What follows belongs to an exercise in optimizing a design on an open flow for small area and a short achievable clock period; a production flow would make more cautious choices.
In this exercise RTL edits were held to simulation tests only and were not proved equivalent to the original.
Some runs may be left out. An edit can pass the tests and still lose a function that they never use.

<file path="flow/constraint.sdc">
create_clock -name core_clock -period 110.0 [get_ports {clk}]
set_input_delay 22.0000 -clock core_clock [delete_from_list [all_inputs] [get_ports {clk}]]
set_output_delay 22.0000 -clock core_clock [all_outputs]
set_load 0.01 [all_outputs]
</file>
<file path="flow/config.mk">
export PLATFORM = sky130hd
export DESIGN_NAME = dsconv_top
export DESIGN_NICKNAME = dsconv_top
export VERILOG_FILES = /design/flow/design.v
export SDC_FILE = /design/flow/constraint.sdc
export NUM_CORES = 4
export LEC_CHECK = 0
export CAP_MARGIN = 20
export CORE_MARGIN = 2
export CORE_UTILIZATION = 45
export SLEW_MARGIN = 20
</file>
<file path="flow/design.v">
module fetchStage2(clk, reset, rddata, rddataPosition, addr, next_stage_rdy, nz, nzposition, valid, 
					next_stage_rdy2, layer_done);
    input						clk, reset, next_stage_rdy, next_stage_rdy2;
    input [31:0]				rddata, rddataPosition;
    output logic [31:0]			nz, nzposition;
    output logic [15:0]			addr;
    output logic				valid, layer_done;
    logic [31:0]				prev_addr;
	integer i;
    always_ff @(posedge clk) begin
		if(reset) begin
			addr<=0;
			prev_addr<=0;
			layer_done<=0;
			nz<=0;
			nzposition<=0;
			valid<=0;
		end else begin
			if(!layer_done) begin
				if(next_stage_rdy & next_stage_rdy2) begin
					nz<=rddata;
					nzposition<=rddataPosition;
					addr<=addr+4;
					prev_addr<=addr;
					valid<=1;
					if(rddataPosition==32'hFFFFFFFF) begin 
						layer_done<=1;
					end
				end else begin
					valid<=0;
				end
			end
		end
	end
endmodule
module depthconv2(clk, reset, new_weight, weight_addr, next_stage_rdy, nz, nzposition, valid_out, rdy,
					outdata, outdataPosition, ksize_side, valid_in, datasize, inmap_out, numOfOutVals, 
					layer_done_in, layer_done_out);
    input						clk, reset, next_stage_rdy, valid_in, layer_done_in;
    input [31:0]				new_weight, nz, nzposition; 
    input [2:0]					ksize_side; 
    input [5:0]					datasize;
    output logic [5:0]			numOfOutVals;
    output logic				valid_out, rdy, layer_done_out;
    output logic [31:0]	outdata, outdataPosition;
    output logic [4:0]			inmap_out;
    output logic [11:0]			weight_addr;
    logic						load_weights, flag0, flag1, flag2, flag3, calculations,
    							k0en, k1en, k2en, k3en, calc_delay;
    logic [4:0]					inmap, prev_inmap;
    logic [26:0]				base_position, newposition;
    logic [16:0][31:0]			kvals; 
    logic [31:0]				k;
    logic [5:0]					prev_count, count, output_count; 
    logic [5:0]				ksize, datasize_reg; 
    logic [5:0]				dMinusK, dMinusKPlus1; 
    logic [11:0]			dMinusKPlus1TimesD;
    integer i;
    always_ff @(posedge clk) begin
		if(reset) begin
			k0en<=1; k1en<=1; k2en<=1; k3en<=1;
			load_weights<=1;
			prev_inmap<=0;
			weight_addr<=0;
			prev_count<=0;
			count<=0;
			output_count<=0;
			calc_delay<=0;
			layer_done_out<=0;
			numOfOutVals<=0;
		end else if(!layer_done_in) begin
			prev_count<=count;
			prev_inmap<=inmap;
			if(prev_inmap!=inmap & !(load_weights)) begin
				load_weights<=1;
				weight_addr<=(inmap | 0)*ksize*4;
				count<=0;
			end
			if(load_weights) begin
				weight_addr<=weight_addr+4;
				count<=count+1;
				if(!(count<ksize-1)) begin
					load_weights<=0;
				end
			end
			kvals[prev_count]<=new_weight;
			if((valid_in | (flag0 & k0en) | (flag1 & k1en) | (flag2 & k2en) | (flag3 & k3en)) & !(load_weights)) begin
				calc_delay<=1;
				if(ksize==4) begin
					if(flag0 & k0en) begin
						k0en<=0;
					end else if(flag1 & k1en) begin
						k1en<=0;
					end else if(flag2 & k2en) begin
						k2en<=0;
					end else if(flag3 & k3en) begin
						k3en<=0;
					end else begin
						calc_delay<=0;
						numOfOutVals<=1; 
					end
				end
			end else begin
				k0en<=1; k1en<=1; k2en<=1; k3en<=1;
				output_count<=0; calc_delay<=0;
			end
		end else
			layer_done_out<=1;
		ksize<=ksize_side*ksize_side;
		dMinusK<=datasize-ksize_side;
		dMinusKPlus1TimesD<=(dMinusK+1)*datasize;
		datasize_reg<=datasize;
	end
	always_comb begin
		base_position=nzposition[26:0];
		if(ksize_side==2) begin
			if((base_position%datasize_reg <= dMinusK) & base_position<dMinusKPlus1TimesD)
				flag0 = 1;
			else
				flag0 = 0;
			if((base_position%datasize_reg > 0) & base_position<dMinusKPlus1TimesD)
				flag1 = 1;
			else
				flag1 = 0;
			if((base_position%datasize_reg <= dMinusK) & base_position>=datasize_reg)
				flag2 = 1;
			else
				flag2 = 0;
			if((base_position%datasize_reg > 0) & base_position>=datasize_reg)
				flag3 = 1;
			else
				flag3 = 0;							
		end else begin
			flag0=0; flag1=0; flag2=0; flag3=0;
		end
		if(valid_in | (flag0 & k0en) | (flag1 & k1en) | (flag2 & k2en) | (flag3 & k3en))
			calculations=1;
		else
			calculations=0;
		inmap=nzposition[31:27];
		inmap_out=inmap;
		if(prev_inmap!=inmap | load_weights | calculations | valid_in) begin
			rdy=0;
		end else
			rdy=1;
		if(ksize==4) begin
			if(flag0 & k0en) begin
				newposition=0;
				k=kvals[0];
			end else if(flag1 & k1en) begin
				newposition=1;
				k=kvals[1];
			end else if(flag2 & k2en) begin
				newposition=datasize;
				k=kvals[2];
			end else if(flag3 & k3en) begin
				newposition=datasize+1;
				k=kvals[3];
			end else begin
				k=0; newposition=0;
			end
		end else begin
			k=0; newposition=0;
		end
		if(calculations) begin
			outdata=k*nz;
			outdataPosition=base_position-newposition;
			valid_out=1;
		end else begin
			outdata=0;
			outdataPosition=0;
			valid_out=0;
		end
	end
endmodule
module pointconv2(clk, reset, new_weight, weight_addr, valid_out, rdy,
					indata, indataPosition, numOfOutmaps, valid_in, inmap_in, numOfInVals, outdata, 
					outposition, layer_done_in, layer_done_out);
    input						clk, reset, valid_in, layer_done_in; 
    input [31:0]				new_weight; 
    input [6:0] 				numOfOutmaps; 
    input [5:0] 				numOfInVals;
    input [31:0]			indata, indataPosition;
    input [4:0]					inmap_in;
    output logic [31:0]			outposition;
    output logic [11:0]			weight_addr;
    output logic				valid_out, rdy, layer_done_out;
    output logic [7:0][31:0]			outdata;
    logic						load_weights, calculations, calc_delay;
    logic [4:0]					prev_inmap;
    logic [16:0][31:0]			outmapfilter; 
    logic [6:0]				prev_count, count, input_count;
    integer i;
    always_ff @(posedge clk) begin
		if(reset) begin
			load_weights<=1;
			prev_inmap<=0;
			weight_addr<=0;
			valid_out<=0;
			prev_count<=0;
			count<=0;
			calculations<=0;
			input_count<=0;
			calc_delay<=0;
			layer_done_out<=0;
		end else if(!layer_done_in) begin
			prev_count<=count;
			prev_inmap<=inmap_in;
			if(prev_inmap!=inmap_in & !(load_weights)) begin
				load_weights<=1;
				weight_addr<=(inmap_in | 0)*numOfOutmaps*4;
				count<=0;
			end
			if(load_weights) begin
				weight_addr<=weight_addr+4;
				count<=count+1;
				if(!(count<numOfOutmaps-1)) begin
					load_weights<=0;
				end
			end
			outmapfilter[prev_count]<=new_weight;
			if(valid_in & !(load_weights) & (prev_inmap==inmap_in)) begin
				outposition<=indataPosition;
				valid_out<=1;
				for(i=0; i<8; i=i+1) 
					outdata[i]<=indata*outmapfilter[i];
			end else
				valid_out<=0;
		end else
			layer_done_out<=1;
	end
	always_comb begin
		if(prev_inmap!=inmap_in | load_weights) begin
			rdy=0;
		end else
			rdy=1;
	end
endmodule
module dsconv_top(clk, reset, datasize, numOfOutmaps,
                  rddataF, rddataAddrF, addrF,
                  rddataweightD, addrweightD,
                  rddataweightP, addrweightP,
                  validP, outaddrP, outdataP, layer_doneP);
    input               clk, reset;
    input [5:0]         datasize;
    input [6:0]         numOfOutmaps;
    input [31:0]        rddataF, rddataAddrF, rddataweightD, rddataweightP;
    output logic [15:0] addrF;
    output logic [11:0] addrweightD, addrweightP;
    output logic        validP, layer_doneP;
    output logic [31:0] outaddrP;
    output logic [255:0] outdataP;
    logic               rdyD, rdyP, layer_doneF, layer_doneD;
    logic [31:0]        nzFD, nzpositionFD;
    logic               validF, validD;
    logic [31:0]        outdataD, outdataAddrD;
    logic [7:0][31:0]   outdataP_w;
    logic [4:0]         inmap_inDP;
    logic [5:0]         numOfOutVals;
    fetchStage2 f0(.clk(clk) , .reset(reset) , .rddata(rddataF) , .rddataPosition(rddataAddrF)
        , .addr(addrF) , .next_stage_rdy(rdyD) , .nz(nzFD) , .nzposition(nzpositionFD) , .valid(validF),
        .next_stage_rdy2(rdyP), .layer_done(layer_doneF));
    depthconv2 d0(.clk(clk) , .reset(reset) , .new_weight(rddataweightD) , .weight_addr(addrweightD) ,
        .next_stage_rdy(1'b0) , .nz(nzFD) , .nzposition(nzpositionFD) , .valid_out(validD) , .rdy(rdyD) ,
        .outdata(outdataD) , .outdataPosition(outdataAddrD) , .ksize_side(3'd2), .valid_in(validF),
        .datasize(datasize), .inmap_out(inmap_inDP), .numOfOutVals(numOfOutVals),
        .layer_done_in(layer_doneF), .layer_done_out(layer_doneD));
    pointconv2 p0(.clk(clk) , .reset(reset) , .new_weight(rddataweightP) ,
        .weight_addr(addrweightP) , .valid_out(validP) , .rdy(rdyP) ,
        .indata(outdataD) , .indataPosition(outdataAddrD) , .numOfOutmaps(numOfOutmaps) , .valid_in(validD) ,
        .inmap_in(inmap_inDP), .numOfInVals(numOfOutVals), .outposition(outaddrP), .outdata(outdataP_w),
        .layer_done_in(layer_doneD), .layer_done_out(layer_doneP));
    assign outdataP = outdataP_w;
endmodule
</file>
<file path="flow/run.sh">
#!/bin/bash
# synth_recipe.tcl (not shown) runs the flow's synth.tcl, then flattens the netlist and writes it again
# the make line also repeats each setting of config.mk as NAME=value (left out here)
make -C /OpenROAD-flow-scripts/flow DESIGN_CONFIG=/design/flow/config.mk WORK_HOME=/design/flow/orfs CLKGATE_MAP_FILE= SYNTH_SCRIPT=/design/flow/synth_recipe.tcl finish
</file>
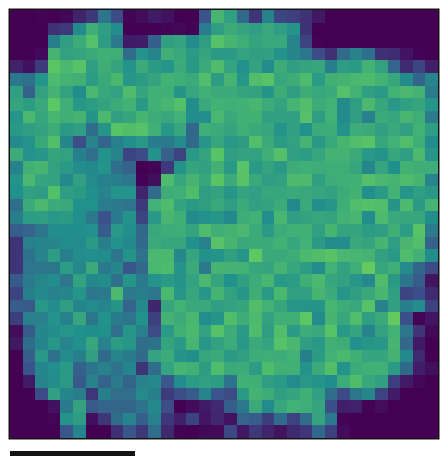
Fig. 1. Local utilization (run 1).
The bar under the picture is 200 um long. 34 x 34 tiles, from dark purple (low) to yellow (high), 0 to 100% covered.
fullest tile: 76%
tiles over 75% full: 0.20%
nearly empty tiles: 8.9%
mean over tiles: 46%

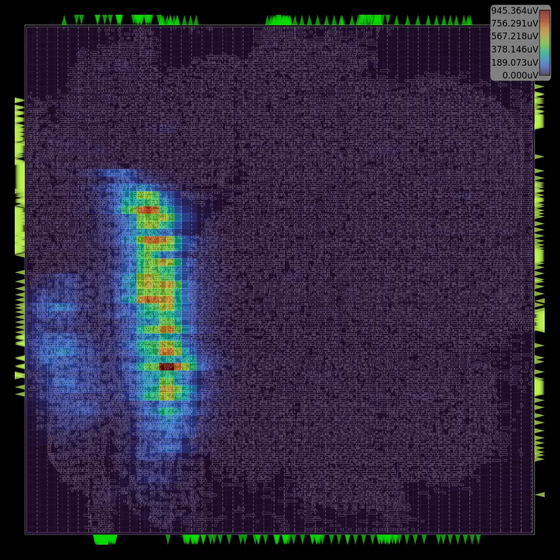
Fig. 2. IR drop over the die (run 1).

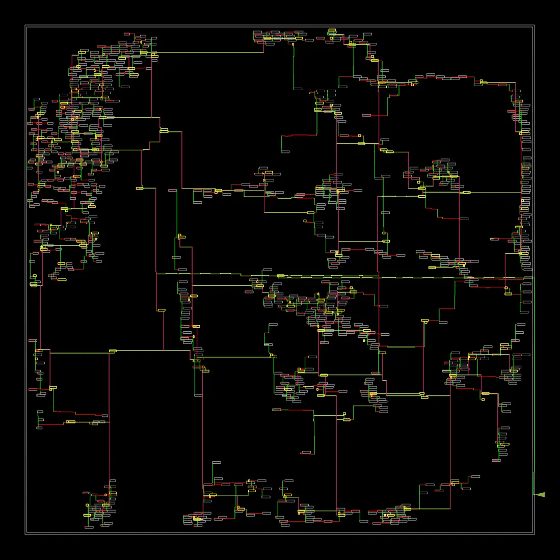
Fig. 3. Clock routing (run 1).
Num CTS Buffers: 117
Clock buffer cells: 141
skew final: 120.2 ps

==> summary.md, run 1 <==
| Metric | Value |
|---|---|
| Status | timing/DRC/antenna clean |
| RSZ-0062 raised after global routing | no |
| WP data arrival | 102,060 ps |
| Nets | 28,229 |
| Die Area | 466,100 um^2 |
| Vias | 166,362 |
| Post-synthesis cell area | 207,300 um^2 |
| Core ar. | 459,200 um^2 |
| Final WL | 696,600 um |
| Worst Path Required | 110,650 ps |
| Syn Inst Count | 23,236 |
| Synth unique cells | 154 |
| Slowest Stage Delay on Critical Path | 750 ps |
| Clock Sinks | 836 |
| Relative slew slack | 10.51% |
| Area Growth Syn to Fin | 7.278% |
| Xor and xnor fraction of the mapped netlist area | 5.022% |
| Initial antenna violation count | 73 |
| Final setup fails | 0 |
| Vias per cell | 5.697 |
| FFs w/ async S/R, synth | 0% |
| Fmax | 9.861 MHz |
| Largest net degree at the start of global routing | 177 |
| Kind of critical path | flop to flop |
| Max Slew Vio Count | 0 |
| # DRC | 0 |
==> run 1: final cells by class <==
class | instances | area, um^2
Clock inverter | 72 | 699.4
Tap cell | 6149 | 7694
Antenna cell | 96 | 240.2
Timing Repair Buffer | 893 | 8139
Sequential cell | 836 | 23430
Inverter | 4197 | 15750
Fill cell | 44178 | 236800
Multi-Input combinational cell | 16819 | 163300
Clock buffer | 141 | 3113
==> run 1: metal layers <==
metal	global-route usage, %	wire length, um
met1	39.08	275300
met2	48.58	320500
met3	5.660	62420
met4	14.13	38280
met5	0	95
==> run 1: placed cells by master, fill, tap and decap left out, types with 328 or more instances in the layout <==
| cell | n |
|---|---|
| nor2_1 | 630 |
| buf_4 | 404 |
| nand2_1 | 3535 |
| mux2_2 | 467 |
| a21oi_1 | 687 |
| and3_1 | 1685 |
| inv_1 | 4189 |
| fa_1 | 3709 |
| xnor2_1 | 920 |
| and2_1 | 328 |
| edfxtp_1 | 668 |
| clkdlybuf4s50_1 | 461 |
| ha_1 | 1510 |
==> run 1: metrics by stage <==
stage | cells | worst slack (ps) | util (%)
floorplan | 23246 | 8626 | -
global placement | 28894 | 12080 | 47.54
detailed placement | 28894 | 9787 | 47.54
CTS | 29107 | 9385 | 48.37
global route | 29141 | 134.8 | 48.39
finish | 29203 | 8589 | 48.43
==> run 1: tightest hold or removal path: cells and delay by family, from the launching register on <==
| family | cells | cell delay, ps |
|---|---|---|
| simple gates | 1 | 50 |
| compound gates | 1 | 50 |
| flops | 1 | 310 |
==> run 1: Yosys cell counts, types with 39 or more instances <==
| cell type | n |
|---|---|
| inv_1 | 4195 |
| fa_1 | 3709 |
| nand2_1 | 3535 |
| and3_1 | 1686 |
| ha_1 | 1513 |
| clkbuf_1 | 1224 |
| xnor2_1 | 936 |
| a21oi_1 | 688 |
| edfxtp_1 | 668 |
| nor2_1 | 637 |
| mux2_2 | 467 |
| and2_1 | 357 |
| nor3_1 | 320 |
| o21ai_0 | 255 |
| o21bai_1 | 235 |
| o21a_1 | 217 |
| xor2_1 | 210 |
| nand3_1 | 190 |
| dfxtp_1 | 168 |
| a21o_1 | 115 |
| o31ai_1 | 112 |
| buf_1 | 111 |
| mux2i_1 | 105 |
| nand2b_1 | 86 |
| nand4_1 | 86 |
| nor2b_1 | 86 |
| o211ai_1 | 80 |
| a31oi_1 | 75 |
| or3_1 | 75 |
| or2_2 | 69 |
| nor4_1 | 68 |
| a211oi_1 | 58 |
| o21ai_1 | 48 |
| or4_1 | 39 |
==> run 1: repair_timing <==
item                       in CTS  in global routing
setup endpoints to repair       0                  3
resized for setup               0                  2
hold buffers                    0                  0
==> run 1: path summary, 6_finish.rpt <==
path	start	endpoint	slack, ps	depth (start not counted)
hold reg to reg	f0.nz[7]$_SDFFE_PP0P_	f0.nz[7]$_SDFFE_PP0P_	460	2
setup reg to reg	d0.datasize_reg[0]$_DFF_P_	p0.outdata[191]$_DFFE_PP_	8590	388
setup / recovery	d0.datasize_reg[0]$_DFF_P_	p0.outdata[191]$_DFFE_PP_	8590	388
hold / removal	f0.nz[7]$_SDFFE_PP0P_	f0.nz[7]$_SDFFE_PP0P_	460	2
==> run 1: cells by family after synthesis <==
family	count (synthesis)
buf+inv	5591
mux	579
flops	836
compound gates	2385
fa+ha+maj	5225
simple gates	7456
other cells	1
xor+xnor	1163
==> run 2: a larger rewrite; changed files in full <==
==> flow/design.v <==
module fetchStage2(clk, reset, rddata, rddataPosition, addr, go, nz, nzposition, valid, layer_done);
    input               clk, reset, go;
    input [31:0]        rddata, rddataPosition;
    output logic [31:0] nz, nzposition;
    output logic [15:0] addr;
    output logic        valid, layer_done;
    logic [13:0]        waddr;
    assign addr = {waddr, 2'b00};
    always_ff @(posedge clk) begin
        if (reset) begin
            waddr <= 0;
            layer_done <= 0;
            nz <= 0;
            nzposition <= 0;
            valid <= 0;
        end else if (!layer_done) begin
            if (go) begin
                nz <= rddata;
                nzposition <= rddataPosition;
                waddr <= waddr + 1'b1;
                valid <= 1;
                if (&rddataPosition) layer_done <= 1;
            end else
                valid <= 0;
        end
    end
endmodule
module depthconv2(clk, reset, new_weight, weight_addr, nz, nzposition, valid_in, datasize,
                  layer_done_in, layer_done_out, rdy, valid_out, outdata, outdataPosition);
    input               clk, reset, valid_in, layer_done_in;
    input [31:0]        new_weight, nz, nzposition;
    input [5:0]         datasize;
    output logic [11:0] weight_addr;
    output logic        rdy, valid_out, layer_done_out;
    output logic [31:0] outdata, outdataPosition;
    logic               load_weights;
    logic [4:0]         prev_inmap;
    logic [9:0]         waddr;
    logic [2:0]         count, prev_count;
    logic [3:0]         en;
    logic [31:0]        kv0, kv1, kv2, kv3;
    logic [5:0]         d;
    logic [6:0]         dp1;
    logic [5:0]         dm1;
    logic [11:0]        dm1d;
    assign weight_addr = {waddr, 2'b00};
    wire [4:0] inmap = nzposition[31:27];
    wire [26:0] pos = nzposition[26:0];
    logic [11:0] r5, r4, r3, r2, r1, r0;
    always_comb begin
        r5 = pos[11:0];
        r4 = (r5 >= {d, 5'b0}) ? r5 - {d, 5'b0} : r5;
        r3 = (r4 >= {1'b0, d, 4'b0}) ? r4 - {1'b0, d, 4'b0} : r4;
        r2 = (r3 >= {2'b0, d, 3'b0}) ? r3 - {2'b0, d, 3'b0} : r3;
        r1 = (r2 >= {3'b0, d, 2'b0}) ? r2 - {3'b0, d, 2'b0} : r2;
        r0 = (r1 >= {4'b0, d, 1'b0}) ? r1 - {4'b0, d, 1'b0} : r1;
    end
    wire [6:0] col = (r0[6:0] >= {1'b0, d}) ? r0[6:0] - {1'b0, d} : r0[6:0];
    wire colfirst = (col == 0);
    wire collast = (col == {1'b0, dm1});
    wire hi = |pos[26:12];
    wire top = !hi & (pos[11:0] < dm1d);
    wire bot = hi | (pos[11:0] >= {6'b0, d});
    wire [3:0] fl = {!colfirst & bot, !collast & bot, !colfirst & top, !collast & top} & en;
    wire s0 = fl[0];
    wire s1 = fl[1] & !fl[0];
    wire s2 = fl[2] & !fl[1] & !fl[0];
    wire s3 = fl[3] & !fl[2] & !fl[1] & !fl[0];
    wire calculations = valid_in | (|fl);
    assign valid_out = calculations;
    assign rdy = !((prev_inmap != inmap) | load_weights | calculations);
    wire [31:0] k = ({32{s0}} & kv0) | ({32{s1}} & kv1) | ({32{s2}} & kv2) | ({32{s3}} & kv3);
    wire [6:0] newposition = ({7{s1}} & 7'd1) | ({7{s2}} & {1'b0, d}) | ({7{s3}} & dp1);
    assign outdataPosition = {5'b0, pos} - {25'b0, newposition};
    bmul m0(.a(nz), .b(k), .p(outdata));
    always_ff @(posedge clk) begin
        if (reset) begin
            en <= 4'hF;
            load_weights <= 1;
            prev_inmap <= 0;
            waddr <= 0;
            prev_count <= 0;
            count <= 0;
            layer_done_out <= 0;
        end else if (!layer_done_in) begin
            prev_count <= count;
            prev_inmap <= inmap;
            if ((prev_inmap != inmap) & !load_weights) begin
                load_weights <= 1;
                waddr <= {3'b0, inmap, 2'b00};
                count <= 0;
            end
            if (load_weights) begin
                waddr <= waddr + 1'b1;
                count <= count + 1'b1;
                if (count >= 3) load_weights <= 0;
            end
            if (calculations & !load_weights) begin
                if (s0) en[0] <= 0;
                else if (s1) en[1] <= 0;
                else if (s2) en[2] <= 0;
                else if (s3) en[3] <= 0;
            end else
                en <= 4'hF;
        end else
            layer_done_out <= 1;
    end
    always_ff @(posedge clk) begin
        if (prev_count == 3'd0) kv0 <= new_weight;
        if (prev_count == 3'd1) kv1 <= new_weight;
        if (prev_count == 3'd2) kv2 <= new_weight;
        if (prev_count == 3'd3) kv3 <= new_weight;
    end
    always_ff @(posedge clk) begin
        d <= datasize;
        dp1 <= {1'b0, d} + 1'b1;
        dm1 <= d - 1'b1;
        dm1d <= ({6'b0, d} - 1'b1) * {6'b0, d};
    end
endmodule
module pointconv2(clk, reset, new_weight, weight_addr, numOfOutmaps, valid_in, indata,
                  indataPosition, inmap_in, layer_done_in, layer_done_out, rdy, valid_out,
                  outposition, outdata);
    input               clk, reset, valid_in, layer_done_in;
    input [31:0]        new_weight, indata, indataPosition;
    input [6:0]         numOfOutmaps;
    input [4:0]         inmap_in;
    output logic [11:0] weight_addr;
    output logic        rdy, valid_out, layer_done_out;
    output logic [31:0] outposition;
    output logic [7:0][31:0] outdata;
    logic               load_weights;
    logic [4:0]         prev_inmap;
    logic [9:0]         waddr;
    logic [6:0]         count, prev_count, nmaps;
    logic [7:0][31:0]   f;
    assign weight_addr = {waddr, 2'b00};
    assign rdy = !((prev_inmap != inmap_in) | load_weights);
    wire take = valid_in & !load_weights & (prev_inmap == inmap_in);
    always_ff @(posedge clk) begin
        if (reset) begin
            load_weights <= 1;
            prev_inmap <= 0;
            waddr <= 0;
            valid_out <= 0;
            prev_count <= 0;
            count <= 0;
            layer_done_out <= 0;
        end else if (!layer_done_in) begin
            prev_count <= count;
            prev_inmap <= inmap_in;
            if ((prev_inmap != inmap_in) & !load_weights) begin
                load_weights <= 1;
                waddr <= inmap_in * nmaps;
                count <= 0;
            end
            if (load_weights) begin
                waddr <= waddr + 1'b1;
                count <= count + 1'b1;
                if (!(count < nmaps - 1)) load_weights <= 0;
            end
            valid_out <= take;
        end else
            layer_done_out <= 1;
    end
    logic [7:0][31:0]   prod;
    for (genvar i = 0; i < 8; i++) begin : g_mul
        bmul m(.a(f[i]), .b(indata), .p(prod[i]));
    end
    always_ff @(posedge clk) begin
        outposition <= indataPosition;
        outdata <= prod;
    end
    always_ff @(posedge clk) begin
        for (int i = 0; i < 8; i++)
            if (prev_count == i) f[i] <= new_weight;
        nmaps <= numOfOutmaps;
    end
endmodule
module dsconv_top(clk, reset, datasize, numOfOutmaps,
                  rddataF, rddataAddrF, addrF,
                  rddataweightD, addrweightD,
                  rddataweightP, addrweightP,
                  validP, outaddrP, outdataP, layer_doneP);
    input               clk, reset;
    input [5:0]         datasize;
    input [6:0]         numOfOutmaps;
    input [31:0]        rddataF, rddataAddrF, rddataweightD, rddataweightP;
    output logic [15:0] addrF;
    output logic [11:0] addrweightD, addrweightP;
    output logic        validP, layer_doneP;
    output logic [31:0] outaddrP;
    output logic [255:0] outdataP;
    logic               rdyD, rdyP, layer_doneF, layer_doneD, validF, validD;
    logic [31:0]        nzFD, nzpositionFD, outdataD, outdataAddrD;
    logic [7:0][31:0]   outdataP_w;
    fetchStage2 f0(.clk(clk), .reset(reset), .rddata(rddataF), .rddataPosition(rddataAddrF),
        .addr(addrF), .go(rdyD & rdyP), .nz(nzFD), .nzposition(nzpositionFD), .valid(validF),
        .layer_done(layer_doneF));
    depthconv2 d0(.clk(clk), .reset(reset), .new_weight(rddataweightD), .weight_addr(addrweightD),
        .nz(nzFD), .nzposition(nzpositionFD), .valid_in(validF), .datasize(datasize),
        .layer_done_in(layer_doneF), .layer_done_out(layer_doneD), .rdy(rdyD),
        .valid_out(validD), .outdata(outdataD), .outdataPosition(outdataAddrD));
    pointconv2 p0(.clk(clk), .reset(reset), .new_weight(rddataweightP), .weight_addr(addrweightP),
        .numOfOutmaps(numOfOutmaps), .valid_in(validD), .indata(outdataD),
        .indataPosition(outdataAddrD), .inmap_in(nzpositionFD[31:27]),
        .layer_done_in(layer_doneD), .layer_done_out(layer_doneP), .rdy(rdyP),
        .valid_out(validP), .outposition(outaddrP), .outdata(outdataP_w));
    assign outdataP = outdataP_w;
endmodule
module bmul(input [31:0] a, input [31:0] b, output [31:0] p);
    logic [15:0][31:0] rows;
    logic [31:0]       negs;
    logic [32:0]       bb;
    always_comb begin
        negs = 0;
        bb = {b, 1'b0};
        for (int j = 0; j < 16; j++) begin
            logic a2, a1, a0, one, two, neg;
            a2 = a[2*j+1]; a1 = a[2*j]; a0 = (j == 0) ? 1'b0 : a[2*j-1];
            one = a1 ^ a0;
            two = (a2 & !a1 & !a0) | (!a2 & a1 & a0);
            neg = a2 & !(a1 & a0);
            rows[j] = 0;
            for (int i = 2*j; i < 32; i++)
                rows[j][i] = ((one & bb[i-2*j+1]) | (two & bb[i-2*j])) ^ neg;
            negs[2*j] = neg;
        end
    end
    assign p = rows[0] + rows[1] + rows[2] + rows[3] + rows[4] + rows[5] + rows[6] + rows[7] +
               rows[8] + rows[9] + rows[10] + rows[11] + rows[12] + rows[13] + rows[14] + rows[15] + negs;
endmodule
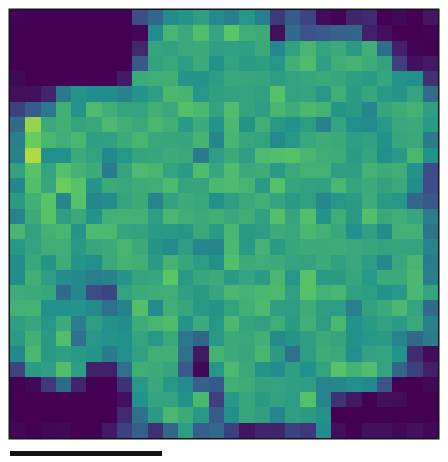
Fig. 4. Local utilization (run 2).
The bar under the picture is 200 um long. 28 x 28 tiles, from dark purple (low) to yellow (high), 0 to 100% covered.
mean over tiles: 47%
tiles over 75% full: 0.50%
emptiest ninth of the die: upper left
Final Core Density: 49.45%
Core ar.: 309,100 um^2
Starting Density: 45.30%

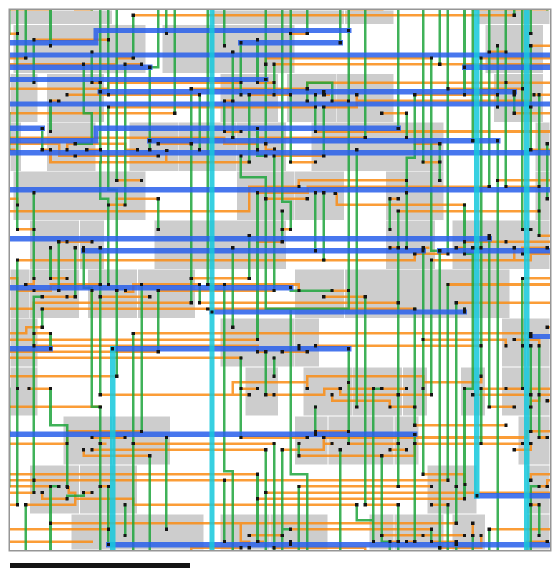
Fig. 5. Close-up of the layout (run 2).
The bar under the picture is 10 um long. Window x 406 to 436, y 406 to 436 um. Cells in grey, sequential cells in the stronger grey; small squares are vias.
legend:
  met2:
    colour: green
  met4:
    colour: cyan
  met3:
    colour: blue
  met1:
    colour: orange
most frequent: a22oi_1 (13), xnor2_1 (10), nand2_1 (8)
sequential cells in the window: 0
cells with their middle in the window: 54

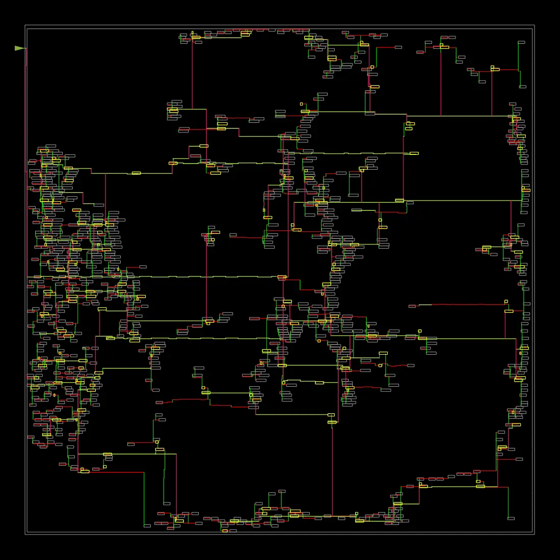
Fig. 6. Clock routing (run 2).
Clock Latency Late Sink: 910 ps
flip-flop and latch count: 843
Num CTS Buffers: 110

==> summary.md, run 2 <==
| Metric | Value |
|---|---|
| Fraction of layout cells with a size suffix above 1 | 5.820% |
| Largest net degree at the start of global routing | 104 (-41%) |
| Nets | 17,569 (-38%) |
| Die Area | 315,600 um^2 (-32%) |
| Final Worst Setup Slack | 76,350 ps (+67,770 ps) |
| Pre-CTS WS | 76,550 ps (+66,760 ps) |
| Most frequent cells after synthesis | 2,032 x a22oi_1, 1,922 x xnor2_1, 1,810 x fa_1 |
| Kind of critical path | flop to flop |
| Cell with the most instances after synthesis | a22oi_1 |
| Placed Cells | 18,507 (-36%) |
| Placed cell areas | 148,900 um^2 |
| Vias per cell | 5.882 (+3.2%) |
| Leading cell type in the layout, fill and taps excluded | a22oi_1 |
| Status | timing/DRC/antenna clean |
| # DRC | 0 (unchanged) |
| GR Util met2 | 45.09% (-3.5 points) |
| Fillcell total | 28,904 (-35%) |
| Final setup fails | 0 (unchanged) |
| Syn Inst Count | 14,797 (-36%) |
| M3 GR Usage | 7.344% (+1.7 points) |
| Post_cts resized | 0 (unchanged) |
| Slowest Stage Delay on Critical Path | 870 ps (+120 ps) |
| Fmax | 29.72 MHz (+200%) |
| Final WL | 457,000 um (-34%) |
| Skew final | 137.6 ps (+17.36 ps) |
| Setup TNS | 0 ps |
| Non-Filler Instances | 18,767 (-36%) |
| Max Slew Vio Count | 0 (unchanged) |
| Initial antenna violation count | 44 (-40%) |
| Port bufs | 466 |
| Commonest cells after routing, fill and taps aside | 2,032 x a22oi_1, 1,888 x xnor2_1, 1,810 x fa_1, 1,609 x inv_1, 1,110 x ha_1 |
| Area Growth Syn to Fin | 9.164% |
| Worst Path Required | 110,770 ps (+120 ps) |
| Clk pin slew, worst setup/hold paths | 60 ps |
| GRT busiest layer | met2 |
| RSZ-0062 raised after global routing | no |
| FFs w/ async S/R, synth | 0% (unchanged) |
| Vias | 110,383 (-34%) |
| Synth unique cells | 97 (-37%) |
| Hold-fix buffers at CTS | 0 (unchanged) |
| Worst-path cell with the longest stage delay | xor2_2 |
| First-pass GRT wire length | 699,900 um |
| Relative slew slack | 16.99% (+6.5 points) |
| WP data arrival | 34,420 ps (-67,640 ps) |
| Post-synthesis cell area | 140,000 um^2 (-32%) |
| Clock Sinks | 843 (+0.84%) |
| Met1 Use GR | 37.98% (-1.1 points) |
-- run 2: cell types whose count changed after synthesis, moves of 291 or more --
cell     change
nor2_1     -295
a22oi_1   +2015
nand2_1   -2710
xor2_1     +628
dfxtp_1    +291
xnor2_1    +986
and2_1     -307
and3_1    -1677
mux2_2     -431
a21oi_1    -294
inv_1     -2585
ha_1       -396
fa_1      -1899
-- run 2: layout make-up --
| cell class | instances | area [um^2] | area share, % |
|---|---|---|---|
| multi-input cells | 11034 | 109000 | 71.33 |
| flip-flops and latches | 843 | 20720 | 13.56 |
| repair buffers | 885 | 7933 | 5.190 |
| inverters | 1625 | 6100 | 3.991 |
| well taps | 4120 | 5155 | 3.373 |
| clock buffers | 138 | 3012 | 1.970 |
| clock inverters | 63 | 758.2 | 0.4961 |
| diodes | 59 | 147.6 | 0.09659 |
-- run 2: metrics by stage --
step / hold WS [ps] / utilization (%)
CTS: 442.1 / 49.40
detailed placement: 432.0 / 48.18
finish: 441.5 / 49.45
global placement: 432.4 / 48.18
floorplan: 415.2 / -
global route: 457.4 / 49.42
-- run 2: per-layer routing --
layer  routed length [um]  up-vias
met5                  184        -
met3                47790      883
li1                     -    49101
met1               184300    54840
met4                18050       20
met2               206700     5539
-- run 2: cell families after synthesis --
kind of cell	Yosys count	synth area share [%]
buffers and inverters	2928	7.919
AO/OA/AOI/OAI	3445	17.34
XOR/XNOR	2765	17.34
adder cells (fa/ha/maj)	2927	35.86
flip-flops	843	14.80
multiplexers	133	0.9838
other	2	0.005363
AND/OR/NAND/NOR	1754	5.754
-- run 2: final timing paths --
path	start	endpoint	slack [ps]	cells after the start
max	d0.d[1]$_DFF_P_	p0.outdata[31]$_DFF_P_	76350	121
min reg2reg	d0.en[3]$_SDFFE_PP1P_	d0.en[3]$_SDFFE_PP1P_	440	2
min	d0.en[3]$_SDFFE_PP1P_	d0.en[3]$_SDFFE_PP1P_	440	2
max reg2reg	d0.d[1]$_DFF_P_	p0.outdata[31]$_DFF_P_	76350	121
-- run 2: worst min-delay path, cell delays in order (launching register included) --
cell and delay, ps:
dfxtp_1 310, nand2_1 50, nand2_1 40
--- run 3: outline of the changes from run 2 ---
flow/design.v: 232 -> 949 lines; modules unchanged: 3
  depthconv2: edited, 93 -> 113 lines
  bmul: edited, 22 -> 711 lines
  dsc_fa: new, 4 lines
  dsc_ha: new, 4 lines
==> module dsc_ha as of run 3 <==
module dsc_ha(input a, input b, output s, output co);
    assign s = a ^ b;
    assign co = a & b;
endmodule
==> module depthconv2 as of run 3 <==
module depthconv2(clk, reset, new_weight, weight_addr, nz, nzposition, valid_in, datasize,
                  layer_done_in, layer_done_out, rdy, valid_out, outdata, outdataPosition);
    input               clk, reset, valid_in, layer_done_in;
    input [31:0]        new_weight, nz, nzposition;
    input [5:0]         datasize;
    output logic [11:0] weight_addr;
    output logic        rdy, valid_out, layer_done_out;
    output logic [31:0] outdata, outdataPosition;
    logic               load_weights;
    logic [4:0]         prev_inmap;
    logic [9:0]         waddr;
    logic [2:0]         count, prev_count;
    logic [3:0]         en;
    logic [31:0]        kv0, kv1, kv2, kv3;
    logic [5:0]         d;
    logic [6:0]         dp1;
    logic [7:0]         k3;
    logic [8:0]         k5, k7;
    logic [11:0]        dm1d;
    assign weight_addr = {waddr, 2'b00};
    wire [4:0] inmap = nzposition[31:27];
    wire [26:0] pos = nzposition[26:0];
    wire [8:0] ph = pos[11:3];
    wire [8:0] km [0:8];
    assign km[0] = 9'd0;
    assign km[1] = {3'b0, d};
    assign km[2] = {2'b0, d, 1'b0};
    assign km[3] = k3;
    assign km[4] = {1'b0, d, 2'b0};
    assign km[5] = k5;
    assign km[6] = {k3[7:0], 1'b0};
    assign km[7] = k7;
    assign km[8] = {d, 3'b0};
    logic [8:0] ksel;
    always_comb begin
        ksel = 0;
        for (int m = 1; m < 8; m++)
            if (ph >= km[m]) ksel = km[m];
    end
    wire [5:0] r1hi = ph[5:0] - ksel[5:0];
    wire [8:0] r1 = {r1hi, pos[2:0]};
    wire [8:0] r1p = r1 + 1'b1;
    logic colfirst, collast;
    always_comb begin
        colfirst = 0;
        collast = 0;
        for (int m = 0; m < 8; m++)
            if (r1 == km[m]) colfirst = 1;
        for (int m = 1; m < 9; m++)
            if (r1p == km[m]) collast = 1;
    end
    wire hi = |pos[26:12];
    wire top = !hi & (pos[11:0] < dm1d);
    wire bot = hi | (pos[11:0] >= {6'b0, d});
    wire [3:0] fl = {!colfirst & bot, !collast & bot, !colfirst & top, !collast & top} & en;
    wire s0 = fl[0];
    wire s1 = fl[1] & !fl[0];
    wire s2 = fl[2] & !fl[1] & !fl[0];
    wire s3 = fl[3] & !fl[2] & !fl[1] & !fl[0];
    wire calculations = valid_in | (|fl);
    assign valid_out = calculations;
    assign rdy = !((prev_inmap != inmap) | load_weights | calculations);
    wire [31:0] k = ({32{s0}} & kv0) | ({32{s1}} & kv1) | ({32{s2}} & kv2) | ({32{s3}} & kv3);
    wire [6:0] newposition = ({7{s1}} & 7'd1) | ({7{s2}} & {1'b0, d}) | ({7{s3}} & dp1);
    assign outdataPosition = {5'b0, pos} - {25'b0, newposition};
    bmul m0(.a(nz), .b(k), .p(outdata));
    always_ff @(posedge clk) begin
        if (reset) begin
            en <= 4'hF;
            load_weights <= 1;
            prev_inmap <= 0;
            waddr <= 0;
            prev_count <= 0;
            count <= 0;
            layer_done_out <= 0;
        end else if (!layer_done_in) begin
            prev_count <= count;
            prev_inmap <= inmap;
            if ((prev_inmap != inmap) & !load_weights) begin
                load_weights <= 1;
                waddr <= {3'b0, inmap, 2'b00};
                count <= 0;
            end
            if (load_weights) begin
                waddr <= waddr + 1'b1;
                count <= count + 1'b1;
                if (count >= 3) load_weights <= 0;
            end
            if (calculations & !load_weights) begin
                if (s0) en[0] <= 0;
                else if (s1) en[1] <= 0;
                else if (s2) en[2] <= 0;
                else if (s3) en[3] <= 0;
            end else
                en <= 4'hF;
        end else
            layer_done_out <= 1;
    end
    always_ff @(posedge clk) begin
        if (prev_count == 3'd0) kv0 <= new_weight;
        if (prev_count == 3'd1) kv1 <= new_weight;
        if (prev_count == 3'd2) kv2 <= new_weight;
        if (prev_count == 3'd3) kv3 <= new_weight;
    end
    always_ff @(posedge clk) begin
        d <= datasize;
        dp1 <= {1'b0, d} + 1'b1;
        k3 <= {1'b0, d, 1'b0} + d;
        k5 <= {1'b0, d, 2'b0} + d;
        k7 <= {d, 3'b0} - d;
        dm1d <= ({6'b0, d} - 1'b1) * {6'b0, d};
    end
endmodule
==> module dsc_fa as of run 3 <==
module dsc_fa(input a, input b, input c, output s, output co);
    assign s = a ^ b ^ c;
    assign co = (a & b) | (a & c) | (b & c);
endmodule
--- a/flow/config.mk
+++ b/flow/config.mk
@@ -10,2 +10,4 @@
 export CORE_UTILIZATION = 45
 export SLEW_MARGIN = 20
+export SYNTH_HIERARCHICAL = 1
+export SYNTH_MINIMUM_KEEP_SIZE = 0
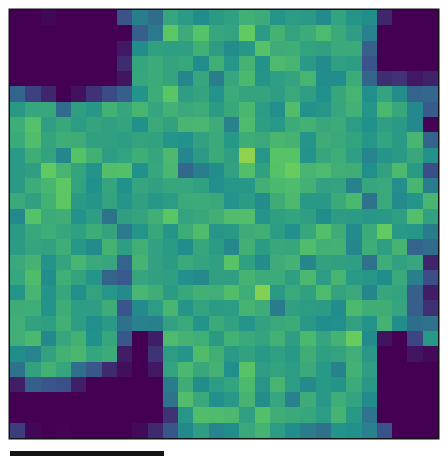
Fig. 7. Local utilization (run 3).
The bar under the picture is 200 um long. 28 x 28 tiles, from dark purple (low) to yellow (high), 0 to 100% covered.
tiles over 75% full: 0.90%
nearly empty tiles: 14%
fullest tile: 83%
mean over tiles: 46%

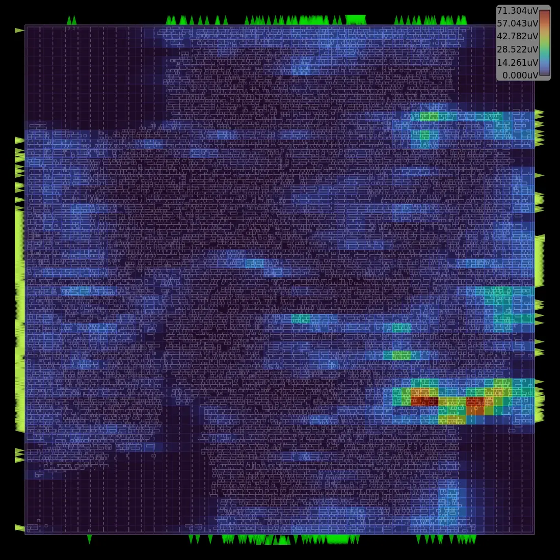
Fig. 8. IR drop over the die (run 3).

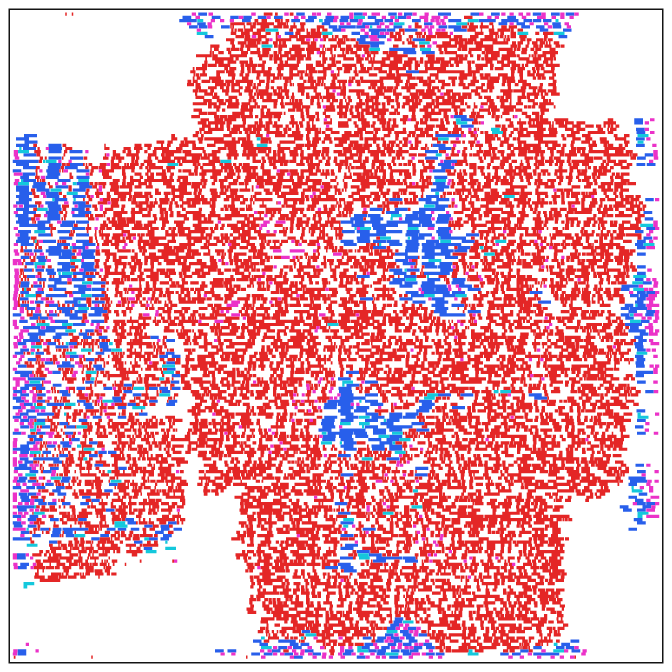
Fig. 9. Placement by cell class (run 3).
legend:
  all other logic:
    colour: red
    cells: 11,490
    share_of_their_area: 78%
  other buffers and delay cells:
    colour: magenta
    cells: 791
    share_of_their_area: 5.1%
  flip-flops:
    colour: blue
    cells: 864
    share_of_their_area: 15%
  clock drivers and dummy loads:
    colour: cyan
    cells: 188
    share_of_their_area: 2.4%
Core ar.: 302,000 um^2
design area: 147,600 um^2
Final Core Density: 48.88%

==> summary.md, run 3 <==
| Metric | Value |
|---|---|
| Simple-gate share of the synthesized area | 6.050% (+0.30 points) |
| Final WL | 479,800 um (+5.0%) |
| Vias | 107,444 (-2.7%) |
| Synth unique cells | 100 (+3.1%) |
| Hold-fix buffers at CTS | 0 (unchanged) |
| Fmax | 41.64 MHz (+40%) |
| Start point of the critical path | p0.waddr[0]$_SDFFE_PP0P_ |
| Clock Sinks | 864 (+2.5%) |
| R2R Path End | p0.outdata[191]$_DFF_P_ |
| Multiplexer share of the synthesized area | 0.3452% (-0.64 points) |
| Die Area | 307,300 um^2 (-2.6%) |
| Relative slew slack | 22.16% (+5.2 points) |
| Worst hold margin | 479.0 ps (+37.50 ps) |
| Initial antenna violation count | 24 (-45%) |
| Post-synthesis cell area | 136,300 um^2 (-2.7%) |
| Final setup fails | 0 (unchanged) |
| Commonest cells after routing, fill and taps aside | 2,535 x xnor2_1, 2,047 x a22oi_1, 1,934 x fa_1, 979 x ha_1, 800 x a21oi_1 |
| Synth area leaders | fa_1 28%, xnor2_1 16%, a22oi_1 11% |
| FFs w/ async S/R, synth | 0% (unchanged) |
| Worst-path cell with the longest stage delay | clkdlybuf4s50_1 |
| # DRC | 0 (unchanged) |
| CTS tree | done |
| Port bufs | 466 (unchanged) |
| Worst Path Required | 88,000 ps (-22,770 ps) |
| Worst r2r path cells | 56 (-54%) |
| Number of stages on the worst setup path | 1 (-99%) |
| Max Slew Vio Count | 0 (unchanged) |
| Skew final | 93.40 ps (-44.16 ps) |
| Fillcell total | 27,816 (-3.8%) |
| Largest net degree at the start of global routing | 121 (+16%) |
| Worst Hold End | f0.nzposition[31]$_SDFFE_PP0P_ |
| Fraction of layout cells with a size suffix above 1 | 5.805% (-0.015 points) |
| Cell with the most instances after synthesis | xnor2_1 |
| Clock Latency Late Sink | 880 ps (-30 ps) |
| Largest family of logic cells by synthesized area | adder cells |
| Most frequent cells after synthesis | 2,550 x xnor2_1, 2,047 x a22oi_1, 1,934 x fa_1 |
| Min-Delay Startpoint | f0.nzposition[31]$_SDFFE_PP0P_ |
| Hold Path Cell Cnt | 2 (unchanged) |
| Slowest Stage Delay on Critical Path | 660 ps (-210 ps) |
| Kind of critical path | flop to output port |
| Xor and xnor fraction of the mapped netlist area | 17.82% (+0.47 points) |
| Vias per cell | 6.200 (+5.4%) |
| Clk pin slew, worst setup/hold paths | 60 ps (about the same) |
| Area Growth Syn to Fin | 8.329% |
| Placed Cells | 17,123 (-7.5%) |
| Num CTS Buffers | 104 (-5.5%) |
| Nets | 16,324 (-7.1%) |
| Post-Synth Adder-Cell Area | 37.55% (+1.7 points) |
| Status | timing/DRC/antenna clean |
| Post_cts resized | 0 (unchanged) |
| First-pass GRT wire length | 716,400 um (+2.4%) |
| Syn Inst Count | 13,585 (-8.2%) |
| Leading cell type in the layout, fill and taps excluded | xnor2_1 |
| Setup TNS | 0 ps (unchanged) |
| Reg-to-reg startpoint | d0.d[5]$_DFF_P_ |
| Non-Filler Instances | 17,331 (-7.7%) |
| RSZ-0062 raised after global routing | no |
| Starting Density | 45.12% (-0.17 points) |
-- run 3: cell families (layout without fill, tap and decap cells) --
group | Yosys count | in the layout
xor+xnor | 2753 | 2753
fa+ha+maj | 2930 | 2930
buf+inv | 1847 | 1592
other cells | 12 | 35
simple gates | 1683 | 1683
mux | 44 | 44
compound gates | 3452 | 3452
flops | 864 | 864
-- run 3: worst max-delay path by stage --
| stage | endpoint | slack, ps |
|---|---|---|
| 5_1_grt | addrweightP[2] | 85920 |
| 3_3_place_gp | p0.waddr[9]$_SDFFE_PP0P_ | 86160 |
| 3_5_place_dp | p0.waddr[9]$_SDFFE_PP0P_ | 86210 |
| 2_1_floorplan | f0.layer_done$_SDFF_PP0_ | 87150 |
| 6_report | addrweightP[2] | 85980 |
| 4_1_cts | addrweightP[2] | 85960 |
-- run 3: worst reg2reg max path, delay by kind of cell (launching register included) --
family,cells,cell delay (ps)
buffers and inverters,6,3270
AOI/OAI and AO/OA,20,5120
xor gates and xnor gates,5,1750
and+or+nand+nor,8,1820
adders and majority gates,14,6390
muxes,3,1000
DFF,1,310
-- run 3: area by class of cell --
cell class / count / area, um^2 / share of cell area (%)
antenna: 20 / 50.05 / 0.03390
clock buffer: 129 / 2888 / 1.956
clock inverter: 59 / 604.3 / 0.4093
inverter: 613 / 2301 / 1.559
multi-input combinational: 10877 / 108500 / 73.47
sequential: 864 / 21140 / 14.32
tap: 3978 / 4977 / 3.371
timing repair buffer: 791 / 7202 / 4.878
-- run 3: metrics by stage --
stage                     setup slack (ps)  cell area (um^2)
after CTS                            85960            147600
after global placement               86160            144100
after detailed placement             86210            144100
after global routing                 85920            147600
after floorplan                      87150            136300
final                                85980            147600
-- run 3: metal layers --
metal	up-vias	GRT usage, %	wire length, um
met5	-	0	58
met4	10	17.00	30140
met3	1107	6.479	46710
met2	5998	46.81	211600
met1	54211	40.41	191300
li1	46118	-	-
-- run 3: Yosys stat by module, one instance, submodules excluded --
module / times used / area, um^2 / cells
pointconv2: 1 / 16460 / 895
depthconv2: 1 / 14070 / 1408
bmul: 9 / 6445 / 941
fetchStage2: 1 / 2935 / 364
dsc_fa: 1890 / 20.02 / 1
dsc_ha: 558 / 12.51 / 1
dsconv_top: 1 / 6.256 / 1
## Run 4: large edit since run 3, in outline
flow/design.v: 949 -> 1841 lines; modules unchanged: 4
  depthconv2: edited, 113 -> 130 lines
  pointconv2: edited, 59 -> 63 lines
  benc4: new, 8 lines
  udec4: new, 7 lines
  dsc_x3: new, 9 lines
  bm4c: new, 704 lines
  bmu: new, 710 lines
  dsc_x3f: new, 144 lines
  removed: bmul
==> module dsc_x3 as of run 4 <==
module dsc_x3(input [31:0] m, output [31:0] p);
    wire [31:0] c;
    assign p[0] = m[0];
    dsc_ha u1(.a(m[1]), .b(m[0]), .s(p[1]), .co(c[2]));
    for (genvar i = 2; i < 31; i++) begin : g_r
        dsc_fa u(.a(m[i]), .b(m[i-1]), .c(c[i]), .s(p[i]), .co(c[i+1]));
    end
    assign p[31] = m[31] ^ m[30] ^ c[31];
endmodule
==> module benc4 as of run 4 <==
module benc4(input [31:0] a, output [15:0] one, output [15:0] two, output [15:0] neg);
    wire [32:0] aa = {a, 1'b0};
    for (genvar j = 0; j < 16; j++) begin : g_enc
        assign one[j] = aa[2*j+1] ^ aa[2*j];
        assign two[j] = (aa[2*j+2] & !aa[2*j+1] & !aa[2*j]) | (!aa[2*j+2] & aa[2*j+1] & aa[2*j]);
        assign neg[j] = aa[2*j+2] & !(aa[2*j+1] & aa[2*j]);
    end
endmodule
==> module udec4 as of run 4 <==
module udec4(input [31:0] a, output [15:0] s1, output [15:0] s2, output [15:0] s3);
    for (genvar j = 0; j < 16; j++) begin : g_d
        assign s1[j] = a[2*j] & !a[2*j+1];
        assign s2[j] = !a[2*j] & a[2*j+1];
        assign s3[j] = a[2*j] & a[2*j+1];
    end
endmodule
==> module dsc_x3f as of run 4 <==
module dsc_x3f(input [31:0] m, output [31:0] p);
    wire [31:0] ra = m;
    wire [31:0] rb = {m[30:0], 1'b0};
    wire [31:0] g0, p0;
    for (genvar i = 0; i < 32; i++) begin : g_pg
        dsc_ha u(.a(ra[i]), .b(rb[i]), .s(p0[i]), .co(g0[i]));
    end
    wire gg1 = g0[1] | (p0[1] & g0[0]);
    wire pq1 = p0[1] & p0[0];
    wire gg2 = g0[3] | (p0[3] & g0[2]);
    wire pq2 = p0[3] & p0[2];
    wire gg3 = g0[5] | (p0[5] & g0[4]);
    wire pq3 = p0[5] & p0[4];
    wire gg4 = g0[7] | (p0[7] & g0[6]);
    wire pq4 = p0[7] & p0[6];
    wire gg5 = g0[9] | (p0[9] & g0[8]);
    wire pq5 = p0[9] & p0[8];
    wire gg6 = g0[11] | (p0[11] & g0[10]);
    wire pq6 = p0[11] & p0[10];
    wire gg7 = g0[13] | (p0[13] & g0[12]);
    wire pq7 = p0[13] & p0[12];
    wire gg8 = g0[15] | (p0[15] & g0[14]);
    wire pq8 = p0[15] & p0[14];
    wire gg9 = g0[17] | (p0[17] & g0[16]);
    wire pq9 = p0[17] & p0[16];
    wire gg10 = g0[19] | (p0[19] & g0[18]);
    wire pq10 = p0[19] & p0[18];
    wire gg11 = g0[21] | (p0[21] & g0[20]);
    wire pq11 = p0[21] & p0[20];
    wire gg12 = g0[23] | (p0[23] & g0[22]);
    wire pq12 = p0[23] & p0[22];
    wire gg13 = g0[25] | (p0[25] & g0[24]);
    wire pq13 = p0[25] & p0[24];
    wire gg14 = g0[27] | (p0[27] & g0[26]);
    wire pq14 = p0[27] & p0[26];
    wire gg15 = g0[29] | (p0[29] & g0[28]);
    wire pq15 = p0[29] & p0[28];
    wire gg16 = gg2 | (pq2 & gg1);
    wire pq16 = pq2 & pq1;
    wire gg17 = gg4 | (pq4 & gg3);
    wire pq17 = pq4 & pq3;
    wire gg18 = gg6 | (pq6 & gg5);
    wire pq18 = pq6 & pq5;
    wire gg19 = gg8 | (pq8 & gg7);
    wire pq19 = pq8 & pq7;
    wire gg20 = gg10 | (pq10 & gg9);
    wire pq20 = pq10 & pq9;
    wire gg21 = gg12 | (pq12 & gg11);
    wire pq21 = pq12 & pq11;
    wire gg22 = gg14 | (pq14 & gg13);
    wire pq22 = pq14 & pq13;
    wire gg23 = gg17 | (pq17 & gg16);
    wire pq23 = pq17 & pq16;
    wire gg24 = gg19 | (pq19 & gg18);
    wire pq24 = pq19 & pq18;
    wire gg25 = gg21 | (pq21 & gg20);
    wire pq25 = pq21 & pq20;
    wire gg26 = gg24 | (pq24 & gg23);
    wire pq26 = pq24 & pq23;
    wire gg27 = gg25 | (pq25 & gg26);
    wire pq27 = pq25 & pq26;
    wire gg28 = gg18 | (pq18 & gg23);
    wire pq28 = pq18 & pq23;
    wire gg29 = gg20 | (pq20 & gg26);
    wire pq29 = pq20 & pq26;
    wire gg30 = gg22 | (pq22 & gg27);
    wire pq30 = pq22 & pq27;
    wire gg31 = gg3 | (pq3 & gg16);
    wire pq31 = pq3 & pq16;
    wire gg32 = gg5 | (pq5 & gg23);
    wire pq32 = pq5 & pq23;
    wire gg33 = gg7 | (pq7 & gg28);
    wire pq33 = pq7 & pq28;
    wire gg34 = gg9 | (pq9 & gg26);
    wire pq34 = pq9 & pq26;
    wire gg35 = gg11 | (pq11 & gg29);
    wire pq35 = pq11 & pq29;
    wire gg36 = gg13 | (pq13 & gg27);
    wire pq36 = pq13 & pq27;
    wire gg37 = gg15 | (pq15 & gg30);
    wire pq37 = pq15 & pq30;
    wire gg38 = g0[2] | (p0[2] & gg1);
    wire pq38 = p0[2] & pq1;
    wire gg39 = g0[4] | (p0[4] & gg16);
    wire pq39 = p0[4] & pq16;
    wire gg40 = g0[6] | (p0[6] & gg31);
    wire pq40 = p0[6] & pq31;
    wire gg41 = g0[8] | (p0[8] & gg23);
    wire pq41 = p0[8] & pq23;
    wire gg42 = g0[10] | (p0[10] & gg32);
    wire pq42 = p0[10] & pq32;
    wire gg43 = g0[12] | (p0[12] & gg28);
    wire pq43 = p0[12] & pq28;
    wire gg44 = g0[14] | (p0[14] & gg33);
    wire pq44 = p0[14] & pq33;
    wire gg45 = g0[16] | (p0[16] & gg26);
    wire pq45 = p0[16] & pq26;
    wire gg46 = g0[18] | (p0[18] & gg34);
    wire pq46 = p0[18] & pq34;
    wire gg47 = g0[20] | (p0[20] & gg29);
    wire pq47 = p0[20] & pq29;
    wire gg48 = g0[22] | (p0[22] & gg35);
    wire pq48 = p0[22] & pq35;
    wire gg49 = g0[24] | (p0[24] & gg27);
    wire pq49 = p0[24] & pq27;
    wire gg50 = g0[26] | (p0[26] & gg36);
    wire pq50 = p0[26] & pq36;
    wire gg51 = g0[28] | (p0[28] & gg30);
    wire pq51 = p0[28] & pq30;
    wire gg52 = g0[30] | (p0[30] & gg37);
    wire pq52 = p0[30] & pq37;
    assign p[0] = p0[0];
    assign p[1] = p0[1] ^ g0[0];
    assign p[2] = p0[2] ^ gg1;
    assign p[3] = p0[3] ^ gg38;
    assign p[4] = p0[4] ^ gg16;
    assign p[5] = p0[5] ^ gg39;
    assign p[6] = p0[6] ^ gg31;
    assign p[7] = p0[7] ^ gg40;
    assign p[8] = p0[8] ^ gg23;
    assign p[9] = p0[9] ^ gg41;
    assign p[10] = p0[10] ^ gg32;
    assign p[11] = p0[11] ^ gg42;
    assign p[12] = p0[12] ^ gg28;
    assign p[13] = p0[13] ^ gg43;
    assign p[14] = p0[14] ^ gg33;
    assign p[15] = p0[15] ^ gg44;
    assign p[16] = p0[16] ^ gg26;
    assign p[17] = p0[17] ^ gg45;
    assign p[18] = p0[18] ^ gg34;
    assign p[19] = p0[19] ^ gg46;
    assign p[20] = p0[20] ^ gg29;
    assign p[21] = p0[21] ^ gg47;
    assign p[22] = p0[22] ^ gg35;
    assign p[23] = p0[23] ^ gg48;
    assign p[24] = p0[24] ^ gg27;
    assign p[25] = p0[25] ^ gg49;
    assign p[26] = p0[26] ^ gg36;
    assign p[27] = p0[27] ^ gg50;
    assign p[28] = p0[28] ^ gg30;
    assign p[29] = p0[29] ^ gg51;
    assign p[30] = p0[30] ^ gg37;
    assign p[31] = p0[31] ^ gg52;
endmodule
==> module depthconv2 as of run 4 <==
module depthconv2(clk, reset, new_weight, weight_addr, nz, nzposition, valid_in, datasize,
                  layer_done_in, layer_done_out, rdy, valid_out, outdata, outdataPosition);
    input               clk, reset, valid_in, layer_done_in;
    input [31:0]        new_weight, nz, nzposition;
    input [5:0]         datasize;
    output logic [11:0] weight_addr;
    output logic        rdy, valid_out, layer_done_out;
    output logic [31:0] outdata, outdataPosition;
    logic               load_weights;
    logic [4:0]         prev_inmap;
    logic [9:0]         waddr;
    logic [2:0]         count, prev_count;
    logic [3:0]         en;
    logic [31:0]        kv0, kv1, kv2, kv3;
    logic [5:0]         d, dm1;
    logic [7:0]         k3;
    logic [8:0]         k5, k7;
    assign weight_addr = {waddr, 2'b00};
    wire [4:0] inmap = nzposition[31:27];
    wire [26:0] pos = nzposition[26:0];
    function automatic logic ge9(input [8:0] a, input [8:0] b);
        logic g;
        g = 1;
        for (int i = 0; i < 9; i++)
            g = (a[i] & !b[i]) | (a[i] & g) | (!b[i] & g);
        ge9 = g;
    endfunction
    wire [8:0] km [0:7];
    assign km[0] = 9'd0;
    assign km[1] = {3'b0, d};
    assign km[2] = {2'b0, d, 1'b0};
    assign km[3] = {1'b0, k3};
    assign km[4] = {1'b0, d, 2'b0};
    assign km[5] = k5;
    assign km[6] = {k3, 1'b0};
    assign km[7] = k7;
    wire [8:0] ph = pos[11:3];
    logic [2:0] qh, ql;
    logic [8:0] ksel1, ksel2;
    always_comb begin
        qh = 0;
        ksel1 = 0;
        for (int m = 1; m < 8; m++)
            if (ge9(ph, km[m])) begin qh = m; ksel1 = km[m]; end
    end
    wire [5:0] r1hi = ph[5:0] - ksel1[5:0];
    wire [8:0] r1 = {r1hi, pos[2:0]};
    always_comb begin
        ql = 0;
        ksel2 = 0;
        for (int m = 1; m < 8; m++)
            if (ge9(r1, km[m])) begin ql = m; ksel2 = km[m]; end
    end
    wire [5:0] col = r1[5:0] - ksel2[5:0];
    wire [5:0] row = {qh, ql};
    wire colfirst = (col == 0);
    wire collast = (col == dm1);
    wire hi = |pos[26:12];
    wire top = !hi & (row < dm1);
    wire bot = hi | (row != 0);
    wire [3:0] fl = {!colfirst & bot, !collast & bot, !colfirst & top, !collast & top} & en;
    wire s0 = fl[0];
    wire s1 = fl[1] & !fl[0];
    wire s2 = fl[2] & !fl[1] & !fl[0];
    wire s3 = fl[3] & !fl[2] & !fl[1] & !fl[0];
    wire calculations = valid_in | (|fl);
    assign valid_out = calculations;
    assign rdy = !((prev_inmap != inmap) | load_weights | calculations);
    wire [31:0] k = ({32{s0}} & kv0) | ({32{s1}} & kv1) | ({32{s2}} & kv2) | ({32{s3}} & kv3);
    wire [6:0] newposition = s1 ? 7'd1 : (s2 | s3) ? {1'b0, d} + {6'b0, s3} : 7'd0;
    function automatic logic [31:0] rsub(input [31:0] x, input [31:0] y);
        logic b;
        b = 0;
        for (int i = 0; i < 32; i++) begin
            rsub[i] = x[i] ^ y[i] ^ b;
            b = (!x[i] & y[i]) | (!x[i] & b) | (y[i] & b);
        end
    endfunction
    assign outdataPosition = rsub({5'b0, pos}, {25'b0, newposition});
    wire [31:0] nz3;
    wire [15:0] u1, u2, u3;
    dsc_x3f x0(.m(nz), .p(nz3));
    udec4 e0(.a(k), .s1(u1), .s2(u2), .s3(u3));
    bmu m0(.s1(u1), .s2(u2), .s3(u3), .m(nz), .m3(nz3), .p(outdata));
    always_ff @(posedge clk) begin
        if (reset) begin
            en <= 4'hF;
            load_weights <= 1;
            prev_inmap <= 0;
            waddr <= 0;
            prev_count <= 0;
            count <= 0;
            layer_done_out <= 0;
        end else if (!layer_done_in) begin
            prev_count <= count;
            prev_inmap <= inmap;
            if ((prev_inmap != inmap) & !load_weights) begin
                load_weights <= 1;
                waddr <= {3'b0, inmap, 2'b00};
                count <= 0;
            end
            if (load_weights) begin
                waddr <= waddr + 1'b1;
                count <= count + 1'b1;
                if (count >= 3) load_weights <= 0;
            end
            if (calculations & !load_weights) begin
                if (s0) en[0] <= 0;
                else if (s1) en[1] <= 0;
                else if (s2) en[2] <= 0;
                else if (s3) en[3] <= 0;
            end else
                en <= 4'hF;
        end else
            layer_done_out <= 1;
    end
    always_ff @(posedge clk) begin
        if (prev_count == 3'd0) kv0 <= new_weight;
        if (prev_count == 3'd1) kv1 <= new_weight;
        if (prev_count == 3'd2) kv2 <= new_weight;
        if (prev_count == 3'd3) kv3 <= new_weight;
    end
    always_ff @(posedge clk) begin
        d <= datasize;
        dm1 <= d - 1'b1;
        k3 <= {1'b0, d, 1'b0} + d;
        k5 <= {1'b0, d, 2'b0} + d;
        k7 <= {d, 3'b0} - d;
    end
endmodule
==> module pointconv2 as of run 4 <==
module pointconv2(clk, reset, new_weight, weight_addr, numOfOutmaps, valid_in, indata,
                  indataPosition, inmap_in, layer_done_in, layer_done_out, rdy, valid_out,
                  outposition, outdata);
    input               clk, reset, valid_in, layer_done_in;
    input [31:0]        new_weight, indata, indataPosition;
    input [6:0]         numOfOutmaps;
    input [4:0]         inmap_in;
    output logic [11:0] weight_addr;
    output logic        rdy, valid_out, layer_done_out;
    output logic [31:0] outposition;
    output logic [7:0][31:0] outdata;
    logic               load_weights;
    logic [4:0]         prev_inmap;
    logic [9:0]         waddr;
    logic [6:0]         count, prev_count, nmaps;
    logic [7:0][31:0]   f;
    assign weight_addr = {waddr, 2'b00};
    assign rdy = !((prev_inmap != inmap_in) | load_weights);
    wire take = valid_in & !load_weights & (prev_inmap == inmap_in);
    always_ff @(posedge clk) begin
        if (reset) begin
            load_weights <= 1;
            prev_inmap <= 0;
            waddr <= 0;
            valid_out <= 0;
            prev_count <= 0;
            count <= 0;
            layer_done_out <= 0;
        end else if (!layer_done_in) begin
            prev_count <= count;
            prev_inmap <= inmap_in;
            if ((prev_inmap != inmap_in) & !load_weights) begin
                load_weights <= 1;
                waddr <= inmap_in * nmaps;
                count <= 0;
            end
            if (load_weights) begin
                waddr <= waddr + 1'b1;
                count <= count + 1'b1;
                if (!(count < nmaps - 1)) load_weights <= 0;
            end
            valid_out <= take;
        end else
            layer_done_out <= 1;
    end
    logic [7:0][31:0]   prod;
    wire [15:0] s1, s2, s3;
    udec4 e0(.a(indata), .s1(s1), .s2(s2), .s3(s3));
    for (genvar i = 0; i < 8; i++) begin : g_mul
        wire [31:0] f3;
        dsc_x3 x(.m(f[i]), .p(f3));
        bmu m(.s1(s1), .s2(s2), .s3(s3), .m(f[i]), .m3(f3), .p(prod[i]));
    end
    always_ff @(posedge clk) begin
        outposition <= indataPosition;
        outdata <= prod;
    end
    always_ff @(posedge clk) begin
        for (int i = 0; i < 8; i++)
            if (prev_count == i) f[i] <= new_weight;
        nmaps <= numOfOutmaps;
    end
endmodule
==> flow/flow/run.sh (new file) <==
#!/bin/bash
# Standard layout, with the port buffers made from the small
# sky130_fd_sc_hd__buf_1 instead of the cell buffer_ports picks by default.
set -o pipefail
export BUFFER_PORTS_ARGS="-buffer_cell sky130_fd_sc_hd__buf_1"
bash standard.sh > standard.log 2>&1
==> flow/standard.sh (new file) <==
#!/bin/bash
# synth_recipe.tcl (not shown) runs the flow's synth.tcl, then flattens the netlist and writes it again
# the make line also repeats each setting of config.mk as NAME=value (left out here)
make -C /OpenROAD-flow-scripts/flow DESIGN_CONFIG=/design/flow/config.mk WORK_HOME=/design/flow/orfs CLKGATE_MAP_FILE= SYNTH_SCRIPT=/design/flow/synth_recipe.tcl "${@:-finish}"
--- a/flow/config.mk
+++ b/flow/config.mk
@@ -9,4 +9,7 @@
 export CORE_MARGIN = 2
 export CORE_UTILIZATION = 45
+export CTS_CLUSTER_DIAMETER = 80
+export CTS_CLUSTER_SIZE = 30
+export PLACE_DENSITY = 0.5
 export SLEW_MARGIN = 20
 export SYNTH_HIERARCHICAL = 1
removed: flow/run.sh
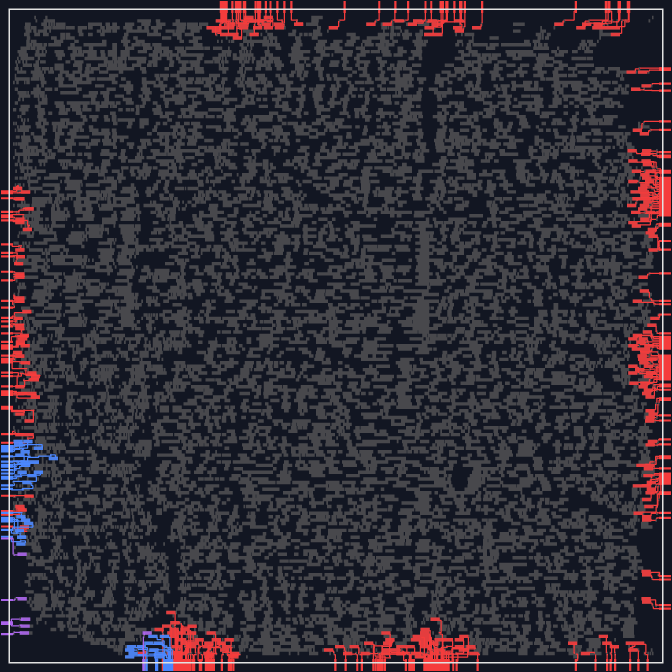
Fig. 10. I/O nets highlighted (run 4).
legend:
  datasize:
    colour: purple
    direction: input
    edge: 5 left, 1 bottom
    end_cells: 6
    buffers: 6
    wire: 80.5 um
  outaddrP:
    colour: blue
    direction: output
    edge: 20 left, 12 bottom
    end_cells: 32
    buffers: 32
    wire: 703 um
  outdataP:
    colour: red
    direction: output
    edge: 93 right, 78 bottom, 45 top, 40 left
    end_cells: 256
    buffers: 256
    wire: 4,390 um
IO Count: 473
port bufs: 466

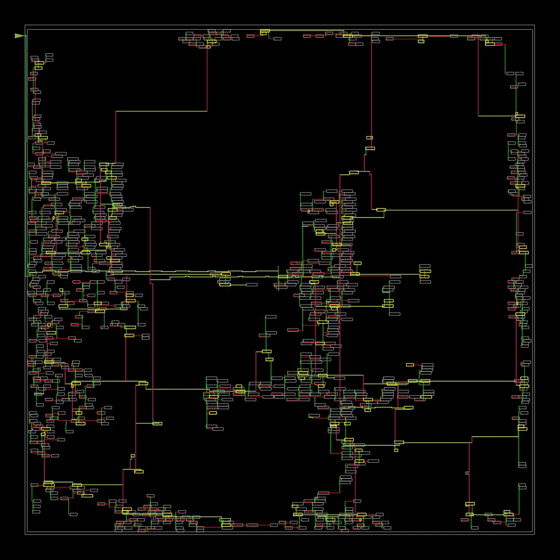
Fig. 11. Clock routing (run 4).
Clock Latency Late Sink: 900 ps
Clock buffer cells: 78
Num CTS Buffers: 75
skew final: 100.7 ps
Clock Sinks: 853

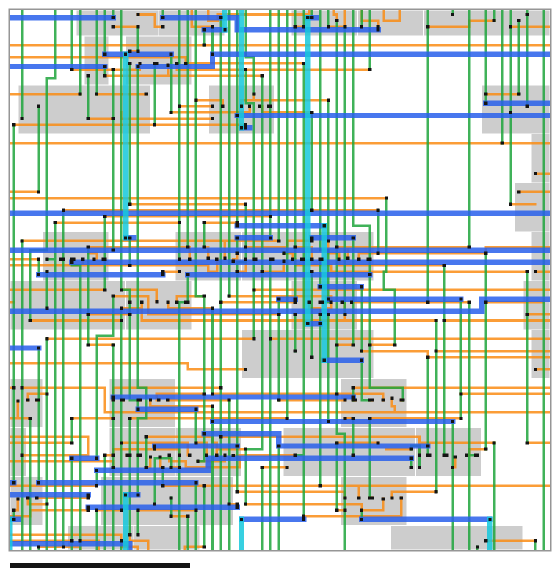
Fig. 12. Close-up of the layout (run 4).
The bar under the picture is 10 um long. Window x 374 to 404, y 374 to 404 um. Cells in grey, sequential cells in the stronger grey; small squares are vias.
legend:
  met2:
    colour: green
  met3:
    colour: blue
  met1:
    colour: orange
  met4:
    colour: cyan
most frequent: a222oi_1 (19), fa_1 (8)
sequential cells in the window: 0
cells with their middle in the window: 29

==> summary.md, run 4 <==
| Metric | Value |
|---|---|
| Cell with the most instances after synthesis | a222oi_1 |
| Highest routing layer actually used | met5 |
| Post_cts resized | 0 (unchanged) |
| Post-synthesis sequential area ratio | 17.55% |
| Met3 WL | 72,290 um (+55%) |
| Worst Path Required | 88,000 ps (about the same) |
| Post-synthesis cell area | 119,200 um^2 (-13%) |
| Synth area leaders | fa_1 36%, a222oi_1 19%, edfxtp_1 9.7% |
| FFs w/ async S/R, synth | 0% (unchanged) |
| Relative slew slack | 21.63% (-0.53 points) |
| Commonest cells after routing, fill and taps aside | 2,307 x a222oi_1, 2,146 x fa_1, 787 x ha_1, 469 x dfxtp_1, 465 x buf_1 |
| # DRC | 0 (unchanged) |
| Fmax | 42.36 MHz (+1.7%) |
| Final min period | 23,610 ps |
| Syn Inst Count | 10,231 (-25%) |
| Kind of critical path | flop to output port |
| Reg-to-reg startpoint | f0.nzposition[8]$_SDFFE_PP0P_ |
| Wire length on met2 | 219,900 um (+3.9%) |
| Status | timing/DRC/antenna clean |
| Die Y | 518.6 um |
| Area Growth Syn to Fin | 5.715% |
| Vias per cell | 7.836 (+26%) |
| Starting Density | 45.32% (+0.20 points) |
| Max Slew Vio Count | 0 (unchanged) |
| Largest net degree at the start of global routing | 133 (+9.9%) |
| Met1 WL | 186,900 um (-2.3%) |
| Clk buf depth | 4 |
| Hold Vio Cnt, Final | 0 |
| Clk pin slew, worst setup/hold paths | 100 ps (+40 ps) |
| Die Area | 269,000 um^2 (-12%) |
| Final setup fails | 0 (unchanged) |
| First-pass GRT wire length | 748,000 um (+4.4%) |
| Start point of the critical path | f0.waddr[0]$_SDFFE_PP0P_ |
| Reg area | 20,920 um^2 (-1.1%) |
| Placed Cells | 13,220 (-23%) |
| Leading cell type in the layout, fill and taps excluded | a222oi_1 |
| Nets | 12,859 (-21%) |
| Synth unique cells | 117 (+17%) |
| Crit path max-delay family | flip-flops |
| Worst-path cell with the longest stage delay | dfxtp_1 |
| Most frequent cells after synthesis | 2,307 x a222oi_1, 2,146 x fa_1, 1,213 x clkbuf_1 |
| Fraction of layout cells with a size suffix above 1 | 7.237% (+1.4 points) |
| Core ar. | 263,000 um^2 (-13%) |
| Routed len/inst | 38.11 um |
| Fillcell total | 23,833 (-14%) |
| Hold-fix buffers at CTS | 0 (unchanged) |
| Non-Filler Instances | 13,370 (-23%) |
run 4: changes by cell type in the layout (fill, tap and decap cells not counted), sizes merged, moves of 209 or more:
cell,previous run,this run
ha,996,787
buf,326,793
a21oi,816,230
xnor2,2556,77
fa,1934,2146
clkdlybuf4s50,465,0
a22oi,2047,156
nand2,598,300
a222oi,0,2307
run 4: modules after synthesis (local to each module, per instance):
module,flip-flops and latches,times used,area (um^2),cells inside
depthconv2,190,1,11750,1204
udec4,0,2,400.4,48
pointconv2,583,1,16470,900
fetchStage2,80,1,2935,364
dsconv_top,0,1,6.256,1
dsc_x3f,0,1,840.8,115
dsc_ha,0,544,12.51,1
dsc_x3,0,8,31.28,2
dsc_fa,0,2122,20.02,1
bmu,0,9,4094,541
run 4: metal layers:
metal  vias up  GRT usage [%]
met1     52873          47.85
li1      40262              -
met2      9774          54.69
met3      1822          11.73
met5         -        0.08890
met4        30          19.22
run 4: stage by stage:
stage / instance area (um^2) / worst slack, ps / util [%] / hold WS, ps
after floorplan: 119500 / 87150 / - / 417.9
after global placement: 123100 / 86180 / 46.80 / 433.6
after detailed placement: 123100 / 86150 / 46.80 / 438.7
after CTS: 125900 / 86360 / 47.89 / 463.9
after global routing: 126000 / 86300 / 47.91 / 489.2
final: 126000 / 86390 / 47.91 / 456.2
run 4: layout make-up:
cell class	count	share of cell area (%)
multi-input cells	7631	72.80
flip-flops and latches	853	16.60
repair buffers	794	3.514
well taps	3515	3.491
clock buffers	78	1.498
inverters	428	1.275
clock inverters	55	0.7835
diodes	16	0.03178
run 4: final timing paths:
path	end	slack [ps]	cells after the start
worst min-delay path	d0.en[3]$_SDFFE_PP1P_	460	1
worst min register to register	d0.en[3]$_SDFFE_PP1P_	460	1
worst max-delay path	addrF[2]	86390	1
worst max register to register	p0.outdata[63]$_DFF_P_	87260	70
run 4: logic make-up after synthesis:
logic type / count (synthesis) / share of synthesized area (%)
adders and majority gates: 2954 / 44.49
and+or+nand+nor: 1036 / 4.455
buffers and inverters: 1831 / 5.891
xor gates and xnor gates: 238 / 1.874
other: 22 / 0.06929
muxes: 38 / 0.3275
DFF: 853 / 17.55
AOI/OAI and AO/OA: 3259 / 25.34
--- run 5 (diff from run 4) ---
--- a/flow/design.v
+++ b/flow/design.v
@@ -16,7 +16,7 @@
         end else if (!layer_done) begin
             if (go) begin
                 nz <= rddata;
-                nzposition <= rddataPosition;
+                nzposition <= {rddataPosition[31:27], 15'b0, rddataPosition[11:0]};
                 waddr <= waddr + 1'b1;
                 valid <= 1;
                 if (&rddataPosition) layer_done <= 1;
@@ -82,9 +82,8 @@
     wire [5:0] row = {qh, ql};
     wire colfirst = (col == 0);
     wire collast = (col == dm1);
-    wire hi = |pos[26:12];
-    wire top = !hi & (row < dm1);
-    wire bot = hi | (row != 0);
+    wire top = (row < dm1);
+    wire bot = (row != 0);
     wire [3:0] fl = {!colfirst & bot, !collast & bot, !colfirst & top, !collast & top} & en;
     wire s0 = fl[0];
     wire s1 = fl[1] & !fl[0];
@@ -95,15 +94,15 @@
     assign rdy = !((prev_inmap != inmap) | load_weights | calculations);
     wire [31:0] k = ({32{s0}} & kv0) | ({32{s1}} & kv1) | ({32{s2}} & kv2) | ({32{s3}} & kv3);
     wire [6:0] newposition = s1 ? 7'd1 : (s2 | s3) ? {1'b0, d} + {6'b0, s3} : 7'd0;
-    function automatic logic [31:0] rsub(input [31:0] x, input [31:0] y);
+    function automatic logic [11:0] rsub(input [11:0] x, input [11:0] y);
         logic b;
         b = 0;
-        for (int i = 0; i < 32; i++) begin
+        for (int i = 0; i < 12; i++) begin
             rsub[i] = x[i] ^ y[i] ^ b;
             b = (!x[i] & y[i]) | (!x[i] & b) | (y[i] & b);
         end
     endfunction
-    assign outdataPosition = rsub({5'b0, pos}, {25'b0, newposition});
+    assign outdataPosition = {20'b0, rsub(pos[11:0], {5'b0, newposition})};
     wire [31:0] nz3;
     wire [15:0] u1, u2, u3;
     dsc_x3f x0(.m(nz), .p(nz3));
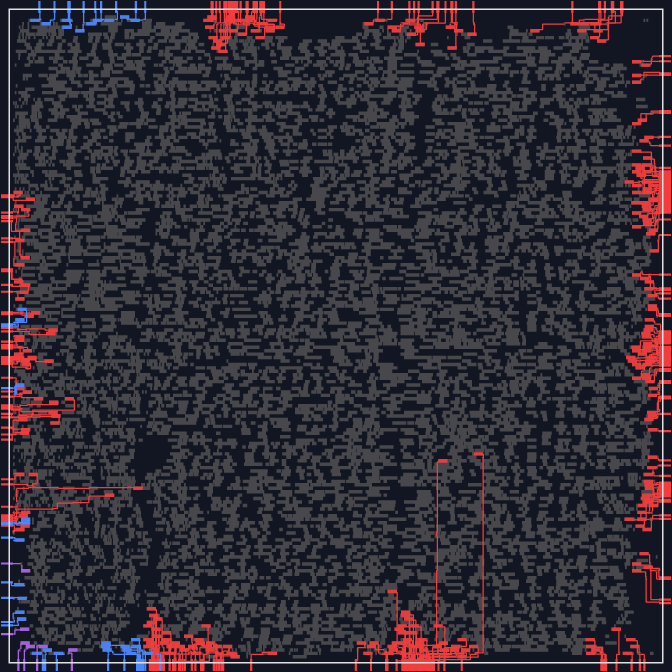
Fig. 13. I/O nets highlighted (run 5).
legend:
  outdataP:
    colour: red
    direction: output
    edge: 91 right, 76 bottom, 45 top, 44 left
    end_cells: 256
    buffers: 256
    wire: 5,970 um
  datasize:
    colour: purple
    direction: input
    edge: 4 bottom, 2 left
    end_cells: 6
    buffers: 6
    wire: 80.1 um
  outaddrP:
    colour: blue
    direction: output
    edge: 12 bottom, 10 left, 10 top
    end_cells: 32
    buffers: 32
    wire: 481 um

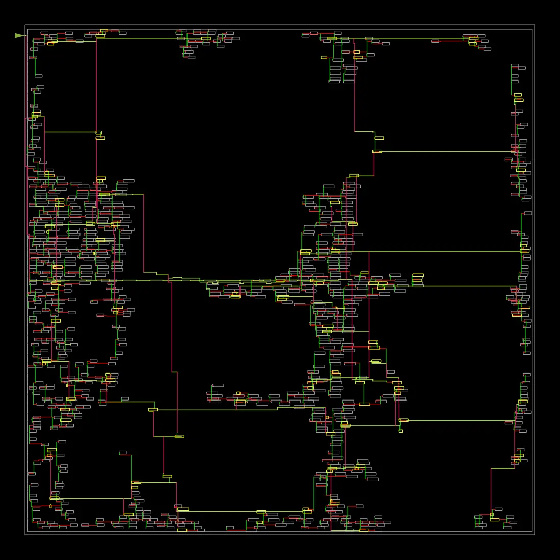
Fig. 14. Clock routing (run 5).
Clock Latency Late Sink: 870 ps

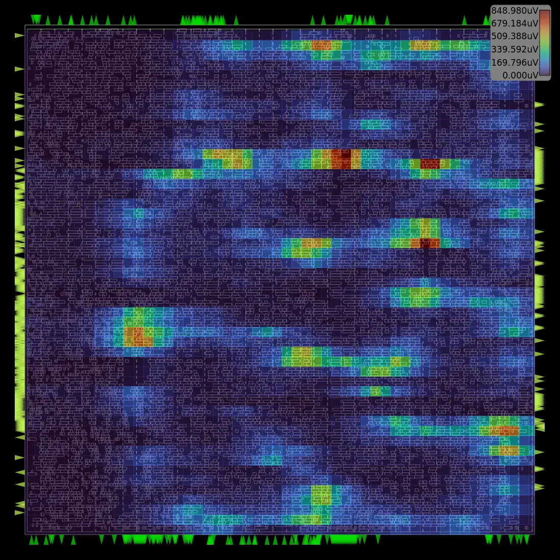
Fig. 15. IR drop over the die (run 5).

==> summary.md, run 5 <==
| Metric | Value |
|---|---|
| Status | timing/DRC/antenna clean |
| Syn Inst Count | 9,969 (-2.6%) |
| Reg-to-reg startpoint | f0.nzposition[8]$_SDFFE_PP0P_ |
| Worst Path Required | 88,000 ps (about the same) |
| Clock Sinks | 838 (-1.8%) |
| Reg area | 20,620 um^2 (-1.4%) |
| Fillcell total | 23,427 (-1.7%) |
| Skew final | 76.20 ps (-24.47 ps) |
| Commonest cells after routing, fill and taps aside | 2,306 x a222oi_1, 2,146 x fa_1, 771 x ha_1, 464 x buf_1, 454 x dfxtp_1 |
| Worst hold margin | 473.4 ps (+17.17 ps) |
| Clk pin slew, worst setup/hold paths | 90 ps (about the same) |
| Hold Vio Cnt, Final | 0 (unchanged) |
| Routed len/inst | 37.76 um (-0.92%) |
| Post-synthesis cell area | 117,700 um^2 (-1.2%) |
| Clk buf depth | 4 (unchanged) |
| Worst-path cell with the longest stage delay | dfxtp_1 |
| Post_cts resized | 0 (unchanged) |
| Final min period | 23,590 ps (-20.50 ps) |
| Hold Path Cell Cnt | 2 (+1) |
| Worst Hold End | f0.valid$_SDFFE_PP0N_ |
| R2R Path End | p0.outdata[255]$_DFF_P_ |
| Worst reg-to-reg setup slack | 86,750 ps (-510 ps) |
| Kind of critical path | flop to output port |
| Nets | 12,597 (-2.0%) |
| Worst r2r path cells | 71 (+1.4%) |
| Starting Density | 45.29% (about the same) |
| Area Growth Syn to Fin | 5.502% |
| Die Area | 265,700 um^2 (-1.2%) |
| Crit path max-delay family | flip-flops |
| Largest net degree at the start of global routing | 133 (unchanged) |
| Vias per cell | 7.816 (-0.25%) |
==> run 5: worst max-delay path by stage <==
stage,start,endpoint,slack (ps),cells past startpoint
6_report,p0.outdata[93]$_DFF_P_,outdataP[93],86410,1
4_1_cts,p0.outdata[93]$_DFF_P_,outdataP[93],86340,1
5_1_grt,f0.nzposition[8]$_SDFFE_PP0P_,p0.outdata[255]$_DFF_P_,85780,71
3_5_place_dp,reset,p0.waddr[6]$_SDFFE_PP0P_,86380,3
2_1_floorplan,reset,d0.en[3]$_SDFFE_PP1P_,87090,5
3_3_place_gp,reset,p0.waddr[6]$_SDFFE_PP0P_,86400,3
==> run 5: area by class of cell <==
cell class	count	area share [%]
multi-input combinational	7476	73.16
sequential	838	16.60
tap	3496	3.522
timing repair buffer	787	3.493
clock buffer	79	1.514
inverter	363	1.097
clock inverter	44	0.5963
antenna	9	0.01813
==> run 5: per-layer routing <==
metal | routed length, um | vias up | track usage (%)
li1 | - | 39404 | -
met1 | 184400 | 51740 | 48.92
met2 | 210600 | 9469 | 53.64
met3 | 69850 | 1675 | 10.38
met4 | 29240 | 38 | 17.93
met5 | 250 | - | 0.05479
==> run 5: tightest hold or removal path, stage by stage, from the launching register on <==
cell and delay (ps):
dfxtp_1 330, nand2_1 50, a21oi_1 50
==> run 5: metrics by stage <==
stage | std cells | cell area, um^2 | setup WS, ps | utilization (%)
after floorplan | 10073 | 118100 | 87090 | -
after global placement | 12960 | 121600 | 86400 | 46.77
after detailed placement | 12960 | 121600 | 86380 | 46.77
after CTS | 13083 | 124200 | 86340 | 47.78
after global routing | 13085 | 124200 | 85780 | 47.78
final | 13092 | 124200 | 86410 | 47.78

==> notes/layouts.md <==
Pictures saved along the way, in no particular order.

Placement by cell class.
picture 1
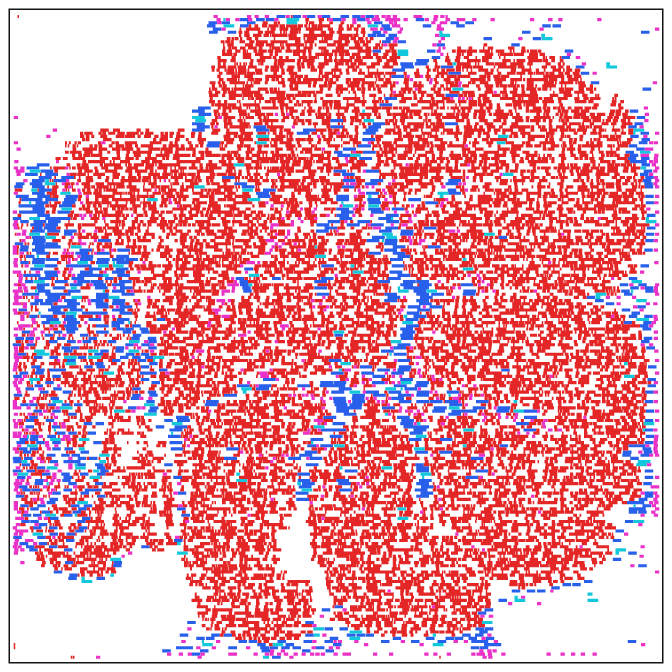
picture 2
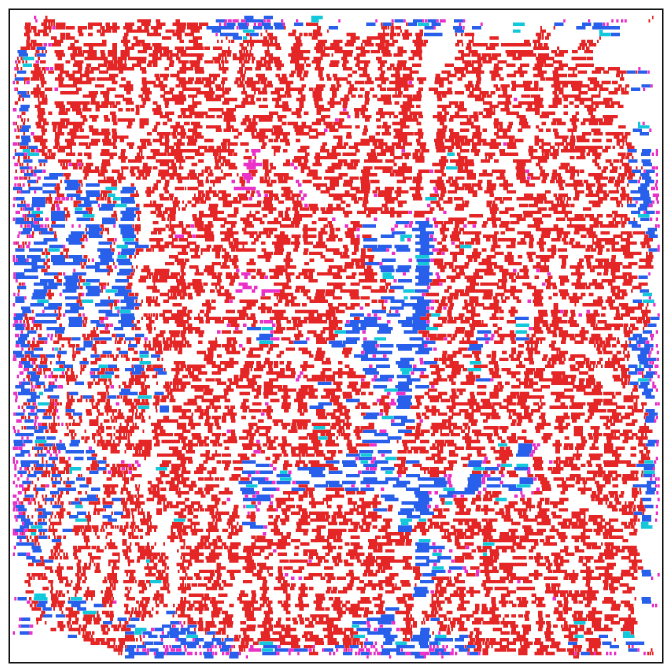
picture 3
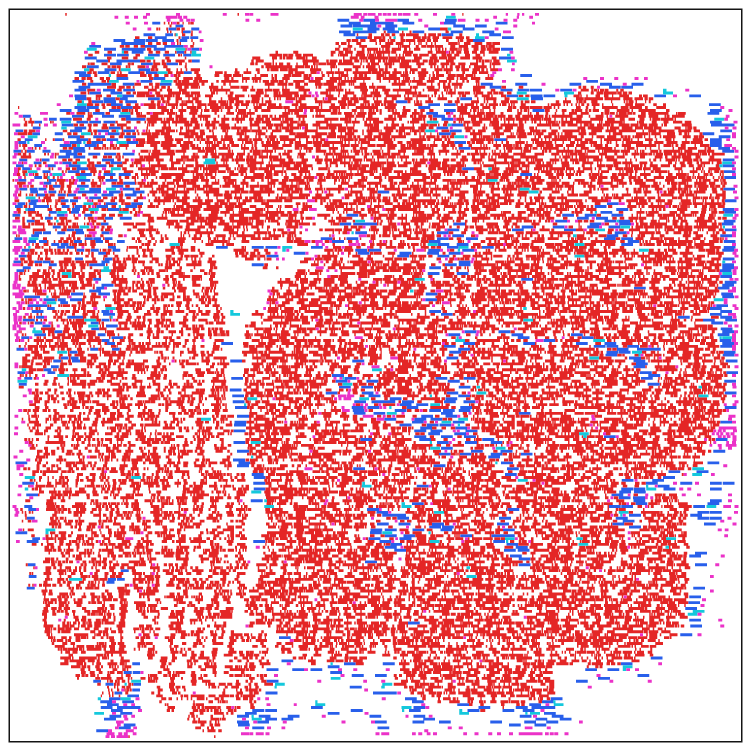
run 4: picture 2
run 1: picture 3
run 2: picture 1


## Gallery

I/O nets highlighted.
(a)
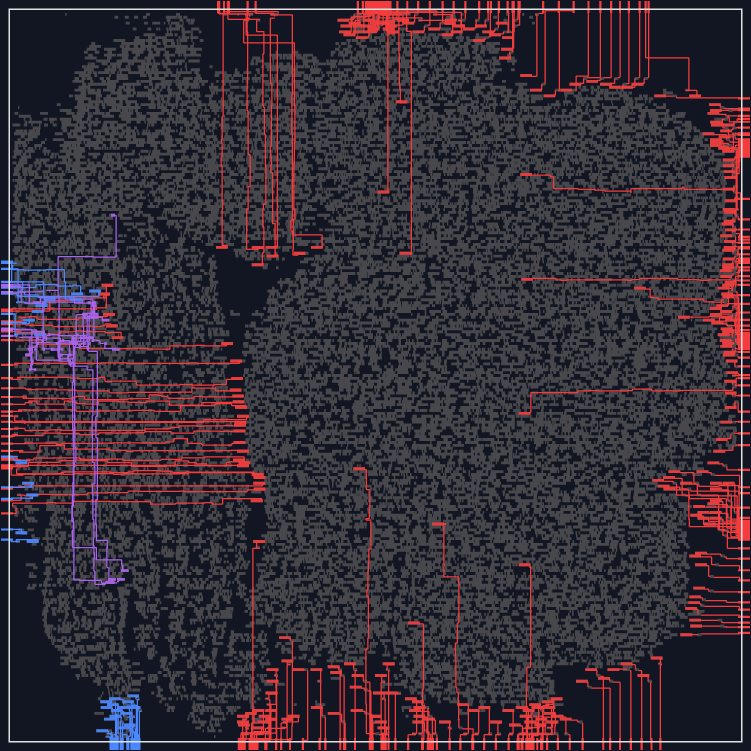
(b)
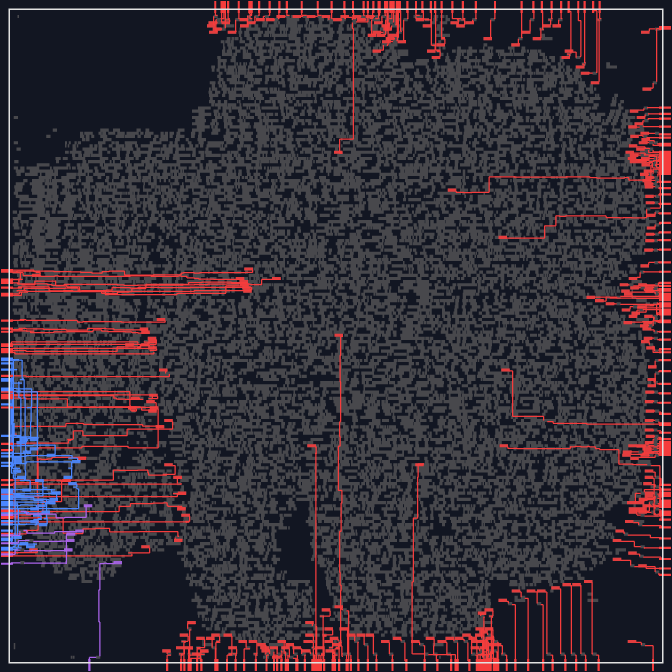
(c)
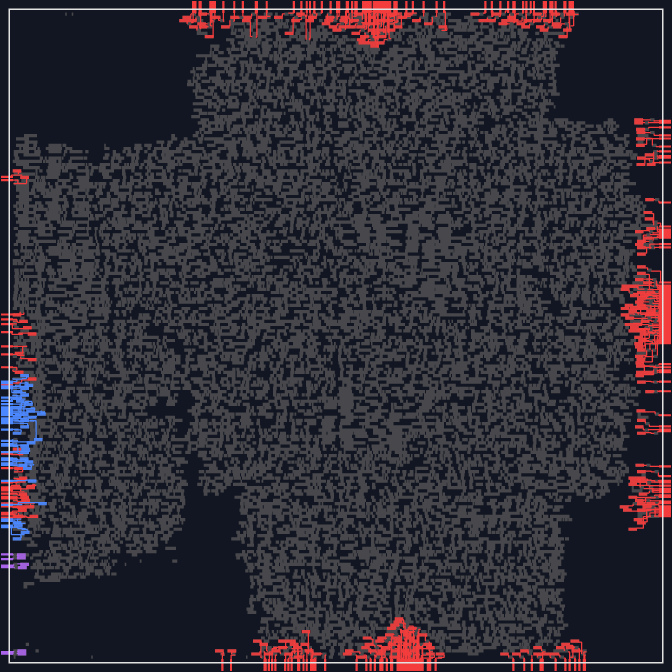
run 1: (a)
run 2: (b)
run 3: (c)

Key to (c):
legend:
  outdataP:
    colour: red
    direction: output
    edge: 87 right, 78 top, 67 bottom, 24 left
    end_cells: 256
    buffers: 256
    wire: 4,210 um
  outaddrP:
    colour: blue
    direction: output
    edge: left
    end_cells: 32
    buffers: 32
    wire: 748 um
  datasize:
    colour: purple
    direction: input
    edge: left
    end_cells: 6
    buffers: 6
    wire: 31.9 um

## port drivers added, routing unchanged
No port has a modelled driver above. Below, the same layouts with a new extraction and two added sets of constraints.
Step 1 (the two cells are an assumption about what drives the block):
set clk [get_ports {clk}]
set_driving_cell -lib_cell sky130_fd_sc_hd__clkbuf_16 $clk
set_driving_cell -lib_cell sky130_fd_sc_hd__buf_2 [delete_from_list [all_inputs] $clk]
Step 2 also shifts input and output timing later by t, the mid clock arrival at the registers, as if the neighbouring blocks saw the same clock.
Slacks: no drivers / after step 1 / after step 2; pairs: no drivers / after step 1.
run | shift t [ns] | setup slack, ns | hold slack, ns | worst setup path at the end | cell pins on the clock port's net
run 1 | 1.051 | 8.589 / 8.589 / 8.589 | 0.456 / 0.456 / 0.456 | register to register | 1
run 2 | 0.956 | 76.354 / 76.354 / 76.354 | 0.442 / 0.442 / 0.442 | register to register | 1
run 3 | 0.941 | 85.982 / 85.873 / 86.202 | 0.479 / 0.479 / 0.479 | input to register | 1
run 4 | 0.944 | 86.392 / 86.302 / 86.102 | 0.456 / 0.456 / 0.456 | input to register | 1
run 5 | 0.932 | 86.413 / 86.309 / 86.371 | 0.473 / 0.473 / 0.473 | input to register | 1
After both steps setup and hold are still met in every run listed. For run 4, which loses most, drivers alone change the setup slack by -0.090 ns; drivers and shift together by -0.290 ns.
